This is an optimization exercise on Yosys and OpenROAD, whose aim is small area, not a production implementation. Where RTL was checked, it was by simulation tests only, not by an equivalence proof against the original. Not every run is shown, and edits may drop behaviour that the tests do not exercise. The RTL of runs 5 and 6 was laid out without a check of its function.

**flow/config.mk**
```make
export PLATFORM = sky130hd
export DESIGN_NAME = boxing_top
export DESIGN_NICKNAME = boxing_top
export VERILOG_FILES = /design/flow/design.v
export SDC_FILE = /design/flow/constraint.sdc
export NUM_CORES = 4
export LEC_CHECK = 0
export CAP_MARGIN = 20
export CORE_MARGIN = 2
export CORE_UTILIZATION = 40
export SLEW_MARGIN = 20
```
**flow/constraint.sdc**
```tcl
create_clock -name core_clock -period 10.0 [get_ports {clk}]
set_input_delay 2.0000 -clock core_clock [delete_from_list [all_inputs] [get_ports {clk}]]
set_output_delay 2.0000 -clock core_clock [all_outputs]
set_load 0.01 [all_outputs]
```
**flow/design.v**
```verilog
module freq(input clkin,output reg clkout,output reg tick,input rst);
	parameter cycle = 500;
	parameter size = 30;
	reg[size-1:0] cyc;
	always @(posedge clkin) begin
		if(~rst) begin
			clkout <= 1'b1;
			tick <= 1'b0;
			cyc <= cycle;
		end
		else begin
			if(cyc == 1) begin
				clkout <= ~clkout;
				tick <= ~clkout;
				cyc <= cycle;
			end
			else begin
				cyc <= cyc - 1;
				tick <= 1'b0;
			end
		end
	end
endmodule
module cyc_counter5_rl(clk,en,rst_n,out,rst);
	parameter cycle2one = 10;
	parameter size_cyc = 30;
	parameter count = 5;
	parameter size_cnt = 3;
	input clk;
	input en;      
	input rst_n;   
	input rst;
	output reg[size_cnt-1:0] out;
	reg [size_cyc-1:0] cyc;
	always @(posedge clk) begin
		if(~rst_n) begin
			out <= 0;
			cyc <= cycle2one;
		end
		else if(en) begin
			if(~rst) begin
				out <= 0;
				cyc <= cycle2one;
			end
			else begin
				if(cyc == 1) begin
					if(out == count - 1) out <= 0;
					else out <= out + 1;
					cyc <= cycle2one;
				end
				else begin
					cyc <= cyc - 1;
				end
			end
		end
	end
endmodule
module player(act,state,led_ctrl,clk,rst);
	input wire[1:0] act;
	output reg[1:0] state;
	output reg[2:0] led_ctrl;
	input clk,rst;
	parameter atk_pre_cyc = 10; 
	parameter atk_rec_cyc = 2; 
	parameter def_hld_cyc = 20;
	parameter def_rec_cyc = 1; 
	parameter freq_base_time = 1000000;
	wire clk_act;
	wire tick;
	freq #(.cycle(freq_base_time)) fq_act(.clkin(clk),.clkout(clk_act),.tick(tick),.rst(rst));
	wire [2:0] led_apt,led_art,led_drt,led_dht;
	reg [3:0] led_sel;
	reg rst_apt,rst_art,rst_drt,rst_dht;
	reg ct5;
	reg ct5_rec;
	cyc_counter5_rl #(.cycle2one(atk_pre_cyc)) ct_apt(.clk(clk),.en(tick),.rst_n(rst),.out(led_apt),.rst(rst_apt));
	cyc_counter5_rl #(.cycle2one(atk_rec_cyc)) ct_art(.clk(clk),.en(tick),.rst_n(rst),.out(led_art),.rst(rst_art));
	cyc_counter5_rl #(.cycle2one(def_rec_cyc)) ct_drt(.clk(clk),.en(tick),.rst_n(rst),.out(led_drt),.rst(rst_drt));
	cyc_counter5_rl #(.cycle2one(def_hld_cyc)) ct_dht(.clk(clk),.en(tick),.rst_n(rst),.out(led_dht),.rst(rst_dht));
	reg acting;
	parameter atk = 2'b10;
	parameter def = 2'b01;
	parameter nothing = 2'b00;
	parameter punching = 2'b11;
	always @(posedge clk) begin
		if(~rst) begin
			rst_apt <= 1'b0;
			rst_art <= 1'b0;
			rst_dht <= 1'b0;
			rst_drt <= 1'b0;
			led_ctrl <= 3'b000;
			state <= nothing;
			acting <= 1'b0;
			ct5 <= 1'b0;
			ct5_rec <= 1'b1;
			led_sel <= 4'b0000;
		end
		else if(tick) begin
			if(acting) begin
				if(ct5 && ct5_rec)begin 
					case(led_sel)
						4'b0001 : begin 
							rst_drt <= 1'b0;
							acting <= 1'b0;
								 end
						4'b0010 : begin 
							rst_dht <= 1'b0;
							rst_drt <= 1'b1;
							state <= nothing;
								 end
						4'b0100 : begin 
							rst_art <= 1'b0;
							acting <= 1'b0;
							state <= nothing;
								 end
						4'b1000 : begin 
							rst_apt <= 1'b0;
							rst_art <= 1'b1;
							state <= punching;
								 end
						default :  begin
							rst_apt <= 1'b0;
							rst_art <= 1'b0;
							rst_dht <= 1'b0;
							rst_drt <= 1'b0;
							acting <= 1'b0;
									  end
					endcase
					ct5_rec <= 1'b0;
				end
				else begin  
					if(state == def && act == nothing) begin
						state <= nothing;
						rst_dht <= 1'b0;
						rst_drt <= 1'b1;
					end
					else	acting <= acting;
					ct5_rec <= (led_apt[2] | led_art[2] |led_drt[2] | led_dht[2]) & ~ct5;
					ct5 <= led_apt[2] | led_art[2] |led_drt[2] | led_dht[2];
				end
			end
			else begin
				case(act)
				2'b00 : begin  
					state <= nothing;
					acting <= 1'b0;
					end
				2'b01,2'b11 : begin  
					state <= def; 
					rst_dht <= 1'b1;
					acting <= 1'b1;
					end
				2'b10 : 	begin  
					state <= atk;
					rst_apt <= 1'b1;
					acting <= 1'b1;
					end
				default : begin
					state <= nothing;
					acting <= 1'b0;
					end
				endcase
			end
			led_sel[0] <= rst_drt;
			led_sel[1] <= rst_dht;
			led_sel[2] <= rst_art;
			led_sel[3] <= rst_apt;
			case(led_sel)
				4'b0001 : led_ctrl <= led_drt;
				4'b0010 : led_ctrl <= led_dht;
				4'b0100 : led_ctrl <= led_art;
				4'b1000 : led_ctrl <= led_apt;
				default : led_ctrl <= 3'b0;
			endcase
		end
	end
endmodule
module ps2_keyboard_driver(clk,rst_n,ps2k_clk,ps2k_data,ps2_byte,ps2_state);
input clk;		 
input rst_n;	 
input ps2k_clk;	 
input ps2k_data;	 
output wire [7:0] ps2_byte;	 
output ps2_state;		 
reg ps2k_clk_r0,ps2k_clk_r1,ps2k_clk_r2;	 
wire neg_ps2k_clk;	 
always @ (posedge clk) begin
	if(!rst_n) begin
			ps2k_clk_r0 <= 1'b0;
			ps2k_clk_r1 <= 1'b0;
			ps2k_clk_r2 <= 1'b0;
		end
	else begin
			ps2k_clk_r0 <= ps2k_clk;
			ps2k_clk_r1 <= ps2k_clk_r0;
			ps2k_clk_r2 <= ps2k_clk_r1;
		end
end
assign neg_ps2k_clk = ~ps2k_clk_r1 & ps2k_clk_r2;	 
reg[7:0] ps2_byte_r;
reg[3:0] num;				 
reg[7:0] temp_data;			 
always @ (posedge clk) begin
	if(!rst_n) begin
			num <= 4'd0;
			temp_data <= 8'd0;
		end
	else if(neg_ps2k_clk) begin
			case (num)
				4'd0:	num <= num+1'b1;
				4'd1:	begin
							num <= num+1'b1;
							temp_data[0] <= ps2k_data;	 
						end
				4'd2:	begin
							num <= num+1'b1;
							temp_data[1] <= ps2k_data;	 
						end
				4'd3:	begin
							num <= num+1'b1;
							temp_data[2] <= ps2k_data;	 
						end
				4'd4:	begin
							num <= num+1'b1;
							temp_data[3] <= ps2k_data;	 
						end
				4'd5:	begin
							num <= num+1'b1;
							temp_data[4] <= ps2k_data;	 
						end
				4'd6:	begin
							num <= num+1'b1;
							temp_data[5] <= ps2k_data;	 
						end
				4'd7:	begin
							num <= num+1'b1;
							temp_data[6] <= ps2k_data;	 
						end
				4'd8:	begin
							num <= num+1'b1;
							temp_data[7] <= ps2k_data;	 
						end
				4'd9:	begin
							num <= num+1'b1;	 
						end
				4'd10: begin
							num <= 4'd0;
						end
				default: ;
				endcase
		end
end
reg key_f0;		 
reg ps2_state_r;	 
reg[7:0] ps2_asci;	 
always @ (posedge clk) begin
	if(!rst_n) begin
			key_f0 <= 1'b0;
			ps2_asci <= 1'b0;
			ps2_state_r <= 1'b0;
		end
	else if(num==4'd10) begin	 
			case (temp_data)
				8'h1c,8'h1b,8'h3b,8'h42,8'hf0: begin
					ps2_asci <= temp_data;	 
					ps2_state_r <= 1'b1;
				end
			default:
				ps2_state_r <= 1'b0;
			endcase
		end
	else begin
		ps2_state_r <= 1'b0;
	end
end
assign ps2_byte[7] = ps2_asci[7] & ps2_state;
assign ps2_byte[6] = ps2_asci[6] & ps2_state;
assign ps2_byte[5] = ps2_asci[5] & ps2_state;
assign ps2_byte[4] = ps2_asci[4] & ps2_state;
assign ps2_byte[3] = ps2_asci[3] & ps2_state;
assign ps2_byte[2] = ps2_asci[2] & ps2_state;
assign ps2_byte[1] = ps2_asci[1] & ps2_state;
assign ps2_byte[0] = ps2_asci[0] & ps2_state;
assign ps2_state = ps2_state_r;
endmodule
module get_act(in,out1,out2,clk,rst);
	input [7:0] in;
	output reg[1:0] out1;
	output reg[1:0] out2;
	input rst;
	input clk;
	reg [7:0] bufin1;
	reg [7:0] bufin2;
	reg access;
	parameter opt_freq = 50_000; 
	reg [20:0] num;
	reg [3:0] tmp;
	reg brk;
	always @(posedge clk) begin
		if(~rst) begin
			bufin1 <= 8'd0;
			bufin2 <= 8'd0;
			access <= 1'b0;
		end
		else begin
			bufin1 <= in;
			bufin2 <= bufin1;
			if(bufin1 == bufin2) access <= 1'b0;
			else access <= 1'b1;
		end
	end
	always @(posedge clk) begin
		if(~rst)  begin
			brk <= 0;
			tmp <= 0;
		end
		else begin
			if(access) begin
				if(brk) begin
					case (in)
					8'h1c: begin
							tmp[3] <= 1'b0;	 
							brk <= 1'b0;
						end
					8'h1b: begin
							tmp[2] <= 1'b0;	 
							brk <= 1'b0;
						end
					8'h3b: begin
							tmp[1] <= 1'b0;	 
							brk <= 1'b0;
						end
					8'h42: begin
							tmp[0] <= 1'b0;	 
							brk <= 1'b0;
						end
					8'h00: begin
							tmp <= tmp;
						end
					default: begin
							tmp <= tmp;
							brk <= 1'b1;
						end
					endcase
				end
				else begin
					case (in)
						8'h1c: tmp[3] <= 1'b1; 
						8'h1b: tmp[2] <= 1'b1; 
						8'h3b: tmp[1] <= 1'b1; 
						8'h42: tmp[0] <= 1'b1; 
						8'hf0: brk <= 1'b1;
						default:	tmp <= tmp;
					endcase
				end
			end
			else tmp <= tmp;
		end
	end
	always @(posedge clk) begin
		if(~rst)  begin
				num <= opt_freq;
				out1 <= 0;
				out2 <= 0;
			end
		else if(num == 0) begin
				out1[1] <= tmp[3];
				out1[0] <= tmp[2];
				out2[1] <= tmp[1];
				out2[0] <= tmp[0];
				num <= opt_freq;
			end
		else begin
				num <= num - 1;
		end
	end
endmodule
module fight_sys(state1,state2,clk,rst,point1_1,point1_0,point2_1,point2_0,win );
	input [1:0] state1,state2;
	input clk,rst;
	output reg[3:0] point1_1,point1_0,point2_1,point2_0;
	output reg win;
	parameter inipoint1 = 10;
	parameter inipoint2 = 10;
	reg [4:0] point1,point2;
	reg st1_buf1,st1_buf2;
	reg ph_access1;
	always @(posedge clk) begin
		if(~rst) begin
			st1_buf1 <= 1'b0;
			st1_buf2 <= 1'b0;
			ph_access1 <= 1'b0;
		end
		else begin
			st1_buf1 <= state1;
			st1_buf2 <= st1_buf1;
			if(st1_buf1 == st1_buf2) ph_access1 <= 1'b0;
			else begin
				if(state1 == 2'b11) ph_access1 <= 1'b1;
			end
		end
	end
	reg st2_buf1,st2_buf2;
	reg ph_access2;
	always @(posedge clk) begin
		if(~rst) begin
			st2_buf1 <= 1'b0;
			st2_buf2 <= 1'b0;
			ph_access2 <= 1'b0;
		end
		else begin
			st2_buf1 <= state2;
			st2_buf2 <= st2_buf1;
			if(st2_buf1 == st2_buf2) ph_access2 <= 1'b0;
			else begin
				if(state2 == 2'b11) ph_access2 <= 1'b1;
			end
		end
	end
	always @(posedge clk) begin
		if(~rst) begin
			point1 <= inipoint1;
			point2 <= inipoint2;
			win <= 0;
		end
		else if(win)win <= win;
		else if(ph_access1)begin
			case (state2)
				2'b00: begin
					if(point2 > 5'd2) begin
						point2 <= point2 - 5'd2;
						point1 <= point1 + 5'd2;
					end
					else begin
						win <= 1'b1;
						point2 <= 0;
						point1 <= 5'd20;
					end
				end
				2'b01: begin
					if(point2 > 5'd1) begin
						point2 <= point2 - 5'd1;
						point1 <= point1 + 5'd1;
					end
					else begin
						win <= 1'b1;
						point2 <= 0;
						point1 <= 5'd20;
					end
				end
				2'b10,2'b11: begin
					if(point2 > 5'd3) begin
						point2 <= point2 - 5'd3;
						point1 <= point1 + 5'd3;
					end
					else begin
						win <= 1'b1;
						point2 <= 0;
						point1 <= 5'd20;
					end
				end
				default: begin
					point1 <= point1;
					point2 <= point2;
				end
			endcase
		end
		else if(ph_access2) begin
			case (state1)
				2'b00: begin
					if(point1 > 5'd2) begin
						point1 <= point1 - 5'd2;
						point2 <= point2 + 5'd2;
					end
					else begin
						win <= 1'b1;
						point1 <= 0;
						point2 <= 5'd20;
					end
				end
				2'b10,2'b11: begin
					if(point1 > 5'd3) begin
						point1 <= point1 - 5'd3;
						point2 <= point2 + 5'd3;
					end
					else begin
						win <= 1'b1;
						point1 <= 0;
						point2 <= 5'd20;
					end
				end
				2'b01: begin
					if(point1 > 5'd1) begin
						point1 <= point1 - 5'd1;
						point2 <= point2 + 5'd1;
					end
					else begin
						win <= 1'b1;
						point1 <= 0;
						point2 <= 5'd20;
					end
				end
				default: begin
					point1 <= point1;
					point2 <= point2;
				end
			endcase
		end
		else point1 <= point1;
	end
	always @(*) begin
		if(point1 == 5'd20) begin
			point1_1 = 4'b0010;
			point1_0 = 0;
		end
		else if (point1 > 5'd10)begin
			point1_1 = 4'd1;
			point1_0 = point1[3:0] + 4'd6;
		end
		else if(point1 == 5'd10) begin
			point1_1 = 4'd1;
			point1_0 = 0;
		end
		else begin
			point1_1 = 0;
			point1_0 = point1[3:0];
		end
		if(point2 == 5'd20) begin
			point2_1 = 4'd2;
			point2_0 = 0;
		end
		else if (point2 > 5'd10)begin
			point2_1 = 4'd1;
			point2_0 = point2[3:0] + 4'd6;
		end
		else if(point2 == 5'd10) begin
			point2_1 = 4'd1;
			point2_0 = 0;
		end
		else begin
			point2_1 = 0;
			point2_0 = point2[3:0];
		end
	end
endmodule
module led_display(state,in,out,clk,rst);
	input wire[2:0] in;
	input wire[1:0] state;
	output reg[4:0] out;
	input rst;
	input clk;
	always @(posedge clk) begin
		if(~rst) out <= 5'b11111;
		else begin
			case(state)
				2'b10 : begin  
					case (in)
						3'd0: out <= 5'b00001;
						3'd1: out <= 5'b00011;
						3'd2: out <= 5'b00111;
						3'd3: out <= 5'b01111;
						3'd4: out <= 5'b11111;
						default: ;
					endcase
					end
				2'b11 : begin  
					case (in)
						3'd0: out <= 5'b10000;
						3'd1: out <= 5'b01000;
						3'd2: out <= 5'b00100;
						3'd3: out <= 5'b00010;
						3'd4: out <= 5'b00001;
						default: ;
					endcase
					end
				2'b01 : begin  
					case (in)
						3'd0: out <= 5'b11111;
						3'd1: out <= 5'b10111;
						3'd2: out <= 5'b10011;
						3'd3: out <= 5'b10001;
						3'd4: out <= 5'b00000;
						default: ;
					endcase
					end
				2'b00 : begin  
						out <= 5'b00000;
					end
				default :;
			endcase
		end
	end
endmodule
module boxing_top(
	input  wire       clk,
	input  wire       rst_n,
	input  wire       ps2k_clk,
	input  wire       ps2k_data,
	output wire [1:0] state1,
	output wire [1:0] state2,
	output wire [4:0] led1,
	output wire [4:0] led2,
	output wire [3:0] p1_tens,
	output wire [3:0] p1_ones,
	output wire [3:0] p2_tens,
	output wire [3:0] p2_ones,
	output wire       win
);
	wire [7:0] ps2_byte;
	wire       ps2_state;
	wire [1:0] act1, act2;
	wire [2:0] led_ctrl1, led_ctrl2;
	ps2_keyboard_driver u_kbd(
		.clk(clk), .rst_n(rst_n), .ps2k_clk(ps2k_clk), .ps2k_data(ps2k_data),
		.ps2_byte(ps2_byte), .ps2_state(ps2_state));
	get_act #(.opt_freq(12)) u_act(
		.in(ps2_byte), .out1(act1), .out2(act2), .clk(clk), .rst(rst_n));
	player #(.atk_pre_cyc(10), .atk_rec_cyc(2), .def_hld_cyc(20), .def_rec_cyc(1),
	         .freq_base_time(4)) u_p1(
		.act(act1), .state(state1), .led_ctrl(led_ctrl1), .clk(clk), .rst(rst_n));
	player #(.atk_pre_cyc(10), .atk_rec_cyc(2), .def_hld_cyc(20), .def_rec_cyc(1),
	         .freq_base_time(4)) u_p2(
		.act(act2), .state(state2), .led_ctrl(led_ctrl2), .clk(clk), .rst(rst_n));
	fight_sys u_fight(
		.state1(state1), .state2(state2), .clk(clk), .rst(rst_n),
		.point1_1(p1_tens), .point1_0(p1_ones), .point2_1(p2_tens), .point2_0(p2_ones),
		.win(win));
	led_display u_led1(.state(state1), .in(led_ctrl1), .out(led1), .clk(clk), .rst(rst_n));
	led_display u_led2(.state(state2), .in(led_ctrl2), .out(led2), .clk(clk), .rst(rst_n));
endmodule
```
**flow/run.sh**
```bash
#!/bin/bash
# synth_recipe.tcl (not shown) runs the flow's synth.tcl, then flattens the netlist and writes it again
# the make line also repeats each setting of config.mk as NAME=value (left out here)
make -C /OpenROAD-flow-scripts/flow DESIGN_CONFIG=/design/flow/config.mk WORK_HOME=/design/flow/orfs CLKGATE_MAP_FILE= SYNTH_SCRIPT=/design/flow/synth_recipe.tcl finish
```
Run 1, floorplan with the power grid:
The bar under the picture is 50 µm long. Pins as bars on the die edge. Tap cells in gray.
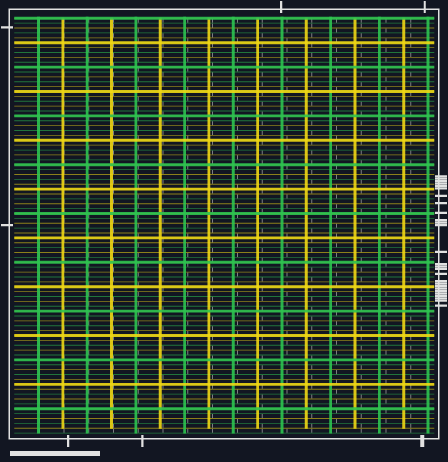
Key: VDD = yellow; VSS = green
The core has 85 rows. 86 met1 rails follow the rows.

Run 1, cell sizes after repair:
The bar under the picture is 50 µm long.
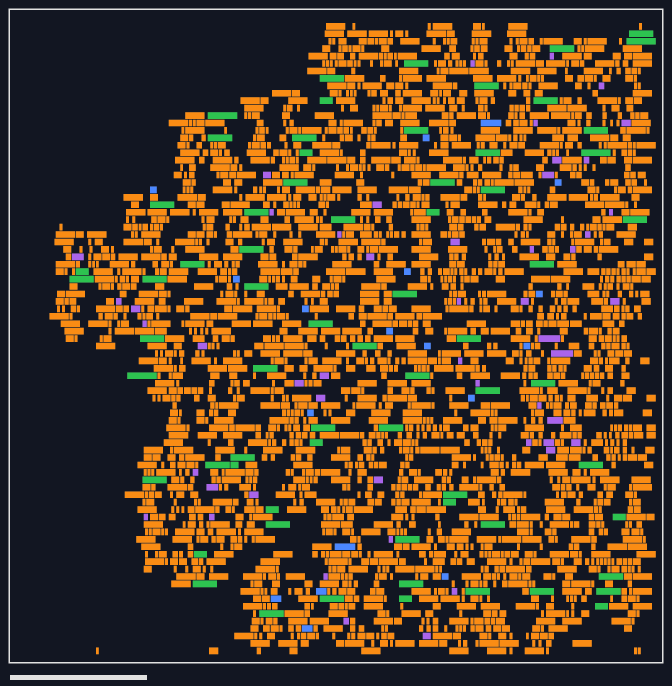
Key: _3 and _4 cells = blue [cells 18]; _2 cells = purple [cells 50]; _6 and larger = green [cells 67]; _0 and _1 cells = orange [cells 2,516]
post-synthesis to final-layout area growth: 11.1%
number of non-clock buffers: 41
total non-filler cell area in the finished layout: 0.0245 mm²
final setup slack of the worst path: 4.84 ns

==> results.json, run 1 <==
{
  "clk-insertion-delay-late_ns": 0.58,
  "timing.critical_path.from": "u_fight.point1[2]$_SDFFE_PN0P_",
  "multi_input_area_mm2": 0.0121,
  "grt_use_total_pct": 15.7,
  "synth-xor-area-share_pct": 12.3,
  "ys_warn_count": 10,
  "synth_cell_type_count": 82,
  "cp-end-kind": "output port",
  "numCtsBuffers": 49,
  "routedWlPerCell_um": 13.4,
  "cp_startpoint_kind": "register",
  "route.vias.total": 17700,
  "regToRegSetupSlack_ns": 6.68,
  "timing.final.hold_violations": 0,
  "tritoncts": "built",
  "cts_hold_buf": 0,
  "post-route-util_pct": 45.2,
  "synth.mux.area_fraction_pct": 1.44,
  "worst_ep_required_time_ns": 8.00,
  "firstDrtPassIters": 6,
  "worstSetupEndpoint": "p1_ones[2]",
  "stdcell_count": 3347,
  "grt_pass1_vias": 16700,
  "fin_crit_ns": 5.16,
  "yosys.area_share.simple_pct": 28.0,
  "grt_first_pass_wirelength_mm": 77.7,
  "timing.hold.ws_ns": 0.432,
  "report.final.setup_viol": 0,
  "status": "no timing/DRC/antenna violations",
  "placeableCoreArea_mm2": 0.0541,
  "ys_async_sr_fraction_pct": 0,
  "skew_ns": 0.0246,
  "synth_flop_cell": "dfxtp_1",
  "clkSlewWorstSetupHoldPaths_ns": 0.06,
  "maxSlewViolCount": 0,
  "number_of_register_bits_inferred_by_synthesis": 458,
  "syn_inst": 2637,
  "cts_root_buf": "clkbuf_16",
  "worstPathMaxFanout": 18,
  "timing_worst_slew_pin_value_ns": 0.955,
  "r2r_start": "u_p1.ct_apt.cyc[11]$_SDFFE_PN0P_",
  "dominant_combinational_cell_family_by_area_after_synthesis": "simple AND/OR/NAND/NOR gates",
  "number_of_maximum_capacitance_violations": 0,
  "post_synth_fa_ha_maj_area_fraction_pct": 3.24,
  "seqCellArea_mm2": 0.00917,
  "final.setup.tns_ns": 0,
  "cts_resized": 0,
  "fmaxAchievable_ghz": 0.194,
  "global_route.overflow_total": 0,
  "number_of_setup_buffers_added_after_cts": 0,
  "placement.io_buffers": 30,
  "syn_area_per_cell_um2": 8.34,
  "filler_cell_count": 5248,
  "placement_rows": 85,
  "synth_enable_flop_cells": 0,
  "design.die.area_mm2": 0.0569,
  "dp.final_hpwl_mm": 30.1,
  "dpl_cell_area_mm2": 0.0228,
  "drt_iter0_markers": 1079,
  "hold_path_class": "register to register",
  "number_of_h_tree_levels": 2,
  "clock_sinks": 458,
  "min_period_over_period_pct": 51.6,
  "drc_errors": 0,
  "unrepaired_setup_endpoints_after_global_routing": "false"
}
Run 1, full-chip view from the flow's report step:
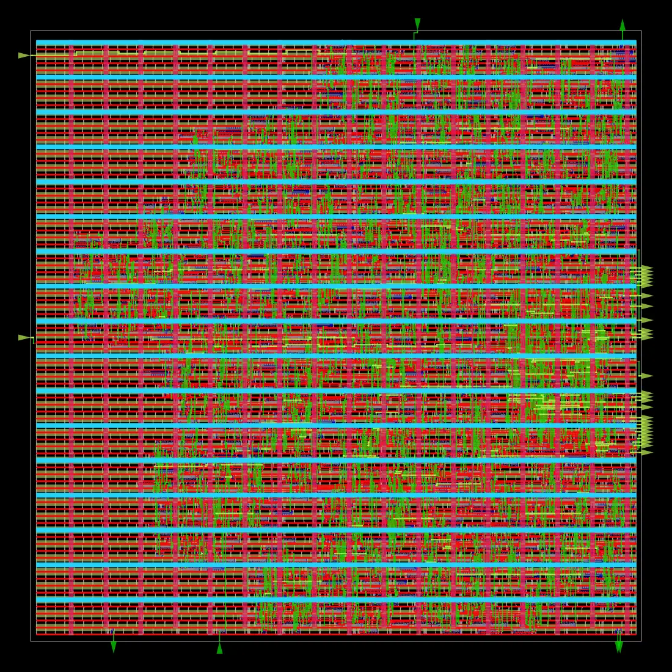
total I/O pin count: 35
floorplan die width: 239 µm
Die Y-Extent: 239 µm

==> run 1: Yosys cell counts, types with 10 or more instances <==
library cell  instances  area (µm²)
and3_1               19         119
and2_1               20         125
nand3b_1             22         165
ha_1                 57         713
nor3_1              107         536
nor2b_1              16         100
mux2i_1              26         260
nor2_1              504        1890
xor2_1              110         963
nand4_1              28         175
nand4b_1             14         123
a22oi_1              10        75.1
nor4b_1              12         105
a31oi_1              10        62.6
clkbuf_1             84         315
nand3_1              68         340
buf_2                14        70.1
dfxtp_1             458        9170
nand2b_1             32         200
or4_1                47         353
o21ai_0              79         395
o22ai_1              13        81.3
buf_1                15        56.3
inv_1                74         278
o31ai_1              11        82.6
or2_2                10        62.6
xnor2_1             198        1730
a21oi_1             106         531
or3_1                32         200
nor4_1               86         538
a211oi_1             15         113
nor3b_1              11        82.6
o211ai_1             13        97.6
nand2_1             190         713
==> run 1: how the worst min path moves through the flow <==
| stage | from | to | cells past startpoint |
|---|---|---|---|
| after floorplan | u_kbd.ps2k_clk_r0$_SDFF_PN0_ | u_kbd.ps2k_clk_r1$_SDFF_PN0_ | 1 |
| after global placement | u_kbd.ps2k_clk_r0$_SDFF_PN0_ | u_kbd.ps2k_clk_r1$_SDFF_PN0_ | 1 |
| after detailed placement | u_kbd.ps2k_clk_r0$_SDFF_PN0_ | u_kbd.ps2k_clk_r1$_SDFF_PN0_ | 1 |
| after CTS | u_kbd.ps2k_clk_r0$_SDFF_PN0_ | u_kbd.ps2k_clk_r1$_SDFF_PN0_ | 1 |
| after global routing | u_kbd.ps2k_clk_r0$_SDFF_PN0_ | u_kbd.ps2k_clk_r1$_SDFF_PN0_ | 1 |
| final | u_kbd.ps2k_clk_r0$_SDFF_PN0_ | u_kbd.ps2k_clk_r1$_SDFF_PN0_ | 1 |
==> run 1: flip-flops by register name (all words and copies together) (netlist names), 21 cells and up <==
name	count
u_act.num	21
u_p1.ct_apt.cyc	30
u_p1.ct_art.cyc	30
u_p1.ct_dht.cyc	30
u_p1.ct_drt.cyc	30
u_p1.fq_act.cyc	30
u_p2.ct_apt.cyc	30
u_p2.ct_art.cyc	30
u_p2.ct_dht.cyc	30
u_p2.ct_drt.cyc	30
u_p2.fq_act.cyc	30
==> run 1: cells in the final DEF, fill, tap and decap left out, types with 9 or more instances in the layout <==
| cell | instances |
|---|---|
| o22ai_1 | 13 |
| o211ai_1 | 13 |
| xnor2_1 | 198 |
| o21ai_0 | 79 |
| nor3_1 | 107 |
| or3_1 | 32 |
| nor2_1 | 504 |
| dfxtp_1 | 458 |
| nand3_1 | 67 |
| mux2i_1 | 26 |
| or2_2 | 10 |
| nand4b_1 | 14 |
| nand3b_1 | 22 |
| nand2b_1 | 31 |
| nor4b_1 | 12 |
| clkinv_2 | 15 |
| a21oi_1 | 106 |
| a22oi_1 | 10 |
| nand4_1 | 28 |
| nand2_1 | 190 |
| or4_1 | 47 |
| o31ai_1 | 11 |
| xor2_1 | 110 |
| a211oi_1 | 15 |
| buf_4 | 12 |
| clkbuf_16 | 51 |
| inv_1 | 74 |
| ha_1 | 57 |
| a31oi_1 | 9 |
| clkdlybuf4s50_1 | 29 |
| nor3b_1 | 11 |
| clkbuf_8 | 11 |
| and2_1 | 20 |
| and3_1 | 19 |
| nor4_1 | 86 |
| nor2b_1 | 16 |
==> run 1: metal layers <==
| metal | GRT usage [%] | vias up | routed length, µm |
|---|---|---|---|
| li1 | - | 9095 | - |
| met1 | 21.2 | 8288 | 21900 |
| met2 | 25.8 | 270 | 20300 |
| met3 | 2.38 | 65 | 1660 |
| met4 | 4.85 | 0 | 855 |
| met5 | 0 | - | 0 |
==> run 1: critical path: stages (launching register included) <==
cell	delay, ns
dfxtp_1	0.71
inv_1	0.31
ha_1	0.36
nor2b_1	0.29
a21oi_1	0.11
nor2_1	0.12
a21oi_1	0.05
nor2_1	0.11
clkdlybuf4s50_1	0.53
==> run 1: final cells by class <==
cell class,count,area share [%]
tap,696,3.56
inverter,79,1.22
timing repair buffer,41,1.56
clock buffer,69,5.95
clock inverter,20,0.844
multi-input combinational,1984,49.4
sequential,458,37.5
==> run 2: a larger rewrite; changed files in full <==
==> flow/design.v <==
module boxing_top(
	input  wire       clk,
	input  wire       rst_n,
	input  wire       ps2k_clk,
	input  wire       ps2k_data,
	output wire [1:0] state1,
	output wire [1:0] state2,
	output wire [4:0] led1,
	output wire [4:0] led2,
	output wire [3:0] p1_tens,
	output wire [3:0] p1_ones,
	output wire [3:0] p2_tens,
	output wire [3:0] p2_ones,
	output wire       win
);
	reg r0, r1, r2;
	reg [3:0] num;
	reg [7:0] sh;
	reg vs;
	wire neg = ~r1 & r2;
	wire n10 = num[3] & num[1];
	wire isA  = sh == 8'h1c;
	wire isS  = sh == 8'h1b;
	wire isJ  = sh == 8'h3b;
	wire isK  = sh == 8'h42;
	wire isF0 = sh == 8'hf0;
	wire valid = isA | isS | isJ | isK | isF0;
	always @(posedge clk) begin
		if (!rst_n) begin
			r0 <= 1'b0; r1 <= 1'b0; r2 <= 1'b0;
			num <= 4'd0;
			vs <= 1'b0;
		end else begin
			r0 <= ps2k_clk; r1 <= r0; r2 <= r1;
			if (neg) num <= n10 ? 4'd0 : num + 4'd1;
			vs <= n10 & valid;
		end
	end
	always @(posedge clk)
		if (neg && num != 4'd0 && !num[3] | (num == 4'd8))
			sh <= {ps2k_data, sh[7:1]};
	reg x1, x2, acc, brk;
	reg [3:0] tmp;
	reg [3:0] cnt;
	reg [1:0] act1, act2;
	always @(posedge clk) begin
		if (!rst_n) begin
			x1 <= 1'b0; x2 <= 1'b0; acc <= 1'b0; brk <= 1'b0;
			tmp <= 4'd0; cnt <= 4'd12; act1 <= 2'd0; act2 <= 2'd0;
		end else begin
			x1 <= vs; x2 <= vs ^ x1; acc <= x2;
			if (acc & vs) begin
				if (isA | isS | isJ | isK) brk <= 1'b0;
				else brk <= 1'b1;
				if (isA) tmp[3] <= ~brk;
				if (isS) tmp[2] <= ~brk;
				if (isJ) tmp[1] <= ~brk;
				if (isK) tmp[0] <= ~brk;
			end
			if (cnt == 4'd0) begin
				cnt <= 4'd12;
				act1 <= tmp[3:2];
				act2 <= tmp[1:0];
			end else cnt <= cnt - 4'd1;
		end
	end
	reg [2:0] ph;
	always @(posedge clk)
		if (!rst_n) ph <= 3'd0; else ph <= ph + 3'd1;
	wire tick = ph == 3'd0;
	wire [2:0] lc1, lc2;
	wire en1, en2;
	player u_p1(.clk(clk), .rst_n(rst_n), .tick(tick), .act(act1), .state(state1), .lc(lc1), .entry(en1));
	player u_p2(.clk(clk), .rst_n(rst_n), .tick(tick), .act(act2), .state(state2), .lc(lc2), .entry(en2));
	wire pa1 = (ph == 3'd3) & en1;
	wire pa2 = (ph == 3'd3) & en2;
	reg [4:0] pt;
	assign win = (pt == 5'd0) | (pt == 5'd20);
	wire [1:0] k2 = state2[1] ? 2'd3 : state2[0] ? 2'd1 : 2'd2;
	wire [1:0] k1 = state1[1] ? 2'd3 : state1[0] ? 2'd1 : 2'd2;
	wire [4:0] q2 = 5'd20 - pt;
	always @(posedge clk) begin
		if (!rst_n) pt <= 5'd10;
		else if (!win) begin
			if (pa1) pt <= (q2 > {3'd0, k2}) ? pt + {3'd0, k2} : 5'd20;
			else if (pa2) pt <= (pt > {3'd0, k1}) ? pt - {3'd0, k1} : 5'd0;
		end
	end
	bcd u_b1(.v(pt), .tens(p1_tens), .ones(p1_ones));
	bcd u_b2(.v(q2), .tens(p2_tens), .ones(p2_ones));
	ledpat u_l1(.clk(clk), .rst_n(rst_n), .state(state1), .lc(lc1), .out(led1));
	ledpat u_l2(.clk(clk), .rst_n(rst_n), .state(state2), .lc(lc2), .out(led2));
endmodule
module bcd(input wire [4:0] v, output wire [3:0] tens, output wire [3:0] ones);
	assign tens = (v >= 5'd20) ? 4'd2 : (v >= 5'd10) ? 4'd1 : 4'd0;
	assign ones = (v >= 5'd20) ? 4'd0 : (v >= 5'd10) ? v[3:0] - 4'd10 : v[3:0];
endmodule
module ledpat(input wire clk, input wire rst_n, input wire [1:0] state, input wire [2:0] lc, output reg [4:0] out);
	always @(posedge clk) begin
		if (!rst_n) out <= 5'b11111;
		else case (state)
			2'b10: out <= lc[2] ? 5'b11111 : lc[1] ? (lc[0] ? 5'b01111 : 5'b00111) : (lc[0] ? 5'b00011 : 5'b00001);
			2'b11: out <= lc[2] ? 5'b00001 : lc[1] ? (lc[0] ? 5'b00010 : 5'b00100) : (lc[0] ? 5'b01000 : 5'b10000);
			2'b01: out <= lc[2] ? 5'b00000 : lc[1] ? (lc[0] ? 5'b10001 : 5'b10011) : (lc[0] ? 5'b10111 : 5'b11111);
			default: out <= 5'b00000;
		endcase
	end
endmodule
module player(input wire clk, input wire rst_n, input wire tick, input wire [1:0] act,
	output wire [1:0] state, output reg [2:0] lc, output wire entry);
	reg [2:0] f;
	reg nw;
	reg [2:0] o;
	reg [4:0] e;
	reg trig;
	assign state = f[2:1];
	assign entry = f[2] & f[1] & nw;
	wire f_apt = f == 3'b100;
	wire f_art = f == 3'b110;
	wire f_dht = f == 3'b010;
	wire f_drt = f == 3'b001;
	wire acting = |f;
	wire [2:0] co = nw ? 3'd0 : o;
	wire [4:0] ce = nw ? 5'd0 : e;
	wire [4:0] lim = f_apt ? 5'd9 : f_art ? 5'd1 : f_dht ? 5'd19 : 5'd0;
	reg [2:0] fn;
	always @(*) begin
		fn = f;
		if (acting) begin
			if (trig) begin
				if (!nw) begin
					if (f_drt | f_art) fn = 3'b000;
					else if (f_dht) fn = 3'b001;
					else fn = 3'b110;
				end
			end else if (f_dht && act == 2'b00) fn = 3'b001;
		end else begin
			case (act)
				2'b00: fn = 3'b000;
				2'b10: fn = 3'b100;
				default: fn = 3'b010;
			endcase
		end
	end
	always @(posedge clk) begin
		if (!rst_n) begin
			f <= 0; nw <= 0; o <= 0; e <= 0; lc <= 0; trig <= 0;
		end else if (tick) begin
			if (!acting) begin o <= 0; e <= 0; end
			else if (ce == lim) begin o <= co[2] ? 3'd0 : co + 3'd1; e <= 0; end
			else begin o <= co; e <= ce + 5'd1; end
			f <= fn;
			nw <= fn != f;
			lc <= o;
			if (acting) trig <= trig ? 1'b0 : (o[2] & ~lc[2]);
		end
	end
endmodule
==> flow/config.mk <==
export PLATFORM = sky130hd
export DESIGN_NAME = boxing_top
export DESIGN_NICKNAME = boxing_top
export VERILOG_FILES = /design/flow/design.v
export SDC_FILE = /design/flow/constraint.sdc
export NUM_CORES = 4
export LEC_CHECK = 0
export ABC_AREA = 1
export CAP_MARGIN = 20
export CORE_MARGIN = 2
export CORE_UTILIZATION = 60
export CTS_BUF_LIST = sky130_fd_sc_hd__clkbuf_8
export CTS_CLUSTER_DIAMETER = 200
export CTS_CLUSTER_SIZE = 50
export SLEW_MARGIN = 20
==> run 2 against run 1 <==
Utilization is 23 points higher. Critical path type unchanged. Critical endpoint is now p2_ones[2]. Cell count is 76% lower. Largest cell class unchanged. Area after synthesis is 79% lower. Register-to-register slack better by 0.96 ns. Clock skew is 0.011 ns lower. Final area is 79% lower. Sequential cell count is 376 lower. Non-clock buffer count is 9 lower. Via count is 75% lower.
==> results.json, run 2 <==
{
  "number_of_h_tree_levels": 3,
  "yosysTopAreaCell": "dfxtp_1",
  "drc_errors": 0,
  "vias_per_cell": 5.39,
  "dp.final_hpwl_mm": 7.19,
  "final_common_cell": "nand2_1",
  "arrival_ns": 2.85,
  "synthDominantCellAreaShare_pct": 31.4,
  "cp_startpoint_kind": "register",
  "largest_register_ff_count": 8,
  "timing.final.hold_violations": 0,
  "synth_top_cells_by_area": "dfxtp_1, nand2_1, inv_1",
  "filler_cell_count": 687,
  "clkSlewWorstSetupHoldPaths_ns": 0.09,
  "ys_seq_area_share_pct": 36.5,
  "drt_wl_total_mm": 9.98,
  "status": "no timing/DRC/antenna violations",
  "critical_path_buffer_and_inverter_count": 4,
  "cts_hold_buf": 0,
  "layout.nets": 730,
  "skew_ns": 0.0132,
  "total_i_o_pin_count": 35,
  "report.final.setup_viol": 0,
  "post_synth_instance_area_mm2": 0.00471,
  "seqCellArea_mm2": 0.00172,
  "synth_enable_flop_cells": 8,
  "min_period_over_period_pct": 48.5,
  "global_route.overflow_total": 0,
  "design.die.area_mm2": 0.00858,
  "floorplan.initialDensity_pct": 61.3,
  "cp_slowest_cell": "clkdlybuf4s50_1",
  "max_flop_register": "sh",
  "ys_async_sr_fraction_pct": 0,
  "grt_antenna_before_repair": 0,
  "maxSlewViolCount": 0,
  "timing.critical_path.from": "pt[1]$_SDFFE_PN1P_",
  "timing.critical_path.slowest_cell_delay_ns": 0.56,
  "drt_iter0_markers": 187,
  "regToRegSetupSlack_ns": 7.64,
  "worstPathMaxFanout": 6,
  "fmaxAchievable_ghz": 0.206,
  "number_of_setup_buffers_added_after_cts": 0,
  "r2r_start": "pt[1]$_SDFFE_PN1P_",
  "number_of_maximum_capacitance_violations": 0,
  "synth_flop_cell": "dfxtp_1",
  "yosys.cell_count.top_type": "nand2_1",
  "antenna_cells": 0,
  "synth_cell_type_count": 39,
  "clock_sinks": 82,
  "crit_chain": "inv_1 -> ha_1 -> inv_1 -> nand2_1 -> nand2_1 -> ha_1 -> nand2_1 -> nand2_1 -> nand3_1 -> nand2_1 -> nand2_1 -> inv_1 -> nand2_1 -> o21ai_0 -> clkdlybuf4s50_1",
  "timing.hold.worst.start": "cnt[0]$_SDFF_PP0_",
  "worstSetupEndpoint": "p2_ones[2]",
  "worst_ep_required_time_ns": 8.00,
  "crit_path_frequent_cell": "nand2_1",
  "numCtsBuffers": 9,
  "grt_pass1_vias": 4005,
  "number_of_register_bits_inferred_by_synthesis": 82,
  "unrepaired_setup_endpoints_after_global_routing": "false",
  "layout_common_cells": "nand2_1, inv_1, dfxtp_1",
  "cts_resized": 0,
  "syn_area_per_cell_um2": 6.91,
  "multi_input_area_mm2": 0.00250,
  "tritoncts": "built",
  "timing_worst_slew_pin_value_ns": 0.733,
  "critical_path.top_delay_family": "buffers and inverters",
  "placement_rows": 32,
  "logic_depth_of_the_worst_register_to_register_path": 10,
  "syn_inst": 682,
  "firstDrtPassIters": 5,
  "timing.hold.ws_ns": 0.419,
  "final.setup.tns_ns": 0,
  "critical_path_depth": 15,
  "route.vias.total": 4356,
  "placement.io_buffers": 30,
  "hold_path_class": "register to register",
  "cp-end-kind": "output port",
  "clk-insertion-delay-late_ns": 0.36,
  "routedWlPerCell_um": 12.4,
  "globalplace.congestion": 0.918,
  "grt_first_pass_wirelength_mm": 17.2,
  "fin_crit_ns": 4.85,
  "die_width_um": 92.6,
  "top_cells_by_instance_count_after_synthesis": "nand2_1, inv_1, dfxtp_1, a21oi_1, nand3_1",
  "placeableCoreArea_mm2": 0.00769,
  "regToRegEndpoint": "pt[2]$_SDFFE_PN0P_",
  "ys_warn_count": 3,
  "die_h_um": 92.6,
  "cts_root_buf": "clkbuf_8",
  "grt_use_total_pct": 24.4
}
[run 2: metrics by stage]
step	setup slack (ns)	utilization [%]	instance area [µm²]	cells
floorplan	6.24	-	4720	685
global placement	5.67	65.4	5030	792
detailed placement	5.53	65.4	5030	792
CTS	5.13	68.1	5240	808
global route	4.87	68.1	5240	808
finish	5.15	68.1	5240	808
[run 2: worst min-delay path by stage]
stage	to	slack, ns	cells after the start
2_1_floorplan	acc$_SDFF_PN0_	0.39	2
3_3_place_gp	acc$_SDFF_PN0_	0.40	2
3_5_place_dp	acc$_SDFF_PN0_	0.40	2
4_1_cts	cnt[0]$_SDFF_PP0_	0.42	1
5_1_grt	cnt[0]$_SDFF_PP0_	0.44	1
6_report	cnt[0]$_SDFF_PP0_	0.42	1
[run 2: final cells by class]
type,instances,area share (%)
Clock buffer,9,2.37
Clock inverter,7,1.60
Inverter,97,7.00
Multi-Input combinational cell,479,47.7
Sequential cell,82,32.9
Tap cell,102,2.44
Timing Repair Buffer,32,6.02
[run 2: cells by family after synthesis]
logic type                 count (synthesis)  synth area share [%]
adders and majority gates                 25                  6.96
other                                      1                0.0796
xor gates and xnor gates                  11                  2.04
buffers and inverters                    124                  10.8
AOI/OAI and AO/OA                        130                  15.1
and+or+nand+nor                          309                  28.5
DFF                                       82                  36.5
[run 2: worst register-to-register path, cell delays in order, from the launching register on]
cell and delay (ns):
dfxtp_1 0.44, inv_1 0.19, ha_1 0.37, ha_1 0.29, inv_1 0.05, or2_2 0.26
o21ai_0 0.08, nand4_1 0.28, nand3_1 0.17, nand2_1 0.06, a21oi_1 0.11
[run 2: per-layer routing]
layer,global-route usage (%),vias to the layer above,routed length (µm)
met1,30.8,1974,4770
met3,4.96,8,490
met4,6.37,0,82
met2,42.6,112,4640
li1,-,2262,-
met5,0,-,0
Run 2, cell sizes after repair:
The bar under the picture is 20 µm long.
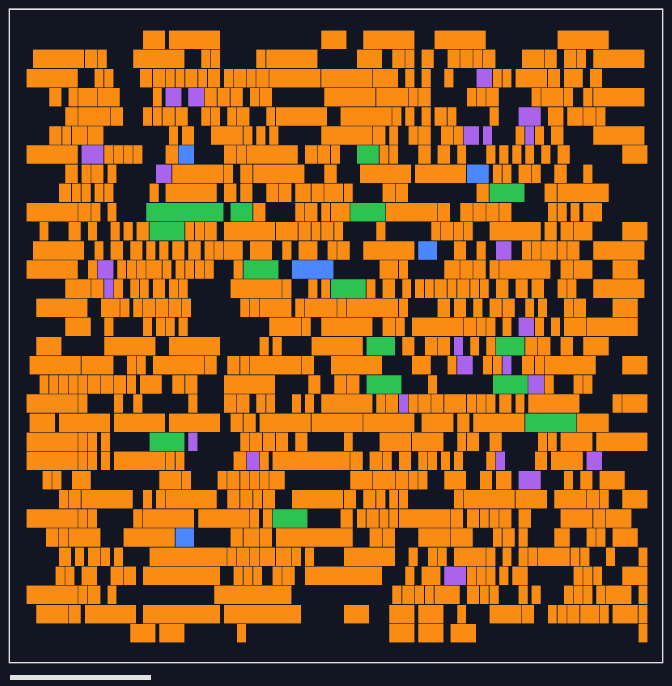
Key: _0 and _1 cells = orange [cells 662]; _2 cells = purple [cells 24]; _3 and _4 cells = blue [cells 5]; _6 and larger = green [cells 15]
total non-filler cell area in the finished layout: 0.00524 mm²
number of non-clock buffers: 32
final setup slack of the worst path: 5.15 ns
post-synthesis to final-layout area growth: 11.1%

Run 2, floorplan with the power grid:
The bar under the picture is 20 µm long. Pins as bars on the die edge. Tap cells in gray.
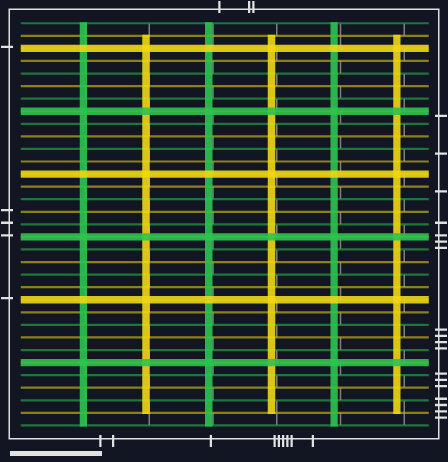
Key: VSS = green; VDD = yellow
6 straps on met4. 6 straps on met5. 35 signal pins sit on the boundary. 102 tap cells. 33 met1 rails follow the rows.

Run 2, zoomed window:
Region (8, 8) to (38, 38) µm. Cells in gray, sequential cells in the stronger gray; small squares are vias.
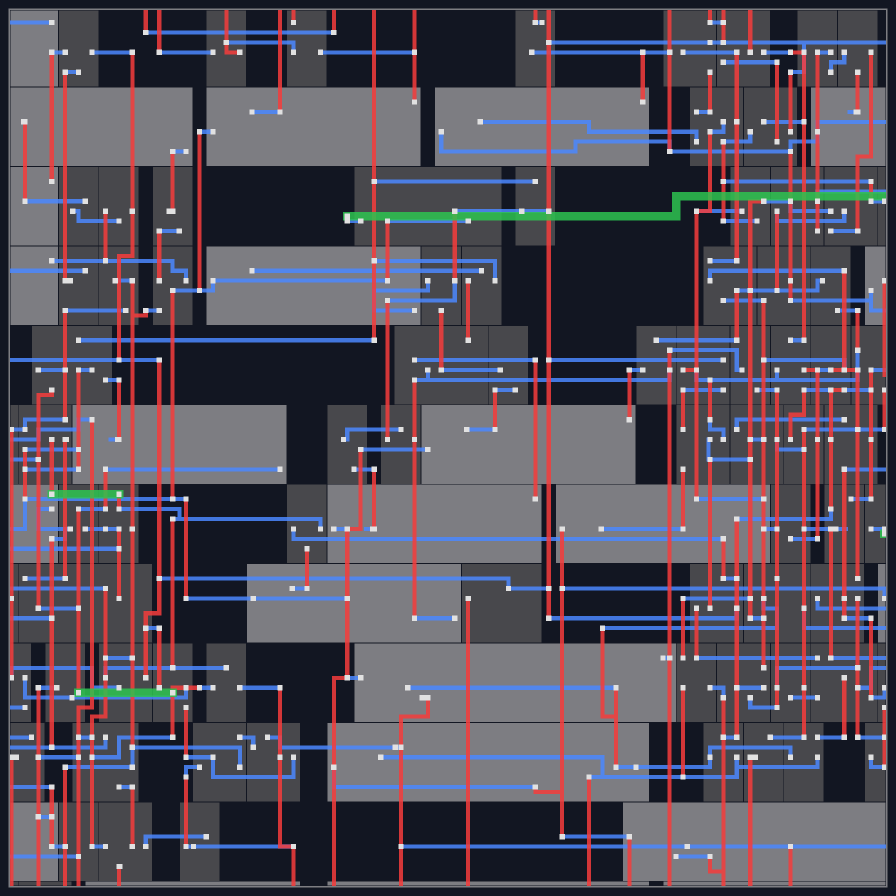
Key: metal 1 = blue; metal 3 = green; metal 2 = red
Most frequent: inv_1 (16), nand2_1 (13), nor2_1 (12). 83 logic cells have their middle in the window. Netlist names of flops here include sh (3). Sequential cells in the window: 12.

Run 2, cell classes on the final placement:
Fill, decap, tap and diode cells in gray.
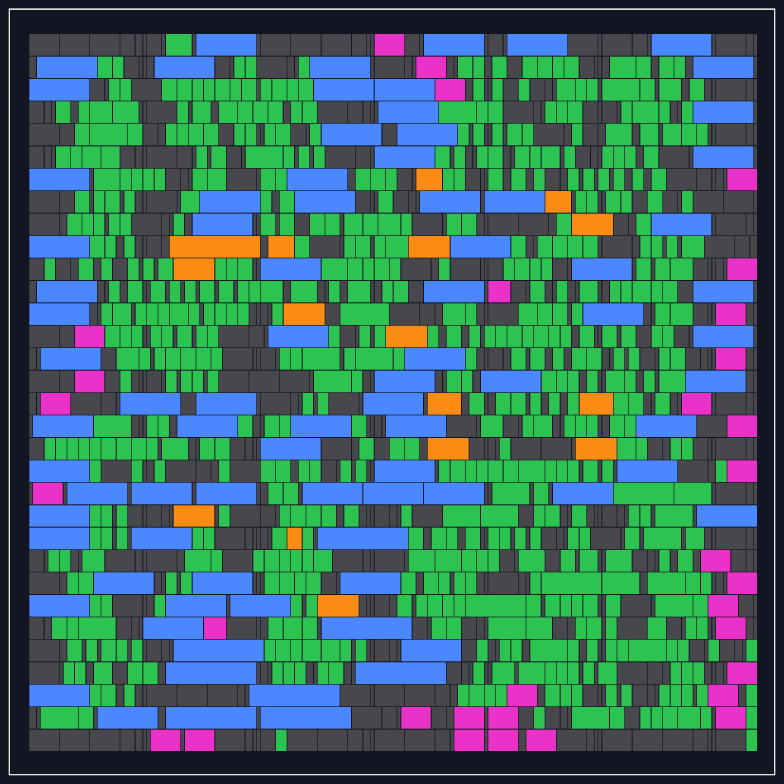

--- run 3 (diff from run 2) ---
==> flow/config.mk (replaced) <==
export PLATFORM = sky130hd
export DESIGN_NAME = boxing_top
export DESIGN_NICKNAME = boxing_top
export VERILOG_FILES = /design/flow/design.v
export SDC_FILE = /design/flow/constraint.sdc
export NUM_CORES = 4
export LEC_CHECK = 0
export CAP_MARGIN = 20
export CORE_MARGIN = 2
export CORE_UTILIZATION = 40
export SLEW_MARGIN = 20
Run 3, cell classes on the final placement:
Fill, decap, tap and diode cells in gray.
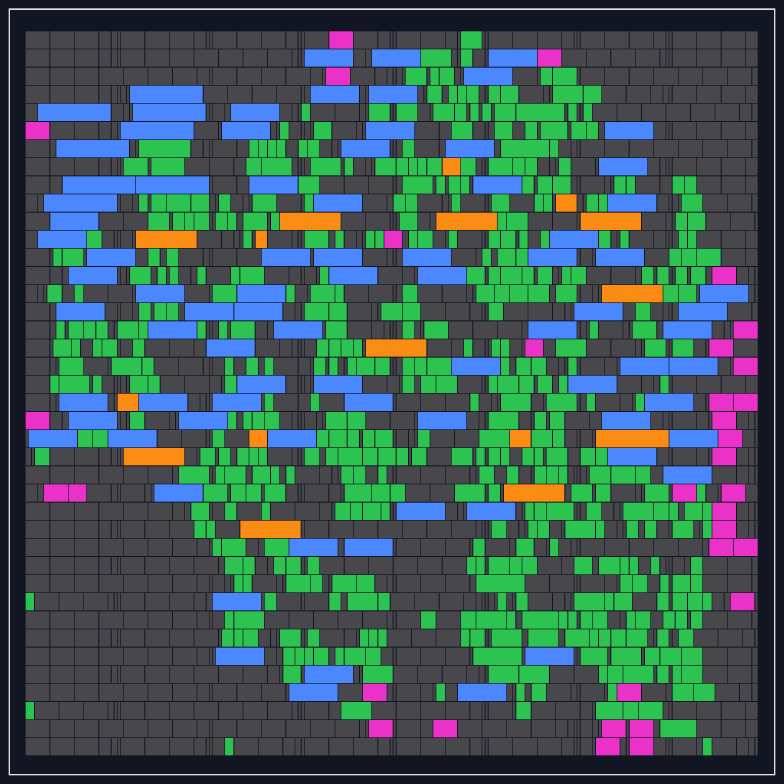
Key: sequential cells = blue [cells 82, share of their area 32%]; combinational and other logic = green [cells 461, share of their area 56%]; remaining buffers and delay cells = magenta [cells 33, share of their area 6.1%]; clock drivers and dummy loads = orange [cells 16, share of their area 5.7%]
fraction of standard cell area that is sequential: 31.4%
total non-filler cell area in the finished layout: 0.00548 mm²

Run 3, zoomed window:
Region (14, 14) to (44, 44) µm. Cells in gray, sequential cells in the stronger gray; small squares are vias.
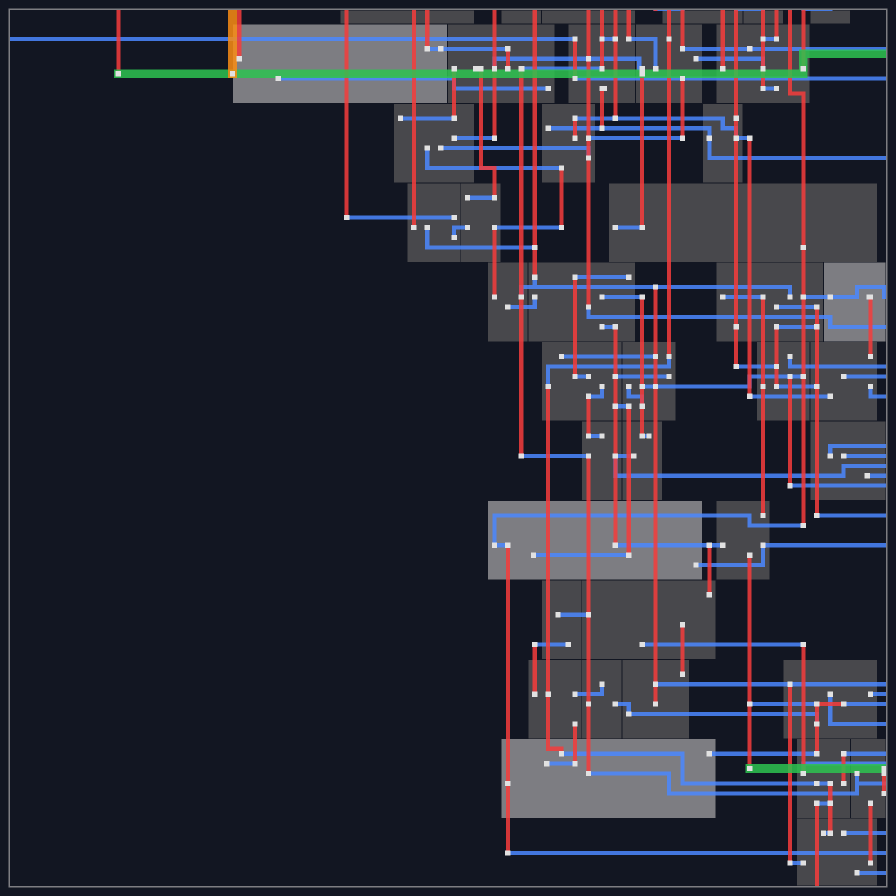
Key: metal 1 = blue; metal 3 = green; metal 4 = orange; metal 2 = red
Sequential cells in the window: 3. Most frequent: nand2_1 (4), o21ai_0 (4), dfxtp_1 (3). Netlist names of flops here include u_p2.e (2), u_p2.o (1). 33 logic cells have their middle in the window.

Run 3, full-chip view from the flow's report step:
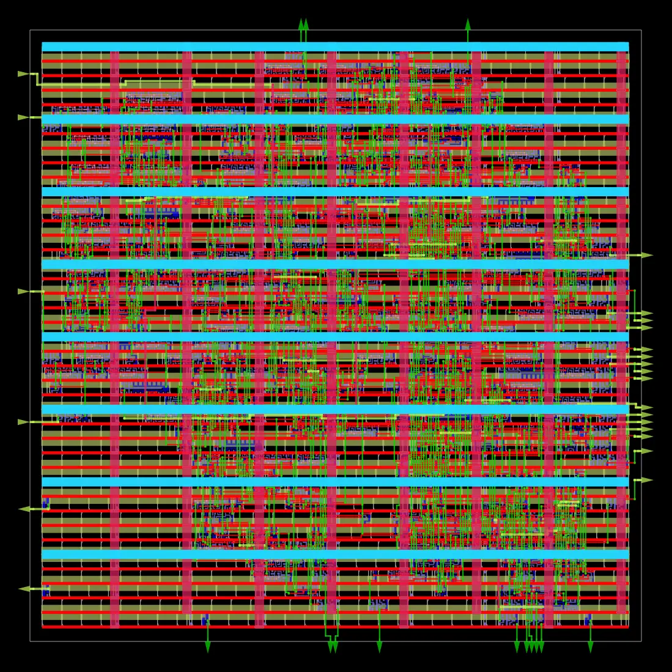
floorplan die width: 115 µm
total wire length: 10.5 mm

==> run 3 against run 2 <==
Worst hold slack better by 0.012 ns. Critical path depth decreased by 6. Area after synthesis rose by 3.9%. Synthesized cell count shrank 14%. Largest cell class unchanged. Final area is 4.8% higher. Utilization shrank 22 points. Die area rose by 53%. First-iteration DRC count is 25% higher. Non-clock buffer count increased by 1. Critical path type unchanged. Cell count down 8.5%.
==> results.json, run 3 <==
{
  "status": "no timing/DRC/antenna violations",
  "tritoncts": "built",
  "yosys.area_share.simple_pct": 24.6,
  "largest_register_ff_count": 8,
  "routedWlPerCell_um": 14.2,
  "cp-end-kind": "output port",
  "synth_top_cells_by_area": "dfxtp_1, ha_1, edfxtp_1",
  "synth_enable_flop_cells": 8,
  "drive_gt1_share_pct": 6.76,
  "ys_seq_area_share_pct": 35.2,
  "synth.mux.area_fraction_pct": 3.53,
  "cp_startpoint_kind": "register",
  "dominant_combinational_cell_family_by_area_after_synthesis": "simple AND/OR/NAND/NOR gates",
  "clock_sinks": 82,
  "design.die.area_mm2": 0.0131,
  "timing_worst_slew_pin_value_ns": 1.07,
  "report.final.setup_viol": 0,
  "clk-insertion-delay-late_ns": 0.35,
  "grt_start_max_net_pins": 35,
  "number_of_maximum_capacitance_violations": 0,
  "globalplace.congestion": 0.823,
  "placeableCoreArea_mm2": 0.0120,
  "cts.path.max_buffers": 2,
  "timing.final.hold_violations": 0,
  "worst_ep_required_time_ns": 8.00,
  "vias_per_cell": 5.48,
  "global_route.overflow_total": 0,
  "share_of_the_synthesized_area_in_compound_gates_ao_oa_aoi_oai_pct": 20.2,
  "skew_ns": 0.0129,
  "post_synth_instance_area_mm2": 0.00490,
  "final.setup.tns_ns": 0,
  "route.vias.total": 4052,
  "final_common_cell": "dfxtp_1",
  "destination_of_the_worst_hold_path": "r1$_SDFF_PN0_",
  "min_period_over_period_pct": 53.7,
  "clkSlewWorstSetupHoldPaths_ns": 0.07,
  "antenna_cells": 0,
  "placement.io_buffers": 30,
  "grt_use_total_pct": 16.5,
  "grt_pass1_vias": 3717,
  "cts_resized": 0,
  "max-slew-margin-rel_pct": 28.7,
  "top_cells_by_instance_count_after_synthesis": "dfxtp_1, nor2_1, nand2_1, a21oi_1, inv_1",
  "grt_first_pass_wirelength_mm": 17.6,
  "number_of_register_bits_inferred_by_synthesis": 82,
  "timing.hold.worst_path_depth": 1,
  "number_of_setup_buffers_added_after_cts": 0,
  "timing.setup.critical_path_class": "register to output port",
  "unrepaired_setup_endpoints_after_global_routing": "false",
  "syn_area_per_cell_um2": 8.39,
  "floorplan.initialDensity_pct": 40.9,
  "ys_warn_count": 3,
  "drc_errors": 0,
  "regToRegEndpoint": "pt[1]$_SDFFE_PN1P_",
  "yosysTopAreaCell": "dfxtp_1",
  "logic_depth_of_the_worst_register_to_register_path": 9,
  "timing.hold.worst.start": "r0$_SDFF_PN0_",
  "layout.nets": 616,
  "synth_flop_cell": "dfxtp_1",
  "hold_path_class": "register to register",
  "dp.final_hpwl_mm": 7.41,
  "numCtsBuffers": 9,
  "synth-xor-area-share_pct": 2.15,
  "layout_common_cells": "dfxtp_1, nor2_1, nand2_1",
  "number_of_h_tree_levels": 3,
  "regToRegSetupSlack_ns": 7.14,
  "cts_hold_buf": 0,
  "maxSlewViolCount": 0,
  "worstPathMaxFanout": 9,
  "post_synth_fa_ha_maj_area_fraction_pct": 6.69,
  "syn_inst": 584,
  "total_i_o_pin_count": 35,
  "antenna_violating_nets_post_route": 0,
  "synthDominantCellAreaShare_pct": 30.3,
  "yosys.cell_count.top_type": "dfxtp_1",
  "synth_cell_type_count": 81,
  "max_flop_register": "sh",
  "grt_antenna_before_repair": 0,
  "placement_rows": 40,
  "areaGrowthSynthToFinish_pct": 12.0,
  "fmaxAchievable_ghz": 0.186,
  "drt_iter0_markers": 234,
  "fin_crit_ns": 5.37,
  "arrival_ns": 3.37,
  "firstDrtPassIters": 7,
  "cts_root_buf": "clkbuf_16",
  "ys_async_sr_fraction_pct": 0,
  "r2r_start": "u_p1.f[2]$_SDFFE_PN0N_"
}
==> run 3: cell types whose count changed after synthesis, sizes merged, moves of 7 or more <==
| cell | before | now |
|---|---|---|
| a21oi | 63 | 39 |
| and2 | 0 | 8 |
| buf | 16 | 28 |
| inv | 96 | 36 |
| mux2i | 0 | 15 |
| nand2 | 158 | 45 |
| nand2b | 0 | 15 |
| nand3 | 58 | 17 |
| nor2 | 64 | 52 |
| nor2b | 0 | 20 |
| nor3b | 0 | 7 |
| o21ai | 45 | 35 |
| xnor2 | 1 | 8 |
==> run 3: routing by layer <==
metal	wire length, µm	vias to the layer above	share of wire [%]	global-route usage, %
met5	0	-	0	0
met4	157	0	1.5	5.28
met1	4910	1906	47	21.1
met2	5100	66	49	27.2
li1	-	2069	-	-
met3	347	11	3.3	4.29
==> run 3: per-stage QoR <==
stage	area (µm²)	util [%]	cells	hold slack, ns	setup slack (ns)
after global placement	5180	43.3	723	0.415	5.11
final	5480	45.8	739	0.431	4.63
after global routing	5480	45.8	739	0.441	4.39
after floorplan	4910	-	587	0.412	5.66
after detailed placement	5180	43.3	723	0.418	5.01
after CTS	5480	45.8	739	0.435	4.63
==> run 3: cells by family (layout without fill, tap and decap cells) <==
family          after synthesis  in the layout
compound gates              144            144
xor+xnor                     12             12
fa+ha+maj                    25             25
buf+inv                      81             86
flops                        82             82
mux                          17             17
other cells                   1              4
simple gates                222            222
==> run 3: worst max-delay path by stage <==
stage,startpoint,to,slack (ns),cells past startpoint
after global placement,pt[0]$_SDFFE_PN0P_,p2_ones[1],5.11,9
after floorplan,pt[0]$_SDFFE_PN0P_,p2_ones[1],5.66,10
after global routing,pt[0]$_SDFFE_PN0P_,p2_ones[1],4.39,9
after CTS,pt[0]$_SDFFE_PN0P_,p2_ones[1],4.63,9
final,pt[0]$_SDFFE_PN0P_,p2_ones[1],4.63,9
after detailed placement,pt[0]$_SDFFE_PN0P_,p2_ones[1],5.01,9
==> run 3: cell type report <==
class / instances / area (µm²)
multi-input cells: 424 / 2820
repair buffers: 33 / 323
inverters: 37 / 139
clock inverters: 7 / 76.3
well taps: 147 / 184
clock buffers: 9 / 225
flip-flops and latches: 82 / 1720
fillers: 1153 / 6480
==> run 3: worst max-delay path, stage by stage, from the launching register on <==
cell             delay (ns)
dfxtp_1                0.45
inv_1                  0.22
ha_1                   0.36
xnor2_1                0.20
ha_1                   0.35
a22o_1                 0.23
a2bb2oi_1              0.18
a2bb2oi_2              0.20
mux2_2                 0.35
clkdlybuf4s50_1        0.47
==> run 4: a larger rewrite; changed files in full <==
==> flow/design.v <==
module boxing_top(
	input  wire       clk,
	input  wire       rst_n,
	input  wire       ps2k_clk,
	input  wire       ps2k_data,
	output wire [1:0] state1,
	output wire [1:0] state2,
	output wire [4:0] led1,
	output wire [4:0] led2,
	output wire [3:0] p1_tens,
	output wire [3:0] p1_ones,
	output wire [3:0] p2_tens,
	output wire [3:0] p2_ones,
	output wire       win
);
	reg r0, r1, r2;
	reg [3:0] num;
	reg [7:0] sh;
	reg vs;
	wire neg = ~r1 & r2;
	wire n10 = num[3] & num[1];
	wire isA  = sh == 8'h1c;
	wire isS  = sh == 8'h1b;
	wire isJ  = sh == 8'h3b;
	wire isK  = sh == 8'h42;
	wire isF0 = sh == 8'hf0;
	wire valid = isA | isS | isJ | isK | isF0;
	always @(posedge clk) begin
		if (!rst_n) begin
			r0 <= 1'b0; r1 <= 1'b0; r2 <= 1'b0;
			num <= 4'd0;
			vs <= 1'b0;
		end else begin
			r0 <= ps2k_clk; r1 <= r0; r2 <= r1;
			if (neg) num <= n10 ? 4'd0 : num + 4'd1;
			vs <= n10 & valid;
		end
	end
	always @(posedge clk)
		if (neg && num != 4'd0 && (!num[3] || num == 4'd8))
			sh <= {ps2k_data, sh[7:1]};
	reg x1, x2, acc, accd, brk;
	reg [3:0] tmp;
	reg [3:0] cnt;
	reg [1:0] act1, act2;
	always @(posedge clk) begin
		if (!rst_n) begin
			x1 <= 1'b0; x2 <= 1'b0; acc <= 1'b0; accd <= 1'b0; brk <= 1'b0;
			tmp <= 4'd0; cnt <= 4'd13; act1 <= 2'd0; act2 <= 2'd0;
		end else begin
			x1 <= vs; x2 <= vs ^ x1; acc <= x2; accd <= acc;
			if (accd & x1) begin
				if (isA | isS | isJ | isK) brk <= 1'b0;
				else brk <= 1'b1;
				if (isA) tmp[3] <= ~brk;
				if (isS) tmp[2] <= ~brk;
				if (isJ) tmp[1] <= ~brk;
				if (isK) tmp[0] <= ~brk;
			end
			if (cnt == 4'd0) begin
				cnt <= 4'd12;
				act1 <= tmp[3:2];
				act2 <= tmp[1:0];
			end else cnt <= cnt - 4'd1;
		end
	end
	reg [2:0] ph;
	always @(posedge clk)
		if (!rst_n) ph <= 3'd0; else ph <= ph + 3'd1;
	wire tick = ph == 3'd1;
	reg jr;		 
	always @(posedge clk) jr <= ~rst_n;
	wire [1:0] sd1, sd2;
	wire [2:0] lc1, lc2;
	wire en1, en2;
	player u_p1(.clk(clk), .rst_n(rst_n), .tick(tick), .act(act1), .state_out(state1),
		.state(sd1), .lc(lc1), .entry(en1));
	player u_p2(.clk(clk), .rst_n(rst_n), .tick(tick), .act(act2), .state_out(state2),
		.state(sd2), .lc(lc2), .entry(en2));
	wire pa1 = (ph == 3'd3) & en1;
	wire pa2 = (ph == 3'd3) & en2;
	reg [4:0] pt;
	assign win = (pt == 5'd0) | (pt == 5'd20);
	wire [1:0] k2 = sd2[1] ? 2'd3 : sd2[0] ? 2'd1 : 2'd2;
	wire [1:0] k1 = sd1[1] ? 2'd3 : sd1[0] ? 2'd1 : 2'd2;
	wire [4:0] q2 = 5'd20 - pt;
	always @(posedge clk) begin
		if (!rst_n) pt <= 5'd10;
		else if (!win) begin
			if (pa1) pt <= (q2 > {3'd0, k2}) ? pt + {3'd0, k2} : 5'd20;
			else if (pa2) pt <= (pt > {3'd0, k1}) ? pt - {3'd0, k1} : 5'd0;
		end
	end
	bcd u_b1(.v(pt), .tens(p1_tens), .ones(p1_ones));
	bcd u_b2(.v(q2), .tens(p2_tens), .ones(p2_ones));
	ledpat u_l1(.jr(jr), .state(sd1), .lc(lc1), .out(led1));
	ledpat u_l2(.jr(jr), .state(sd2), .lc(lc2), .out(led2));
endmodule
module bcd(input wire [4:0] v, output wire [3:0] tens, output wire [3:0] ones);
	assign tens = (v >= 5'd20) ? 4'd2 : (v >= 5'd10) ? 4'd1 : 4'd0;
	assign ones = (v >= 5'd20) ? 4'd0 : (v >= 5'd10) ? v[3:0] - 4'd10 : v[3:0];
endmodule
module ledpat(input wire jr, input wire [1:0] state, input wire [2:0] lc, output reg [4:0] out);
	always @(*) begin
		if (jr) out = 5'b11111;
		else case (state)
			2'b10: out = lc[2] ? 5'b11111 : lc[1] ? (lc[0] ? 5'b01111 : 5'b00111) : (lc[0] ? 5'b00011 : 5'b00001);
			2'b11: out = lc[2] ? 5'b00001 : lc[1] ? (lc[0] ? 5'b00010 : 5'b00100) : (lc[0] ? 5'b01000 : 5'b10000);
			2'b01: out = lc[2] ? 5'b00000 : lc[1] ? (lc[0] ? 5'b10001 : 5'b10011) : (lc[0] ? 5'b10111 : 5'b11111);
			default: out = 5'b00000;
		endcase
	end
endmodule
module player(input wire clk, input wire rst_n, input wire tick, input wire [1:0] act,
	output wire [1:0] state_out, output wire [1:0] state, output reg [2:0] lc, output wire entry);
	reg [2:0] f;
	reg nw;
	reg [2:0] o;
	reg [4:0] d;
	reg trig;
	assign state = f[2:1];
	assign entry = f[2] & f[1] & nw;
	wire f_apt = f == 3'b100;
	wire f_art = f == 3'b110;
	wire f_dht = f == 3'b010;
	wire f_drt = f == 3'b001;
	wire acting = |f;
	reg [2:0] fn;
	always @(*) begin
		fn = f;
		if (acting) begin
			if (trig) begin
				if (!nw) begin
					if (f_drt | f_art) fn = 3'b000;
					else if (f_dht) fn = 3'b001;
					else fn = 3'b110;
				end
			end else if (f_dht && act == 2'b00) fn = 3'b001;
		end else begin
			case (act)
				2'b00: fn = 3'b000;
				2'b10: fn = 3'b100;
				default: fn = 3'b010;
			endcase
		end
	end
	wire chg = fn != f;
	wire [4:0] lim = (fn == 3'b100) ? 5'b10111 : (fn == 3'b110) ? 5'b10000 : (fn == 3'b010) ? 5'b01111 : 5'b00001;
	wire wrap = d == 5'b00001;
	wire [2:0] co = nw ? 3'd0 : o;
	assign state_out = tick ? fn[2:1] : f[2:1];
	always @(posedge clk) begin
		if (!rst_n) begin
			f <= 3'b000;
			trig <= 1'b0;
		end else if (tick) begin
			f <= fn;
			if (acting) trig <= trig ? 1'b0 : (o[2] & ~lc[2]);
		end
	end
	always @(posedge clk) begin
		if (tick) begin
			if (!acting) o <= 3'd0;
			else if (wrap) o <= co[2] ? 3'd0 : co + 3'd1;
			else o <= co;
			d <= (chg | wrap) ? lim : {d[3:0], d[4] ^ d[2]};
			nw <= chg;
			lc <= o;
		end
	end
endmodule
==> flow/config.mk <==
export PLATFORM = sky130hd
export DESIGN_NAME = boxing_top
export DESIGN_NICKNAME = boxing_top
export VERILOG_FILES = /design/flow/design.v
export SDC_FILE = /design/flow/constraint.sdc
export NUM_CORES = 4
export LEC_CHECK = 0
export ABC_AREA = 1
export CAP_MARGIN = 20
export CORE_MARGIN = 2
export CORE_UTILIZATION = 60
export CTS_BUF_LIST = sky130_fd_sc_hd__clkbuf_8
export CTS_CLUSTER_DIAMETER = 200
export CTS_CLUSTER_SIZE = 50
export SLEW_MARGIN = 20
Run 4, floorplan with the power grid:
The bar under the picture is 20 µm long. Pins as bars on the die edge. Tap cells in gray.
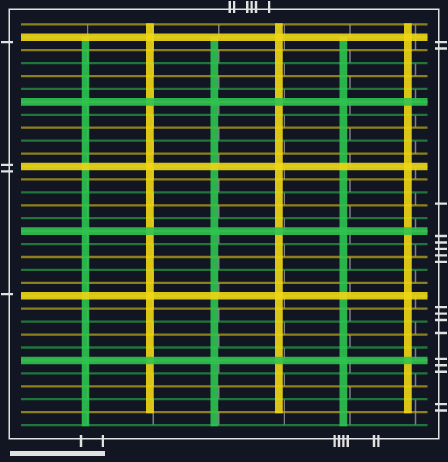
Key: VSS = green; VDD = yellow
99 tap cells. The core has 31 rows. 32 met1 rails follow the rows. 35 signal pins sit on the boundary. 6 straps on met5.

Run 4, full-chip view from the flow's report step:
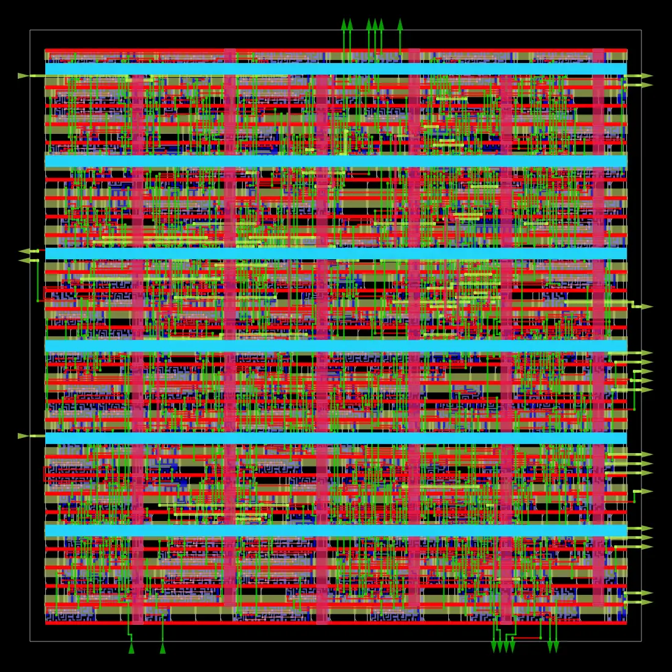
total non-filler cell area in the finished layout: 0.00502 mm²
area of the die: 0.00811 mm²
final std cells w/o fill: 723

Run 4, zoomed window:
Region (8, 8) to (38, 38) µm. Cells in gray, sequential cells in the stronger gray; small squares are vias.
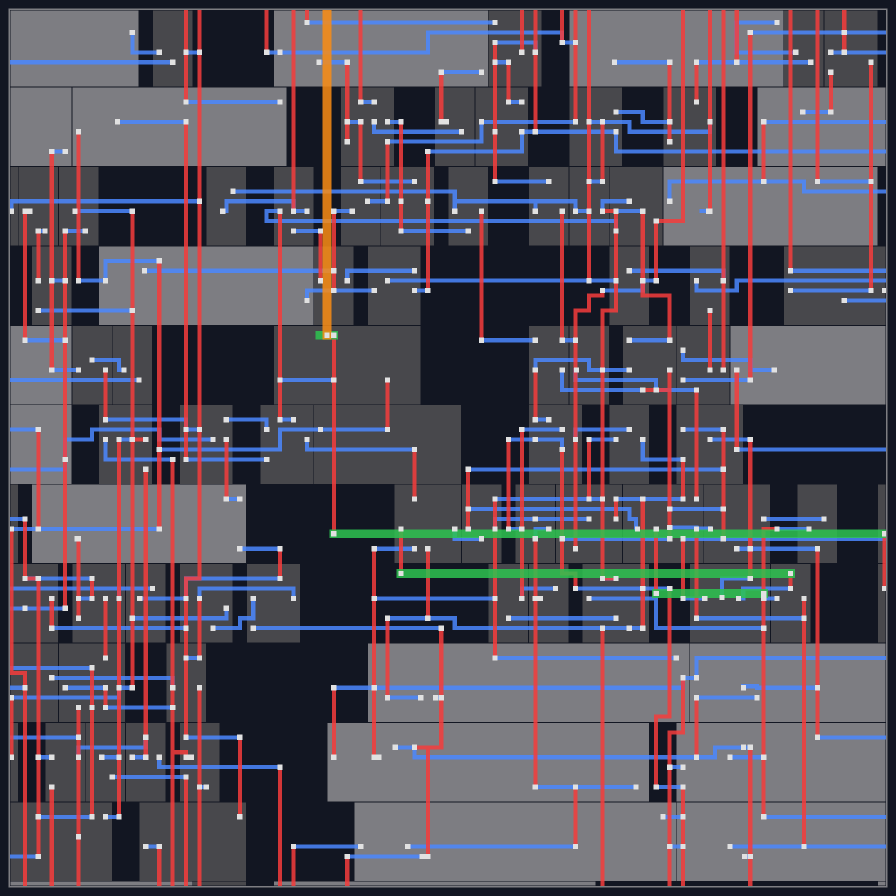
Key: metal 4 = orange; metal 2 = red; metal 3 = green; metal 1 = blue
Most frequent: inv_1 (12), nand2_1 (11). Netlist names of flops here include sh (6), tmp (3). Sequential cells in the window: 15. 79 logic cells have their middle in the window.

==> run 4 against run 3 <==
Die area is 38% lower. Largest cell class unchanged. Utilization rose by 24 points. Sequential cell count is 8 lower. Clock skew is 0.0029 ns lower.
==> results.json, run 4 <==
{
  "regToRegSetupSlack_ns": 7.68,
  "largest_register_ff_count": 8,
  "dominant_combinational_cell_family_by_area_after_synthesis": "simple AND/OR/NAND/NOR gates",
  "placement_rows": 31,
  "timing.hold.ws_ns": 0.423,
  "number_of_setup_buffers_added_after_cts": 0,
  "drt_wl_total_mm": 9.09,
  "clk-insertion-delay-late_ns": 0.35,
  "grt_pass1_vias": 3682,
  "max-slew-margin-rel_pct": 34.6,
  "arrival_ns": 3.00,
  "synth.mux.area_fraction_pct": 0,
  "drc_errors": 0,
  "timing.hold.worst_path_depth": 2,
  "route.vias.total": 3909,
  "die_width_um": 90.1,
  "synth_top_cells_by_area": "edfxtp_1, dfxtp_1, nand2_1",
  "cts.path.max_buffers": 2,
  "ys_warn_count": 3,
  "numCtsBuffers": 9,
  "min_period_over_period_pct": 50.0,
  "antenna_cells": 0,
  "areaGrowthSynthToFinish_pct": 12.9,
  "share_of_the_synthesized_area_in_compound_gates_ao_oa_aoi_oai_pct": 12.9,
  "yosys.area_share.simple_pct": 27.7,
  "placeableCoreArea_mm2": 0.00721,
  "logic_depth_of_the_worst_register_to_register_path": 6,
  "maxSlewViolCount": 0,
  "cts_hold_buf": 0,
  "unrepaired_setup_endpoints_after_global_routing": "false",
  "placement.setup.worst_slack_ns": 5.54,
  "cts_resized": 0,
  "max_flop_register": "sh",
  "total_i_o_pin_count": 35,
  "status": "no timing/DRC/antenna violations",
  "number_of_h_tree_levels": 3,
  "grt_antenna_before_repair": 0,
  "timing.critical_path.from": "ph[1]$_SDFF_PN0_",
  "post_synth_fa_ha_maj_area_fraction_pct": 6.81,
  "syn_inst": 586,
  "critical_path.top_delay_family": "buffers and inverters",
  "timing_worst_slew_pin_value_ns": 0.975,
  "clock_sinks": 74,
  "synth_cell_type_count": 44,
  "antenna_violating_nets_post_route": 0,
  "placement.io_buffers": 30,
  "yosys.cell_count.top_type": "nand2_1",
  "layout_common_cells": "nand2_1, inv_1, nor2_1",
  "synth_enable_flop_cells": 32,
  "number_of_register_bits_inferred_by_synthesis": 74,
  "number_of_maximum_capacitance_violations": 0,
  "ys_seq_area_share_pct": 40.6,
  "timing.critical_path.slowest_cell_delay_ns": 0.86,
  "layout.nets": 646,
  "grt_first_pass_wirelength_mm": 15.9,
  "floorplan.initialDensity_pct": 61.6,
  "final_common_cell": "nand2_1",
  "cp_slowest_cell": "clkinv_1",
  "synth_flop_cell": "dfxtp_1",
  "syn_area_per_cell_um2": 7.58,
  "dp.final_hpwl_mm": 6.77,
  "timing.final.hold_violations": 0,
  "critical_path_buffer_and_inverter_count": 3,
  "synth-xor-area-share_pct": 1.97,
  "final.setup.tns_ns": 0,
  "r2r_start": "ph[1]$_SDFF_PN0_",
  "vias_per_cell": 5.41,
  "tritoncts": "built",
  "report.final.setup_viol": 0,
  "cp-end-kind": "output port"
}
==> run 4: tightest hold or removal path, delay by kind of cell (launching register included) <==
kind	cells	cell delay (ns)
buffers and inverters	1	0.04
DFF	1	0.31
and+or+nand+nor	1	0.05
==> run 4: how the worst max path moves through the flow <==
stage,slack [ns],cells past startpoint,to
4_1_cts,5.14,15,p2_ones[2]
6_report,5.00,7,state1[0]
2_1_floorplan,6.17,14,p2_ones[1]
3_3_place_gp,5.63,15,p2_ones[2]
3_5_place_dp,5.54,15,p2_ones[2]
5_1_grt,4.77,7,state1[0]
==> run 4: layout make-up <==
cell class / instances / area (µm²)
clock inverter: 4 / 42.5
fill: 626 / 2200
inverter: 99 / 372
sequential: 74 / 1800
multi-input combinational: 405 / 2210
timing repair buffer: 30 / 300
clock buffer: 12 / 165
tap: 99 / 124
==> run 4: stage by stage <==
step	area (µm²)	util, %
2_1_floorplan	4450	-
3_3_place_gp	4810	66.7
3_5_place_dp	4810	66.7
4_1_cts	5020	69.5
5_1_grt	5020	69.5
6_report	5020	69.5
==> run 4: logic make-up after synthesis <==
kind of cell / after synthesis
adders and majority gates: 23
other: 1
and+or+nand+nor: 269
AOI/OAI and AO/OA: 99
xor gates and xnor gates: 10
buffers and inverters: 110
DFF: 74
==> run 4: per-layer routing <==
| layer | wire length [µm] | part of all wire (%) | GRT usage [%] | vias up |
|---|---|---|---|---|
| li1 | - | - | - | 1975 |
| met1 | 4050 | 45 | 29.4 | 1811 |
| met2 | 4450 | 49 | 41.2 | 104 |
| met3 | 439 | 4.8 | 4.95 | 19 |
| met4 | 152 | 1.7 | 8.33 | 0 |
| met5 | 0 | 0 | 0 | - |
--- run 5 (diff from run 4) ---
--- a/flow/design.v
+++ b/flow/design.v
@@ -17,12 +17,13 @@
 	reg [3:0] num;
-	reg [7:0] sh;
 	reg vs;
+	localparam [2:0] CN = 3'd0, CA = 3'd1, CF = 3'd2, CK = 3'd3, CS = 3'd4, CJ = 3'd5;
+	reg [2:0] cd;
 	wire neg = ~r1 & r2;
 	wire n10 = num[3] & num[1];
-	wire isA  = sh == 8'h1c;
-	wire isS  = sh == 8'h1b;
-	wire isJ  = sh == 8'h3b;
-	wire isK  = sh == 8'h42;
-	wire isF0 = sh == 8'hf0;
-	wire valid = isA | isS | isJ | isK | isF0;
+	wire isA  = cd == CA;
+	wire isS  = cd == CS;
+	wire isJ  = cd == CJ;
+	wire isK  = cd == CK;
+	wire isF0 = cd == CF;
+	wire valid = cd != CN;
 	always @(posedge clk) begin
@@ -38,5 +39,26 @@
 	end
+	wire d = ps2k_data;
+	reg [7:0] ex;
+	always @(*) begin
+		case (cd)
+			CA: ex = 8'b00111000;
+			CF: ex = 8'b11100001;
+			CK: ex = 8'b10000100;
+			CS: ex = 8'b00110110;
+			CJ: ex = 8'b01110110;
+			default: ex = 8'b00000000;
+		endcase
+	end
+	wire hit = (d == ex[num[2:0]]) & (cd != CN);
+	reg [2:0] cn;
+	always @(*) begin
+		if (num[2:0] == 3'd1) cn = d ? CS : CA;
+		else if (num[2:0] == 3'd2 && cd == CA && d) cn = CK;
+		else if (num[2:0] == 3'd3 && cd == CA && !d) cn = CF;
+		else if (num[2:0] == 3'd6 && cd == CS && d) cn = CJ;
+		else cn = hit ? cd : CN;
+	end
 	always @(posedge clk)
 		if (neg && num != 4'd0 && (!num[3] || num == 4'd8))
-			sh <= {ps2k_data, sh[7:1]};
+			cd <= cn;
 	reg x1, x2, acc, accd, brk;
@@ -81,16 +103,28 @@
 	wire pa2 = (ph == 3'd3) & en2;
-	reg [4:0] pt;
-	assign win = (pt == 5'd0) | (pt == 5'd20);
+	reg [1:0] t1;
+	reg [3:0] o1;
+	wire z1 = o1 == 4'd0;
+	assign win = t1[1] | (~t1[0] & z1);
 	wire [1:0] k2 = sd2[1] ? 2'd3 : sd2[0] ? 2'd1 : 2'd2;
 	wire [1:0] k1 = sd1[1] ? 2'd3 : sd1[0] ? 2'd1 : 2'd2;
-	wire [4:0] q2 = 5'd20 - pt;
-	always @(posedge clk) begin
-		if (!rst_n) pt <= 5'd10;
+	wire [4:0] up = {1'b0, o1} + {3'd0, k2};
+	wire [4:0] dn = {1'b0, o1} - {3'd0, k1};
+	always @(posedge clk) begin
+		if (!rst_n) begin t1 <= 2'd1; o1 <= 4'd0; end
 		else if (!win) begin
-			if (pa1) pt <= (q2 > {3'd0, k2}) ? pt + {3'd0, k2} : 5'd20;
-			else if (pa2) pt <= (pt > {3'd0, k1}) ? pt - {3'd0, k1} : 5'd0;
-		end
-	end
-	bcd u_b1(.v(pt), .tens(p1_tens), .ones(p1_ones));
-	bcd u_b2(.v(q2), .tens(p2_tens), .ones(p2_ones));
+			if (pa1) begin
+				if (t1[0] & (up >= 5'd10)) begin t1 <= 2'd2; o1 <= 4'd0; end
+				else if (up >= 5'd10) begin t1 <= 2'd1; o1 <= up[3:0] - 4'd10; end
+				else o1 <= up[3:0];
+			end else if (pa2) begin
+				if (~t1[0] & (o1 <= {2'd0, k1})) begin t1 <= 2'd0; o1 <= 4'd0; end
+				else if (dn[4]) begin t1 <= 2'd0; o1 <= dn[3:0] + 4'd10; end
+				else o1 <= dn[3:0];
+			end
+		end
+	end
+	assign p1_tens = {2'd0, t1};
+	assign p1_ones = o1;
+	assign p2_tens = {2'd0, z1 ? ~t1[0] & ~t1[1] : 1'b0, z1 ? t1[0] : ~t1[0] & ~t1[1]};
+	assign p2_ones = z1 ? 4'd0 : 4'd10 - o1;
 	ledpat u_l1(.jr(jr), .state(sd1), .lc(lc1), .out(led1));
==> flow/flow/run.sh (new file) <==
#!/bin/bash
# Standard ORFS layout with two changes: the port buffers are buf_1 cells
# and clock tree synthesis adds no dummy loads.
set -euo pipefail
cat >> config.mk <<'EOC'
export BUFFER_PORTS_ARGS = -buffer_cell sky130_fd_sc_hd__buf_1
export CTS_ARGS = -sink_clustering_enable -repair_clock_nets -dont_use_dummy_load -buf_list sky130_fd_sc_hd__clkbuf_8 -sink_clustering_size 50 -sink_clustering_max_diameter 200
EOC
bash standard.sh finish > standard_flow.log 2>&1
==> flow/standard.sh (new file) <==
#!/bin/bash
# synth_recipe.tcl (not shown) runs the flow's synth.tcl, then flattens the netlist and writes it again
# the make line also repeats each setting of config.mk as NAME=value (left out here)
make -C /OpenROAD-flow-scripts/flow DESIGN_CONFIG=/design/flow/config.mk WORK_HOME=/design/flow/orfs CLKGATE_MAP_FILE= SYNTH_SCRIPT=/design/flow/synth_recipe.tcl "${@:-finish}"
--- a/flow/config.mk
+++ b/flow/config.mk
@@ -11,5 +11,4 @@
 export CORE_UTILIZATION = 60
-export CTS_BUF_LIST = sky130_fd_sc_hd__clkbuf_8
-export CTS_CLUSTER_DIAMETER = 200
-export CTS_CLUSTER_SIZE = 50
 export SLEW_MARGIN = 20
+export BUFFER_PORTS_ARGS = -buffer_cell sky130_fd_sc_hd__buf_1
+export CTS_ARGS = -sink_clustering_enable -repair_clock_nets -dont_use_dummy_load -buf_list sky130_fd_sc_hd__clkbuf_8 -sink_clustering_size 50 -sink_clustering_max_diameter 200
removed: flow/run.sh
Run 5, floorplan with the power grid:
The bar under the picture is 20 µm long. Pins as bars on the die edge. Tap cells in gray.
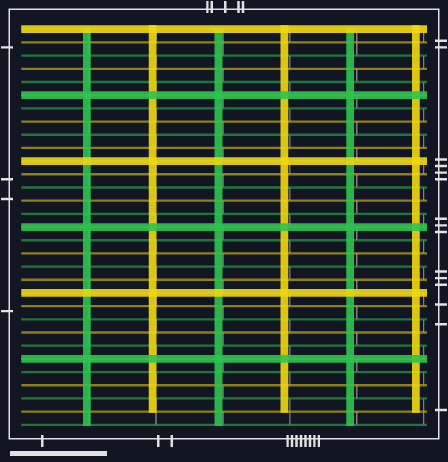
Key: VDD = yellow; VSS = green
6 straps on met4. 96 tap cells. 31 met1 rails follow the rows. 35 signal pins sit on the boundary.

Run 5, zoomed window:
Region (7, 7) to (37, 37) µm. Cells in gray, sequential cells in the stronger gray; small squares are vias.
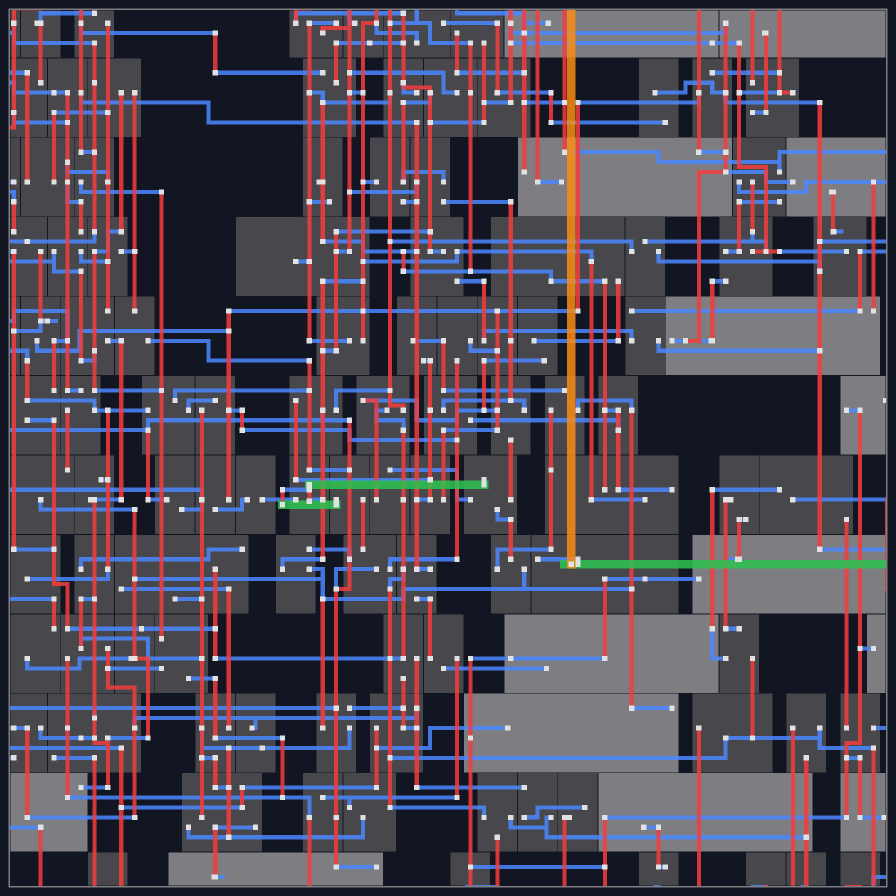
Key: metal 2 = red; metal 1 = blue; metal 4 = orange; metal 3 = green
Most frequent: nand2_1 (28), inv_1 (14), nand3_1 (13). Netlist names of flops here include tmp (2). Sequential cells in the window: 8. 97 logic cells have their middle in the window.

Run 5, cell sizes after repair:
The bar under the picture is 20 µm long.
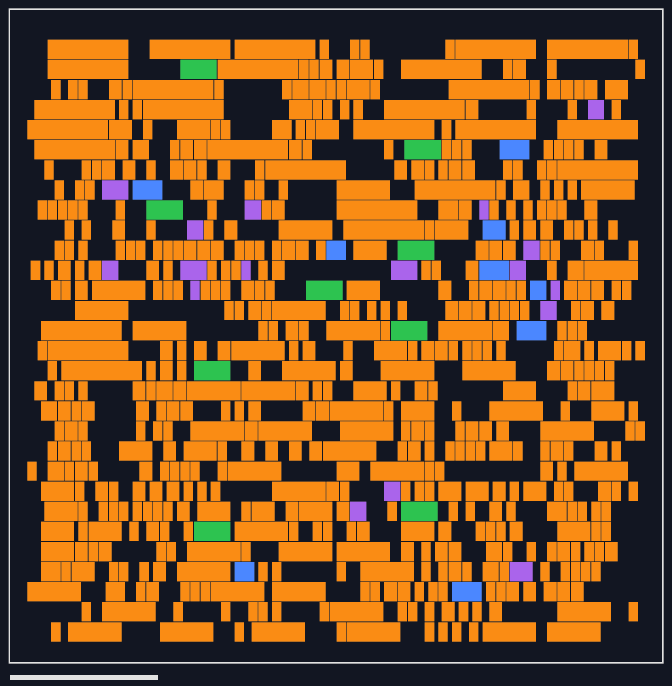
Key: _0 and _1 cells = orange [cells 593]; _6 and larger = green [cells 9]; _3 and _4 cells = blue [cells 9]; _2 cells = purple [cells 17]

==> run 5 against run 4 <==
Final area is 8.7% lower. Via count is 1.3% lower. Critical path depth stayed put. Routed wire length is 4.2% lower. Clock skew is 0.0084 ns higher.
==> results.json, run 5 <==
{
  "status": "no timing/DRC/antenna violations",
  "syn_inst": 596,
  "grt_antenna_before_repair": 0,
  "vias_per_cell": 5.33,
  "ys_seq_area_share_pct": 39.2,
  "destination_of_the_worst_hold_path": "acc$_SDFF_PN0_",
  "logic_depth_of_the_worst_register_to_register_path": 13,
  "cp_startpoint_kind": "register",
  "layout.nets": 656,
  "ys_warn_count": 3,
  "tritoncts": "built",
  "synthDominantCellAreaShare_pct": 20.2,
  "design.die.area_mm2": 0.00780,
  "clock_sinks": 70,
  "cts_hold_buf": 0,
  "unrepaired_setup_endpoints_after_global_routing": "false",
  "syn_area_per_cell_um2": 7.15,
  "max-slew-margin-rel_pct": 64.3,
  "min_period_over_period_pct": 39.5,
  "number_of_maximum_capacitance_violations": 0,
  "number_of_setup_buffers_added_after_cts": 0,
  "cts_root_buf": "clkbuf_8",
  "crit_chain": "ha_1 -> nand2_1 -> inv_1 -> buf_4 -> nand3_1 -> nand2_1 -> buf_1",
  "timing.setup.critical_path_class": "register to output port",
  "timing.final.hold_violations": 0,
  "global_route.overflow_total": 0,
  "grt_first_pass_wirelength_mm": 14.8,
  "final_common_cell": "nand2_1",
  "placement.io_buffers": 30,
  "clkSlewWorstSetupHoldPaths_ns": 0.07,
  "arrival_ns": 1.95,
  "synth_flop_cell": "dfxtp_1",
  "number_of_register_bits_inferred_by_synthesis": 70,
  "placeableCoreArea_mm2": 0.00683,
  "numCtsBuffers": 9,
  "final.setup.tns_ns": 0,
  "routedWlPerCell_um": 12.0,
  "yosys.cell_count.top_type": "nand2_1",
  "regToRegEndpoint": "o1[0]$_SDFFE_PN0P_",
  "grt_use_total_pct": 23.9,
  "antenna_violating_nets_post_route": 0,
  "timing.hold.worst_path_depth": 2,
  "timing.hold.worst.start": "x2$_SDFF_PN0_",
  "synth_top_cells_by_area": "dfxtp_1, edfxtp_1, nand2_1",
  "die_h_um": 88.3,
  "worstPathMaxFanout": 28,
  "ys_async_sr_fraction_pct": 0,
  "seqCellArea_mm2": 0.00167,
  "multi_input_area_mm2": 0.00217,
  "top_cells_by_instance_count_after_synthesis": "nand2_1, inv_1, nor2_1, nand3_1",
  "timing_worst_slew_pin_value_ns": 0.535,
  "clk-insertion-delay-late_ns": 0.34,
  "areaGrowthSynthToFinish_pct": 7.46,
  "floorplan.initialDensity_pct": 62.4,
  "hold_path_class": "register to register",
  "cts_resized": 0,
  "firstDrtPassIters": 4,
  "fmaxAchievable_ghz": 0.253,
  "cp-end-kind": "output port",
  "grt_start_max_net_pins": 29,
  "drc_errors": 0,
  "r2r_start": "u_p2.f[1]$_SDFFE_PN0N_",
  "die_width_um": 88.3,
  "filler_cell_count": 628,
  "grt_pass1_vias": 3467,
  "drive_gt1_share_pct": 5.57,
  "report.final.setup_viol": 0,
  "number_of_h_tree_levels": 3,
  "crit_path_frequent_cell": "nand2_1",
  "largest_registers": "u_p1.d x5, u_p2.d x5",
  "dp.final_hpwl_mm": 6.58,
  "layout_common_cells": "nand2_1, inv_1, nor2_1",
  "synth_cell_type_count": 40,
  "post_synth_instance_area_mm2": 0.00426,
  "yosysTopAreaCell": "dfxtp_1",
  "skew_ns": 0.0184,
  "regToRegSetupSlack_ns": 7.38,
  "synth_enable_flop_cells": 27,
  "drt_wl_total_mm": 8.71,
  "drt_iter0_markers": 169,
  "maxSlewViolCount": 0,
  "antenna_cells": 0,
  "total_i_o_pin_count": 35,
  "cts.path.max_buffers": 2,
  "globalplace.congestion": 0.966,
  "fin_crit_ns": 3.95,
  "placement_rows": 30,
  "cp_slowest_cell": "dfxtp_1",
  "timing.hold.ws_ns": 0.424,
  "worst_ep_required_time_ns": 8.00
}
[run 5: changes by cell type in the layout (fill, tap and decap cells not counted), sizes merged, moves of 10 or more]
cell           previous run  this run
nand3                    27        46
buf                       0        32
o21ai                    34        44
clkdlybuf4s50            30         0
nand2                   133       156
nor2                     73        62
[run 5: cell type report]
| type | instances | share of cell area [%] |
|---|---|---|
| timing repair buffer | 32 | 2.79 |
| sequential | 70 | 36.5 |
| clock buffer | 9 | 2.70 |
| inverter | 96 | 7.92 |
| multi-input combinational | 421 | 47.5 |
| tap | 96 | 2.62 |
[run 5: worst max-delay path by stage]
stage | startpoint | endpoint | slack, ns | depth (start not counted)
3_3_place_gp | ph[0]$_SDFF_PN0_ | state1[0] | 6.52 | 7
6_report | ph[0]$_SDFF_PN0_ | state2[0] | 6.05 | 7
5_1_grt | ph[0]$_SDFF_PN0_ | state1[0] | 5.87 | 7
4_1_cts | ph[0]$_SDFF_PN0_ | state2[0] | 6.05 | 7
3_5_place_dp | ph[0]$_SDFF_PN0_ | state2[0] | 6.42 | 7
2_1_floorplan | ph[0]$_SDFF_PN0_ | state1[0] | 6.61 | 5
[run 5: routing by layer]
layer | vias to the layer above | wire length, µm | track usage, %
met5 | - | 0 | 0
met4 | 0 | 115 | 8.26
met3 | 12 | 346 | 4.01
li1 | 1992 | - | -
met2 | 86 | 4150 | 40.6
met1 | 1770 | 4090 | 31.0
[run 5: worst max-delay path: cells and delay by family, from the launching register on]
| family | cells | cell delay (ns) |
|---|---|---|
| adders and majority gates | 1 | 0.16 |
| buffers and inverters | 3 | 0.61 |
| DFF | 1 | 0.36 |
| and+or+nand+nor | 3 | 0.48 |
[run 5: cells by family (layout without fill, tap and decap cells)]
group                    Yosys count  in the layout  share of synthesized area [%]
other                              1              4                         0.0880
AND/OR/NAND/NOR                  286            286                           29.2
adder cells (fa/ha/maj)           22             22                           6.81
buffers and inverters            108            137                           10.0
XOR/XNOR                           8              8                           1.64
AO/OA/AOI/OAI                    101            101                           13.0
flip-flops                        70             70                           39.2
[run 5: through the flow]
step / cell area, µm² / worst slack, ns / instances / util, %
floorplan: 4270 / 6.61 / 599 / -
global placement: 4460 / 6.52 / 715 / 65.2
detailed placement: 4460 / 6.42 / 715 / 65.2
CTS: 4580 / 6.05 / 724 / 67.1
global route: 4580 / 5.87 / 724 / 67.1
finish: 4580 / 6.05 / 724 / 67.1
Run 5, cell classes on the final placement:
Fill, decap, tap and diode cells in gray.
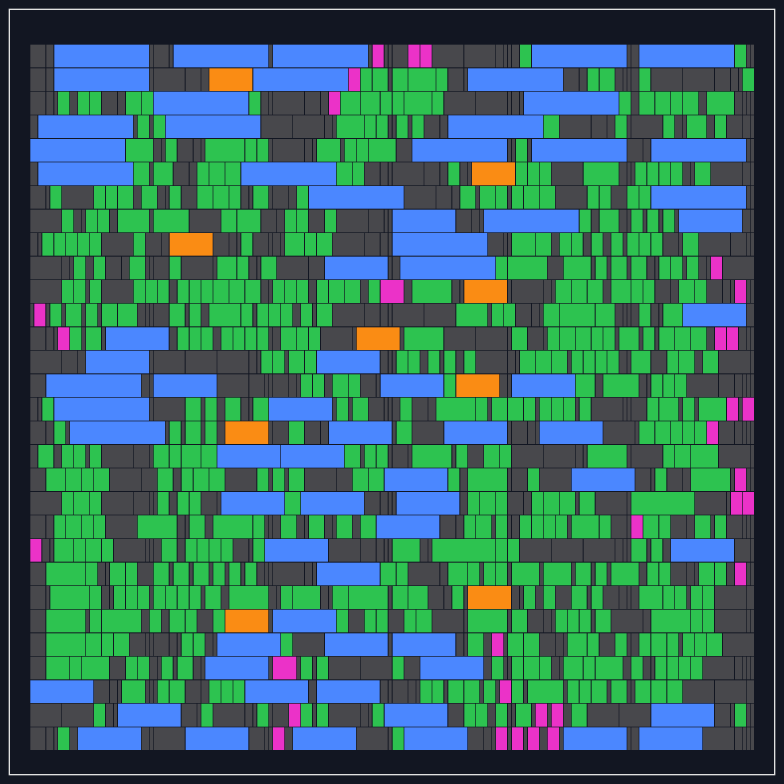

--- run 6 (diff from run 5) ---
==> flow/flow/run.sh (replaced) <==
#!/bin/bash
# Standard ORFS layout with two changes: the port buffers are buf_1 cells
# and clock tree synthesis adds no dummy loads.
set -euo pipefail
cat >> config.mk <<'EOC'
export BUFFER_PORTS_ARGS = -buffer_cell sky130_fd_sc_hd__buf_1
export CTS_ARGS = -sink_clustering_enable -repair_clock_nets -dont_use_dummy_load -buf_list sky130_fd_sc_hd__clkbuf_4 -sink_clustering_size 16 -sink_clustering_max_diameter 100
EOC
bash standard.sh finish > standard_flow.log 2>&1
--- a/flow/config.mk
+++ b/flow/config.mk
@@ -13,2 +13,2 @@
 export BUFFER_PORTS_ARGS = -buffer_cell sky130_fd_sc_hd__buf_1
-export CTS_ARGS = -sink_clustering_enable -repair_clock_nets -dont_use_dummy_load -buf_list sky130_fd_sc_hd__clkbuf_8 -sink_clustering_size 50 -sink_clustering_max_diameter 200
+export CTS_ARGS = -sink_clustering_enable -repair_clock_nets -dont_use_dummy_load -buf_list sky130_fd_sc_hd__clkbuf_4 -sink_clustering_size 16 -sink_clustering_max_diameter 100
Run 6, cell classes on the final placement:
Fill, decap, tap and diode cells in gray.
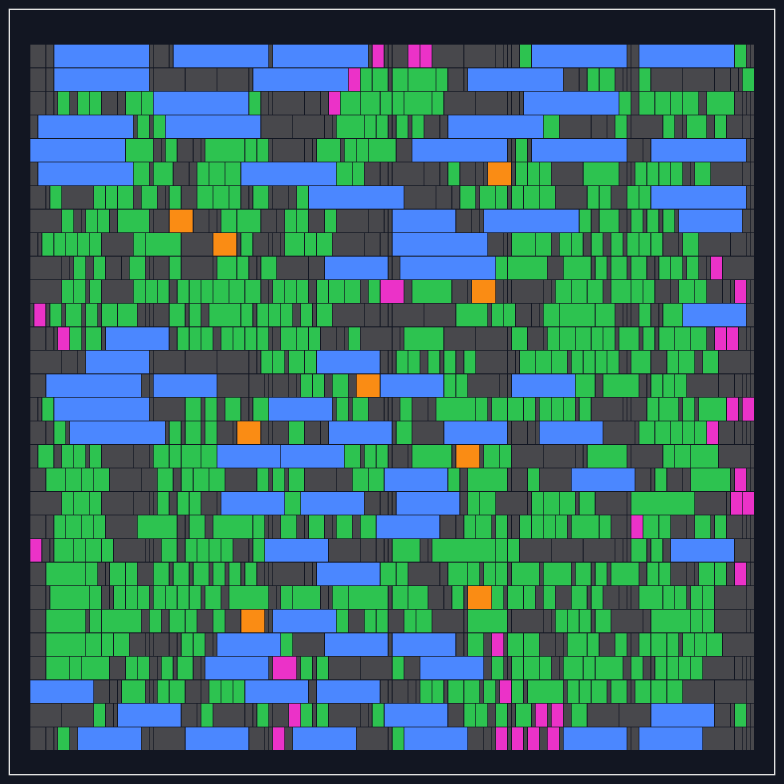
Key: remaining buffers and delay cells = magenta [cells 32, share of their area 2.9%]; combinational and other logic = green [cells 517, share of their area 58%]; clock drivers = orange [cells 9, share of their area 1.5%]; sequential cells = blue [cells 70, share of their area 38%]

Run 6, zoomed window:
Region (7, 7) to (37, 37) µm. Cells in gray, sequential cells in the stronger gray; small squares are vias.
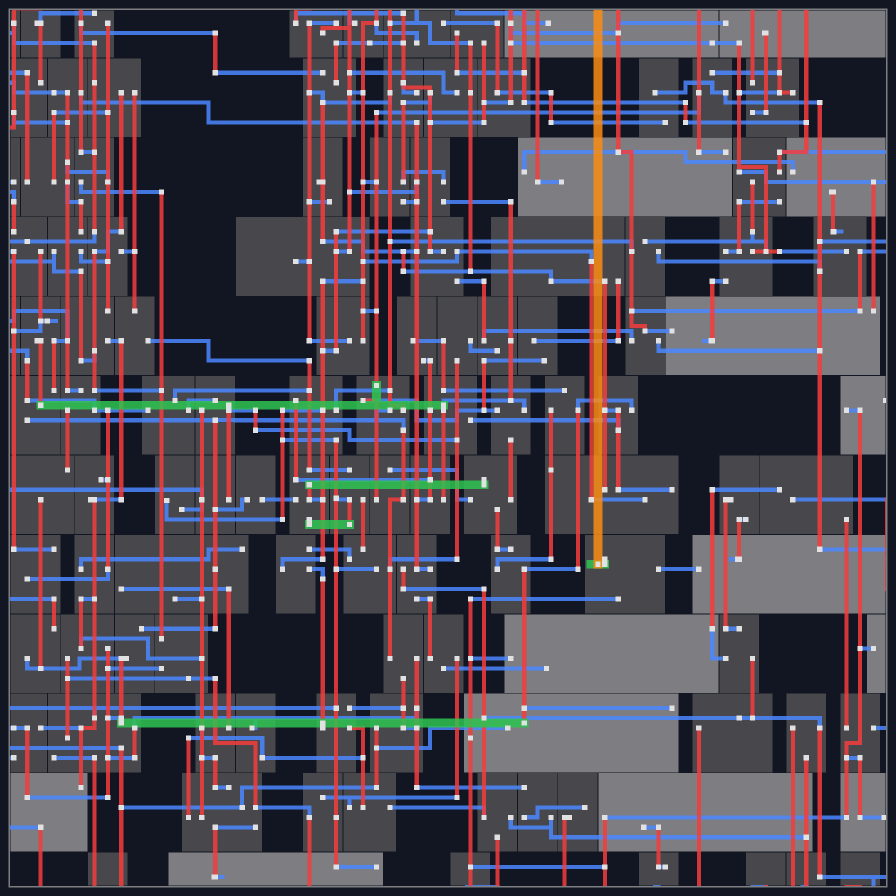
Key: metal 4 = orange; metal 3 = green; metal 2 = red; metal 1 = blue
97 logic cells have their middle in the window. Sequential cells in the window: 8. Netlist names of flops here include tmp (2). Most frequent: nand2_1 (28), inv_1 (14), nand3_1 (13).

==> run 6 against run 5 <==
Still clean on timing, DRC and antenna. Global-route usage unchanged. Via count increased by 0.62%. Sequential share of layout area increased by 0.45 points. Area after synthesis unchanged. Largest cell class unchanged.
==> results.json, run 6 <==
{
  "status": "no timing/DRC/antenna violations",
  "timing.final.hold_violations": 0,
  "synth.mux.area_fraction_pct": 0,
  "clock_sinks": 70,
  "drive_gt1_share_pct": 5.57,
  "cts_resized": 0,
  "placeableCoreArea_mm2": 0.00683,
  "cp_startpoint_kind": "register",
  "dpl.cell_count": 715,
  "routedWlPerCell_um": 12.0,
  "total_i_o_pin_count": 35,
  "timing.critical_path.slowest_cell_delay_ns": 0.38,
  "final.setup.worst_slack_ns": 5.99,
  "drt_iter0_markers": 195,
  "placement.setup.worst_slack_ns": 6.42,
  "clk-insertion-delay-late_ns": 0.40,
  "firstDrtPassIters": 4,
  "ys_async_sr_fraction_pct": 0,
  "grt_use_total_pct": 23.9,
  "floorplan.initialDensity_pct": 62.4,
  "crit_path_frequent_cell": "nand2_1",
  "critical_path_buffer_and_inverter_count": 3,
  "cts_hold_buf": 0,
  "syn_inst": 596,
  "max-slew-margin-rel_pct": 64.2,
  "antenna_cells": 0,
  "cts.path.max_buffers": 2,
  "clkSlewWorstSetupHoldPaths_ns": 0.10,
  "skew_ns": 0.0331,
  "synth_flop_cell": "dfxtp_1",
  "cp-end-kind": "output port",
  "tritoncts": "built",
  "antenna_violating_nets_post_route": 0,
  "yosysTopAreaCell": "dfxtp_1",
  "placement.io_buffers": 30,
  "syn_area_per_cell_um2": 7.15,
  "fin_crit_ns": 4.01,
  "critical_path.top_delay_family": "buffers and inverters",
  "arrival_ns": 2.01,
  "layout.nets": 656,
  "number_of_register_bits_inferred_by_synthesis": 70,
  "timing_worst_slew_pin_value_ns": 0.537,
  "post_synth_instance_area_mm2": 0.00426,
  "vias_per_cell": 5.36,
  "numCtsBuffers": 9,
  "top_cells_by_instance_count_after_synthesis": "nand2_1, inv_1, nor2_1, nand3_1",
  "number_of_setup_buffers_added_after_cts": 0,
  "synth_enable_flop_cells": 27,
  "grt_first_pass_wirelength_mm": 14.8,
  "globalplace.congestion": 0.966,
  "final.setup.tns_ns": 0,
  "post_synth_fa_ha_maj_area_fraction_pct": 6.81,
  "min_period_over_period_pct": 40.1,
  "report.final.setup_viol": 0,
  "route.vias.total": 3884,
  "drc_errors": 0,
  "number_of_maximum_capacitance_violations": 0,
  "share_of_the_synthesized_area_in_compound_gates_ao_oa_aoi_oai_pct": 13.0,
  "cts_root_buf": "clkbuf_4",
  "synth_cell_type_count": 40,
  "dominant_combinational_cell_family_by_area_after_synthesis": "simple AND/OR/NAND/NOR gates",
  "fmaxAchievable_ghz": 0.249,
  "cp_slowest_cell": "dfxtp_1",
  "maxSlewViolCount": 0
}
Run 6, full-chip view from the flow's report step:
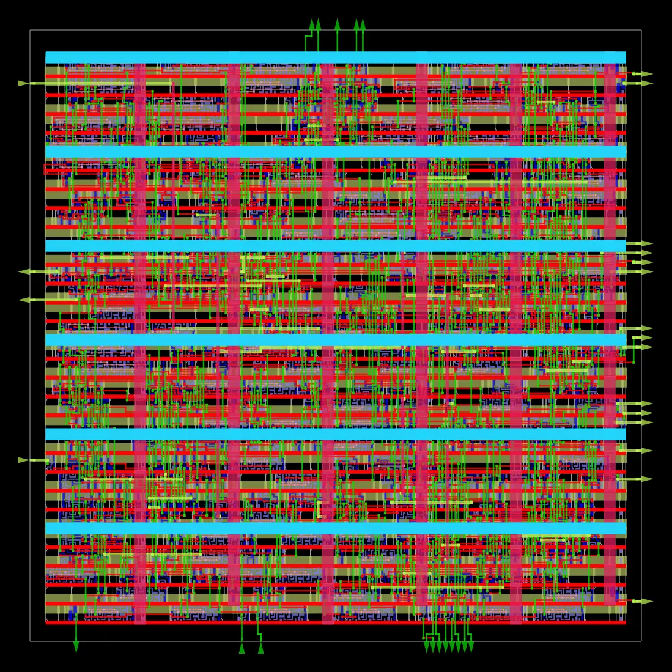
final std cells w/o fill: 724
area of the die: 0.00780 mm²
Die Y-Extent: 88.3 µm
fraction of the core area covered by cells at the end of the flow: 66.2%
floorplan die width: 88.3 µm

==> run 6: cell counts after synthesis <==
No cell type changed its count.
==> run 6: final timing paths <==
kind,start,to,slack [ns],cells past startpoint
worst min register to register,acc$_SDFF_PN0_,accd$_SDFF_PN0_,0.43,2
worst min-delay path,acc$_SDFF_PN0_,accd$_SDFF_PN0_,0.43,2
worst max-delay path,ph[0]$_SDFF_PN0_,state2[0],5.99,7
worst max register to register,u_p2.f[1]$_SDFFE_PN0N_,o1[0]$_SDFFE_PN0P_,7.34,13
==> run 6: logic make-up after synthesis <==
family | after synthesis
and+or+nand+nor | 286
buffers and inverters | 108
AOI/OAI and AO/OA | 101
DFF | 70
adders and majority gates | 22
xor gates and xnor gates | 8
other | 1
==> run 6: layout make-up <==
cell class | instances | share of cell area [%]
clock buffer | 9 | 1.49
inverter | 96 | 8.02
multi-input combinational | 421 | 48.1
sequential | 70 | 36.9
tap | 96 | 2.65
timing repair buffer | 32 | 2.82
==> run 6: per-layer routing <==
layer | global-route usage [%] | part of all wire, %
met1 | 31.1 | 47
met2 | 40.4 | 47
met3 | 3.26 | 3.8
met4 | 9.64 | 1.6
met5 | 0 | 0
==> run 6: through the flow <==
stage	hold WS, ns	instance area [µm²]	utilization (%)
floorplan	0.390	4270	-
global route	0.458	4520	66.2
CTS	0.435	4520	66.2
global placement	0.395	4460	65.2
finish	0.431	4520	66.2
detailed placement	0.404	4460	65.2
==> run 6: worst reg2reg max path: stages, from the launching register on <==
cell and delay (ns):
dfxtp_1 0.52, inv_4 0.10, nand2_4 0.09, ha_1 0.17, inv_1 0.06, fa_1 0.39
xor2_1 0.24, ha_1 0.23, nand2_1 0.06, nand2_1 0.10, nand2_1 0.14, a21oi_2 0.26
nand2_1 0.08, a21oi_1 0.11
==> run 7: too many edits to list; what changed since run 6 <==
flow/design.v: 205 -> 1305 lines; modules unchanged: 0
  boxing_top: edited, 132 -> 1305 lines
  removed: bcd, ledpat, player
==> flow/flow/run.sh (replaced) <==
#!/bin/bash
# Standard ORFS layout with two changes: the port buffers are buf_1 cells
# and clock tree synthesis adds no dummy loads.
set -euo pipefail
cat >> config.mk <<'EOC'
export BUFFER_PORTS_ARGS = -buffer_cell sky130_fd_sc_hd__buf_1
export CTS_ARGS = -sink_clustering_enable -repair_clock_nets -dont_use_dummy_load -buf_list sky130_fd_sc_hd__clkbuf_8 -sink_clustering_size 35 -sink_clustering_max_diameter 500
EOC
bash standard.sh finish > standard_flow.log 2>&1
--- a/flow/config.mk
+++ b/flow/config.mk
@@ -12,3 +12,3 @@
 export SLEW_MARGIN = 20
 export BUFFER_PORTS_ARGS = -buffer_cell sky130_fd_sc_hd__buf_1
-export CTS_ARGS = -sink_clustering_enable -repair_clock_nets -dont_use_dummy_load -buf_list sky130_fd_sc_hd__clkbuf_4 -sink_clustering_size 16 -sink_clustering_max_diameter 100
+export CTS_ARGS = -sink_clustering_enable -repair_clock_nets -dont_use_dummy_load -buf_list sky130_fd_sc_hd__clkbuf_8 -sink_clustering_size 35 -sink_clustering_max_diameter 500
==> run 7 against run 6 <==
Non-clock buffer count fell by 2. Still clean on timing, DRC and antenna. Critical path depth did not move. First-iteration DRC count rose by 28%. Cell count fell by 12%. Global-route usage rose by 1.7 points. Utilization rose by 0.18 points. Sequential share of layout area fell by 3.0 points. Clock-buffer cell count did not move. Highest routed layer unchanged. Clock skew fell by 0.017 ns.
==> results.json, run 7 <==
{
  "post-route-util_pct": 66.4,
  "ys_warn_count": 1,
  "timing_worst_slew_pin_value_ns": 0.939,
  "drive_gt1_share_pct": 9.22,
  "fin_crit_ns": 4.38,
  "numCtsBuffers": 9,
  "antenna_cells": 0,
  "layout_common_cells": "nand2_1, inv_1, dfxtp_1",
  "worst_ep_required_time_ns": 8.00,
  "final_common_cell": "nand2_1",
  "post_synth_instance_area_mm2": 0.00370,
  "number_of_maximum_capacitance_violations": 0,
  "share_of_the_synthesized_area_in_compound_gates_ao_oa_aoi_oai_pct": 19.2,
  "grt_first_pass_wirelength_mm": 13.4,
  "arrival_ns": 2.38,
  "detail_route.wirelength.met1_mm": 4.01,
  "number_of_setup_buffers_added_after_cts": 0,
  "clk-insertion-delay-late_ns": 0.35,
  "drt_iter0_markers": 249,
  "syn_area_per_cell_um2": 6.91,
  "regToRegSetupSlack_ns": 7.57,
  "clock_sinks": 67,
  "cp-end-kind": "output port",
  "met2_length_mm": 3.57,
  "drc_errors": 0,
  "timing.critical_path.from": "ph[0]$_SDFF_PN0_",
  "skew_ns": 0.0163,
  "ys_seq_area_share_pct": 36.2,
  "hold_path_class": "register to register",
  "die_h_um": 82.6,
  "layout.nets": 576,
  "top_cells_by_instance_count_after_synthesis": "nand2_1, inv_1, dfxtp_1, o21ai_0, nor2_1",
  "status": "no timing/DRC/antenna violations",
  "timing.critical_path.slowest_cell_delay_ns": 0.65,
  "yosys.area_share.simple_pct": 29.0,
  "cts.path.max_buffers": 2,
  "vias_per_cell": 5.46,
  "clkSlewWorstSetupHoldPaths_ns": 0.07,
  "logic_depth_of_the_worst_register_to_register_path": 10,
  "top_signal_layer_used": "met4",
  "synthDominantCellAreaShare_pct": 36.2,
  "synth_cell_type_count": 48,
  "timing.setup.critical_path_class": "register to output port",
  "yosysTopAreaCell": "dfxtp_1",
  "tritoncts": "built",
  "grt_start_max_net_pins": 25,
  "critical_path_depth": 7,
  "yosys.cell_count.top_type": "nand2_1",
  "maxSlewViolCount": 0,
  "timing.final.hold_violations": 0,
  "critical_path_buffer_and_inverter_count": 2,
  "grt_antenna_before_repair": 0,
  "placeableCoreArea_mm2": 0.00596,
  "routedWlPerCell_um": 12.7,
  "cts_resized": 0,
  "globalplace.congestion": 0.880,
  "max-slew-margin-rel_pct": 37.4,
  "min_period_over_period_pct": 43.8,
  "final.setup.tns_ns": 0,
  "dp.final_hpwl_mm": 6.03,
  "number_of_register_bits_inferred_by_synthesis": 67,
  "largest_registers": "pt x5, u_p1.d x5, u_p2.d x5",
  "synth_flop_cell": "dfxtp_1",
  "final.setup.worst_slack_ns": 5.62,
  "floorplan.initialDensity_pct": 62.2,
  "placement.io_buffers": 30
}
run 7: worst min-delay path by stage:
stage                   from            end  slack, ns
2_1_floorplan  r0$_SDFF_PN0_  r1$_SDFF_PN0_       0.39
3_3_place_gp   r0$_SDFF_PN0_  r1$_SDFF_PN0_       0.40
3_5_place_dp   r0$_SDFF_PN0_  r1$_SDFF_PN0_       0.42
4_1_cts        r0$_SDFF_PN0_  r1$_SDFF_PN0_       0.43
5_1_grt        r0$_SDFF_PN0_  r1$_SDFF_PN0_       0.45
6_report       r0$_SDFF_PN0_  r1$_SDFF_PN0_       0.43
run 7: final cells by class:
class / count / area, µm²
inverter: 91 / 349
multi-input combinational: 367 / 1930
timing repair buffer: 30 / 113
tap: 75 / 93.8
clock buffer: 9 / 124
sequential: 67 / 1340
fill: 549 / 2000
run 7: stage by stage:
step | hold WS (ns) | cells | instance area (µm²)
after floorplan | 0.390 | 539 | 3710
after global placement | 0.404 | 630 | 3830
after detailed placement | 0.416 | 630 | 3830
after CTS | 0.431 | 639 | 3960
after global routing | 0.451 | 639 | 3960
final | 0.426 | 639 | 3960
run 7: cell families after synthesis:
family / Yosys count
compound gates: 120
xor+xnor: 5
fa+ha+maj: 6
buf+inv: 105
flops: 67
other cells: 1
simple gates: 232
run 7: routing by layer:
layer	track usage, %	vias up
li1	-	1820
met1	34.4	1562
met2	40.4	92
met3	4.46	13
met4	11.0	0
met5	0	-
run 7: worst reg2reg max path: cells and delay by family, from the launching register on:
family / cells / cell delay (ns)
compound gates: 1 / 0.19
simple gates: 7 / 1.32
flops: 1 / 0.37
buf+inv: 2 / 0.50
Run 7, cell classes on the final placement:
Fill, decap, tap and diode cells in gray.
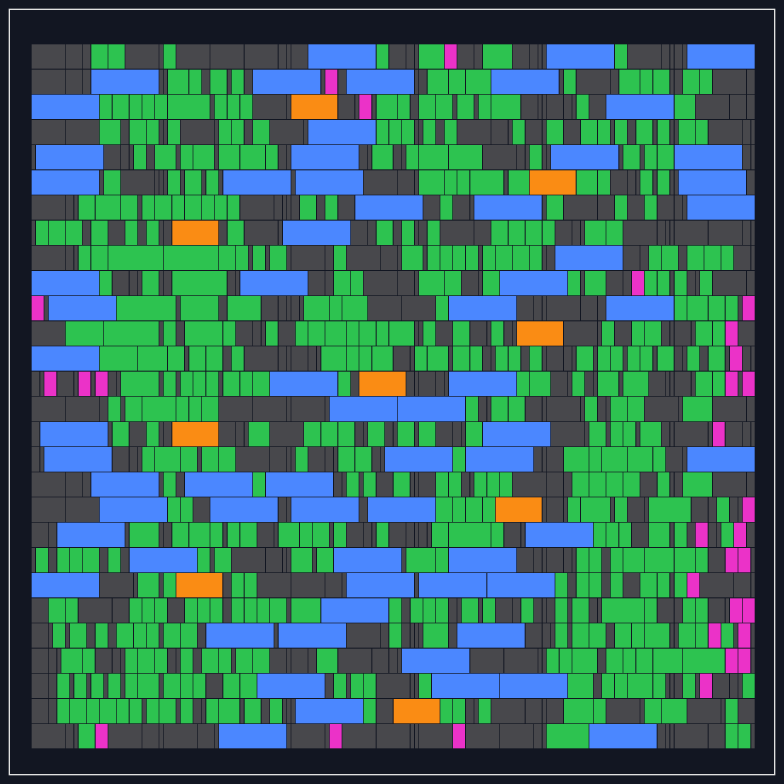
Key: remaining buffers and delay cells = magenta [cells 30, share of their area 2.9%]; clock drivers = orange [cells 9, share of their area 3.2%]; combinational and other logic = green [cells 458, share of their area 59%]; sequential cells = blue [cells 67, share of their area 35%]

Run 7, floorplan with the power grid:
The bar under the picture is 20 µm long. Pins as bars on the die edge. Tap cells in gray.
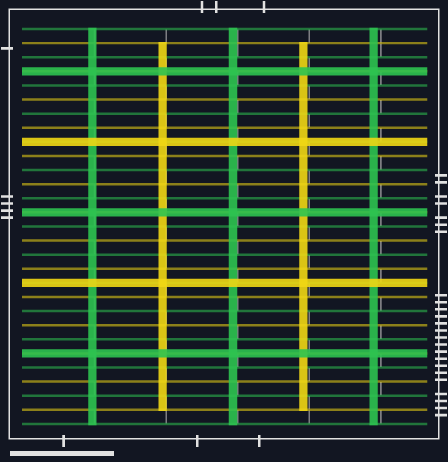
Key: VSS = green; VDD = yellow
75 tap cells. The core has 28 rows. 35 signal pins sit on the boundary. 5 straps on met4. 5 straps on met5.

Run 7, zoomed window:
Region (6, 6) to (36, 36) µm. Cells in gray, sequential cells in the stronger gray; small squares are vias.
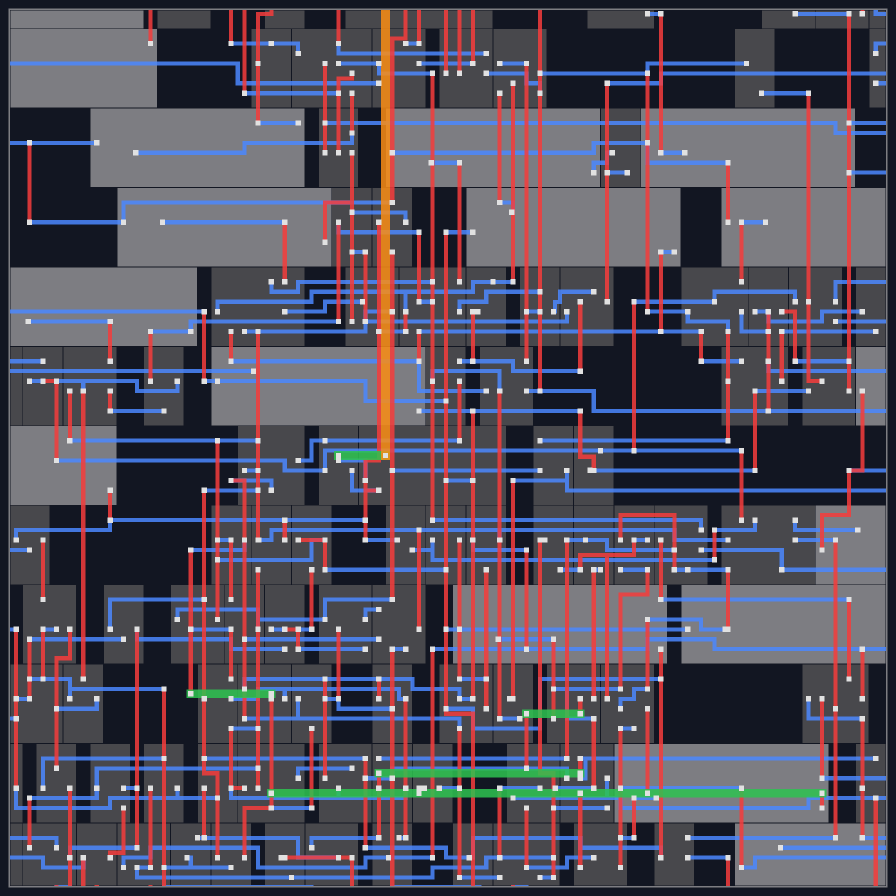
Key: metal 3 = green; metal 2 = red; metal 4 = orange; metal 1 = blue
Most frequent: nand2_1 (23), o21ai_0 (14). 98 logic cells have their middle in the window. Sequential cells in the window: 13. Netlist names of flops here include num (3), tmp (3), cd (2).

Run 7, cell sizes after repair:
The bar under the picture is 20 µm long.
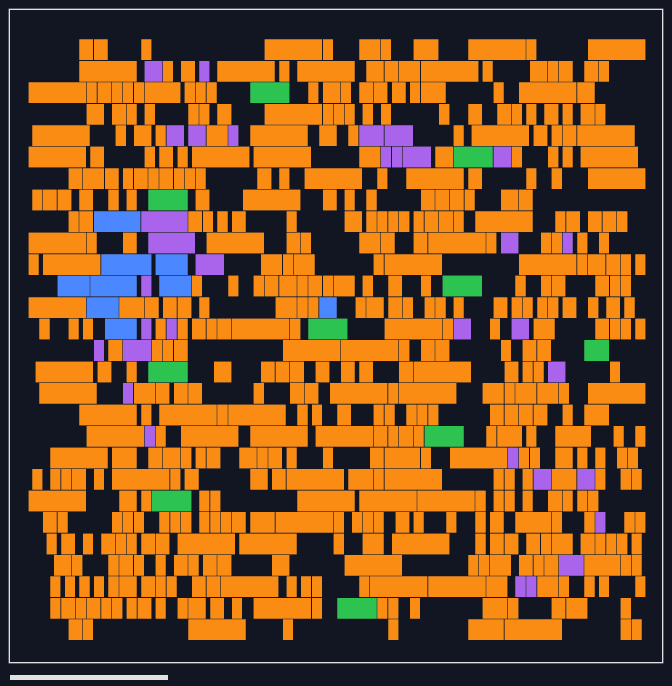

--- run 8 (diff from run 7) ---
==> flow/flow/run.sh (replaced) <==
#!/bin/bash
# Standard ORFS layout with two changes: the port buffers are buf_1 cells
# and clock tree synthesis adds no dummy loads.
set -euo pipefail
cat >> config.mk <<'EOC'
export BUFFER_PORTS_ARGS = -buffer_cell sky130_fd_sc_hd__buf_1
export CTS_ARGS = -sink_clustering_enable -repair_clock_nets -dont_use_dummy_load -buf_list sky130_fd_sc_hd__clkbuf_16 -sink_clustering_size 70 -sink_clustering_max_diameter 500
EOC
bash standard.sh finish > standard_flow.log 2>&1
--- a/flow/config.mk
+++ b/flow/config.mk
@@ -13,2 +13,2 @@
 export BUFFER_PORTS_ARGS = -buffer_cell sky130_fd_sc_hd__buf_1
-export CTS_ARGS = -sink_clustering_enable -repair_clock_nets -dont_use_dummy_load -buf_list sky130_fd_sc_hd__clkbuf_8 -sink_clustering_size 35 -sink_clustering_max_diameter 500
+export CTS_ARGS = -sink_clustering_enable -repair_clock_nets -dont_use_dummy_load -buf_list sky130_fd_sc_hd__clkbuf_16 -sink_clustering_size 70 -sink_clustering_max_diameter 500
Run 8, cell sizes after repair:
The bar under the picture is 20 µm long.
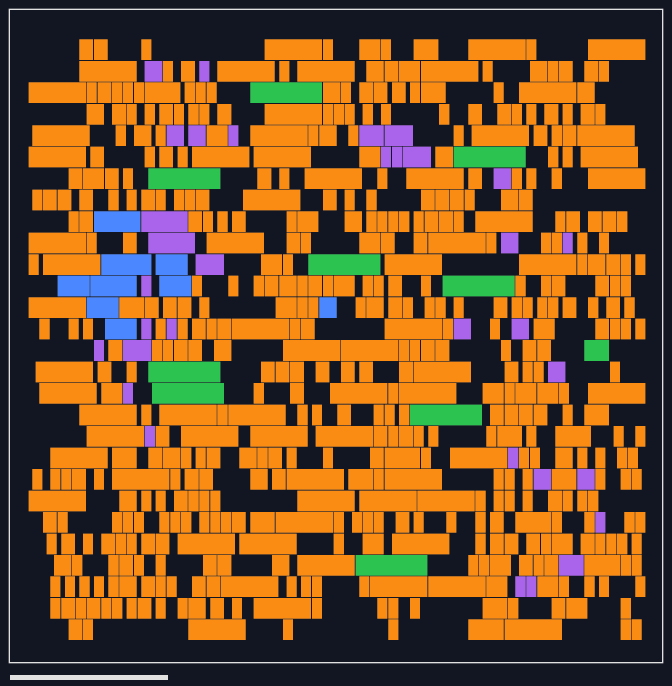
Key: _0 and _1 cells = orange [cells 512]; _3 and _4 cells = blue [cells 9]; _6 and larger = green [cells 10]; _2 cells = purple [cells 33]
total non-filler cell area in the finished layout: 0.00406 mm²
final setup slack of the worst path: 5.64 ns
post-synthesis to final-layout area growth: 9.56%
number of non-clock buffers: 30

Run 8, full-chip view from the flow's report step:
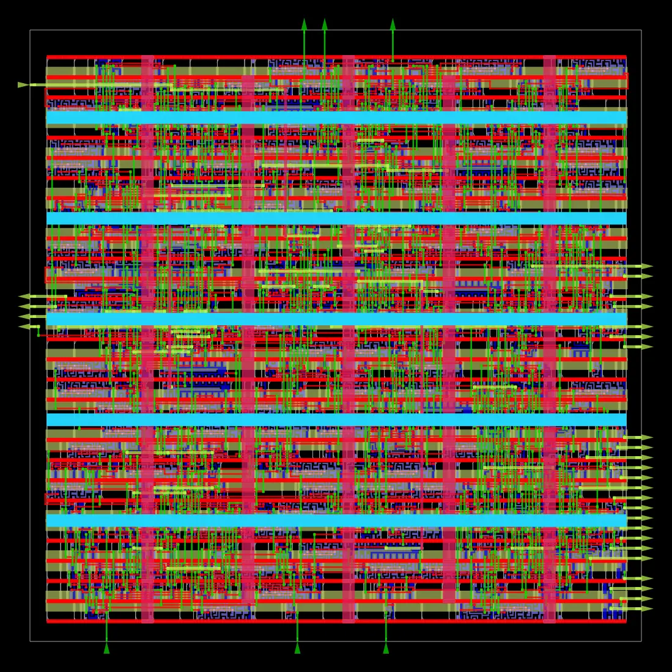
Die Y-Extent: 82.6 µm
floorplan die width: 82.6 µm
fraction of the core area covered by cells at the end of the flow: 68.1%
total wire length: 8.01 mm

Run 8, cell classes on the final placement:
Fill, decap, tap and diode cells in gray.
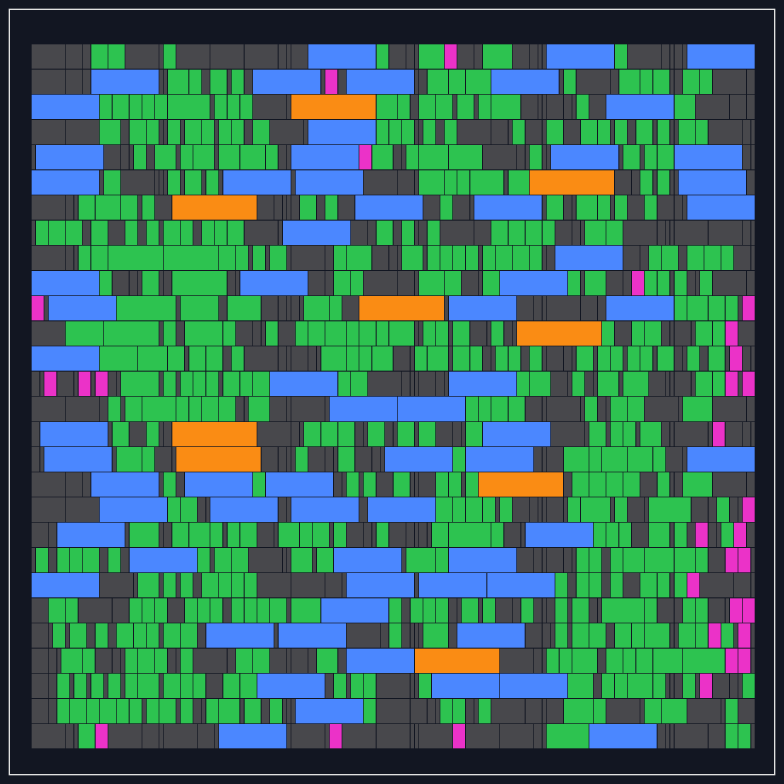
Key: combinational and other logic = green [cells 458, share of their area 58%]; remaining buffers and delay cells = magenta [cells 30, share of their area 2.8%]; sequential cells = blue [cells 67, share of their area 34%]; clock drivers = orange [cells 9, share of their area 5.7%]
row cnt: 28
fraction of standard cell area that is sequential: 33.1%
floorplan core area: 0.00596 mm²

==> run 8 against run 7 <==
Still clean on timing, DRC and antenna. First-iteration DRC count rose by 0.80%. Final area is 2.6% higher. Clock skew shrank 0.0044 ns. Routed wire length fell by 1.1%. Die area is the same. Utilization increased by 1.7 points. Setup slack improved by 0.022 ns. Register-to-register slack barely moved.
==> results.json, run 8 <==
{
  "status": "no timing/DRC/antenna violations",
  "route.vias.total": 3480,
  "detail_route.wirelength.met1_mm": 3.97,
  "r2r_start": "ph[0]$_SDFF_PN0_",
  "clock_sinks": 67,
  "dpl_cell_area_mm2": 0.00383,
  "synthDominantCellAreaShare_pct": 36.2,
  "cts_root_buf": "clkbuf_16",
  "clkSlewWorstSetupHoldPaths_ns": 0.05,
  "routed-wl-met3_um": 427,
  "number_of_setup_buffers_added_after_cts": 0,
  "filler_cell_count": 542,
  "top_signal_layer_used": "met4",
  "global_route.overflow_total": 0,
  "timing.critical_path.slowest_cell_delay_ns": 0.67,
  "number_of_h_tree_levels": 3,
  "numCtsBuffers": 9,
  "yosys.cell_count.top_type": "nand2_1",
  "cp_startpoint_kind": "register",
  "final.setup.tns_ns": 0,
  "skew_ns": 0.0119,
  "cts.path.max_buffers": 2,
  "synth_cell_type_count": 48,
  "cp_slowest_cell": "nor2_2",
  "routedWlPerCell_um": 12.5,
  "grt_first_pass_wirelength_mm": 13.3,
  "cts_hold_buf": 0,
  "ys_warn_count": 1,
  "worst_ep_required_time_ns": 8.00,
  "dp.final_hpwl_mm": 6.03,
  "timing.hold.worst.start": "r0$_SDFF_PN0_",
  "design.die.area_mm2": 0.00681,
  "yosysTopAreaCell": "dfxtp_1",
  "critical_path.top_delay_family": "simple AND/OR/NAND/NOR gates",
  "destination_of_the_worst_hold_path": "r1$_SDFF_PN0_",
  "clk-insertion-delay-late_ns": 0.32
}
[run 8: changes by cell type in the layout (fill, tap and decap cells not counted)]
cell / delta
clkbuf_16: +9
clkbuf_8: -9
[run 8: through the flow]
| stage | setup WS [ns] | hold WS [ns] | cells |
|---|---|---|---|
| 2_1_floorplan | 6.37 | 0.390 | 539 |
| 3_3_place_gp | 6.11 | 0.404 | 630 |
| 3_5_place_dp | 6.00 | 0.416 | 630 |
| 4_1_cts | 5.67 | 0.433 | 639 |
| 5_1_grt | 5.47 | 0.452 | 639 |
| 6_report | 5.64 | 0.426 | 639 |
[run 8: per-layer routing]
layer	global-route usage [%]	vias to the layer above
met3	4.57	7
met4	8.52	0
met1	34.7	1548
met5	0	-
li1	-	1825
met2	40.1	100
[run 8: cells by family (layout without fill, tap and decap cells)]
kind of cell / count (synthesis) / count (layout) / share of synthesized area [%]
AND/OR/NAND/NOR: 232 / 232 / 29.0
AO/OA/AOI/OAI: 120 / 120 / 19.2
buffers and inverters: 105 / 130 / 11.8
flip-flops: 67 / 67 / 36.2
adder cells (fa/ha/maj): 6 / 6 / 2.03
XOR/XNOR: 5 / 5 / 1.59
other: 1 / 4 / 0.101
[run 8: worst max-delay path by stage]
| stage | to | slack [ns] | cells past startpoint |
|---|---|---|---|
| 6_report | state2[0] | 5.64 | 7 |
| 5_1_grt | state2[0] | 5.47 | 7 |
| 4_1_cts | state2[0] | 5.67 | 7 |
| 3_5_place_dp | state2[0] | 6.00 | 7 |
| 3_3_place_gp | state2[0] | 6.11 | 6 |
| 2_1_floorplan | p2_ones[3] | 6.37 | 8 |
[run 8: cell type report]
class / instances / area, µm² / area share [%]
tap: 75 / 93.8 / 2.31
clock buffer: 9 / 225 / 5.55
timing repair buffer: 30 / 113 / 2.78
multi-input combinational: 367 / 1930 / 47.7
sequential: 67 / 1340 / 33.1
inverter: 91 / 349 / 8.61
[run 8: worst min-delay path, delay by kind of cell, from the launching register on]
kind / cells / cell delay (ns)
simple gates: 1 / 0.05
buf+inv: 1 / 0.04
flops: 1 / 0.30

afterwards: timing with drivers on the ports:
No port has a modelled driver above. Below, the same layouts with a new extraction and two added sets of constraints.
Step 1, drivers: a clkbuf_16 drives clk and a buf_2 each remaining input, both assumed.
Step 2 also shifts input and output timing later by t, the mid clock arrival at the registers, as if the neighbouring blocks saw the same clock.
a / b / c = no drivers / after step 1 / after step 2; a / b = the first two.
run	shift t [ns]	slack for setup (ns)	worst setup path after step 2	latest minus earliest clock arrival (ns)
run 1	0.629	4.836 / 4.777 / 5.028	input to register	0.026 / 0.026
run 2	0.382	5.145 / 5.112 / 5.494	register to output	0.014 / 0.014
run 3	0.380	4.628 / 4.591 / 4.970	register to output	0.013 / 0.013
run 4	0.373	5.000 / 4.970 / 5.343	register to output	0.010 / 0.010
run 5	0.362	6.052 / 6.023 / 6.385	register to output	0.018 / 0.019
run 6	0.407	5.990 / 5.963 / 6.370	register to output	0.033 / 0.033
run 7	0.371	5.621 / 5.591 / 5.962	register to output	0.016 / 0.016
run 8	0.350	5.643 / 5.611 / 5.961	register to output	0.012 / 0.012
After both steps setup and hold are still met in every run listed.
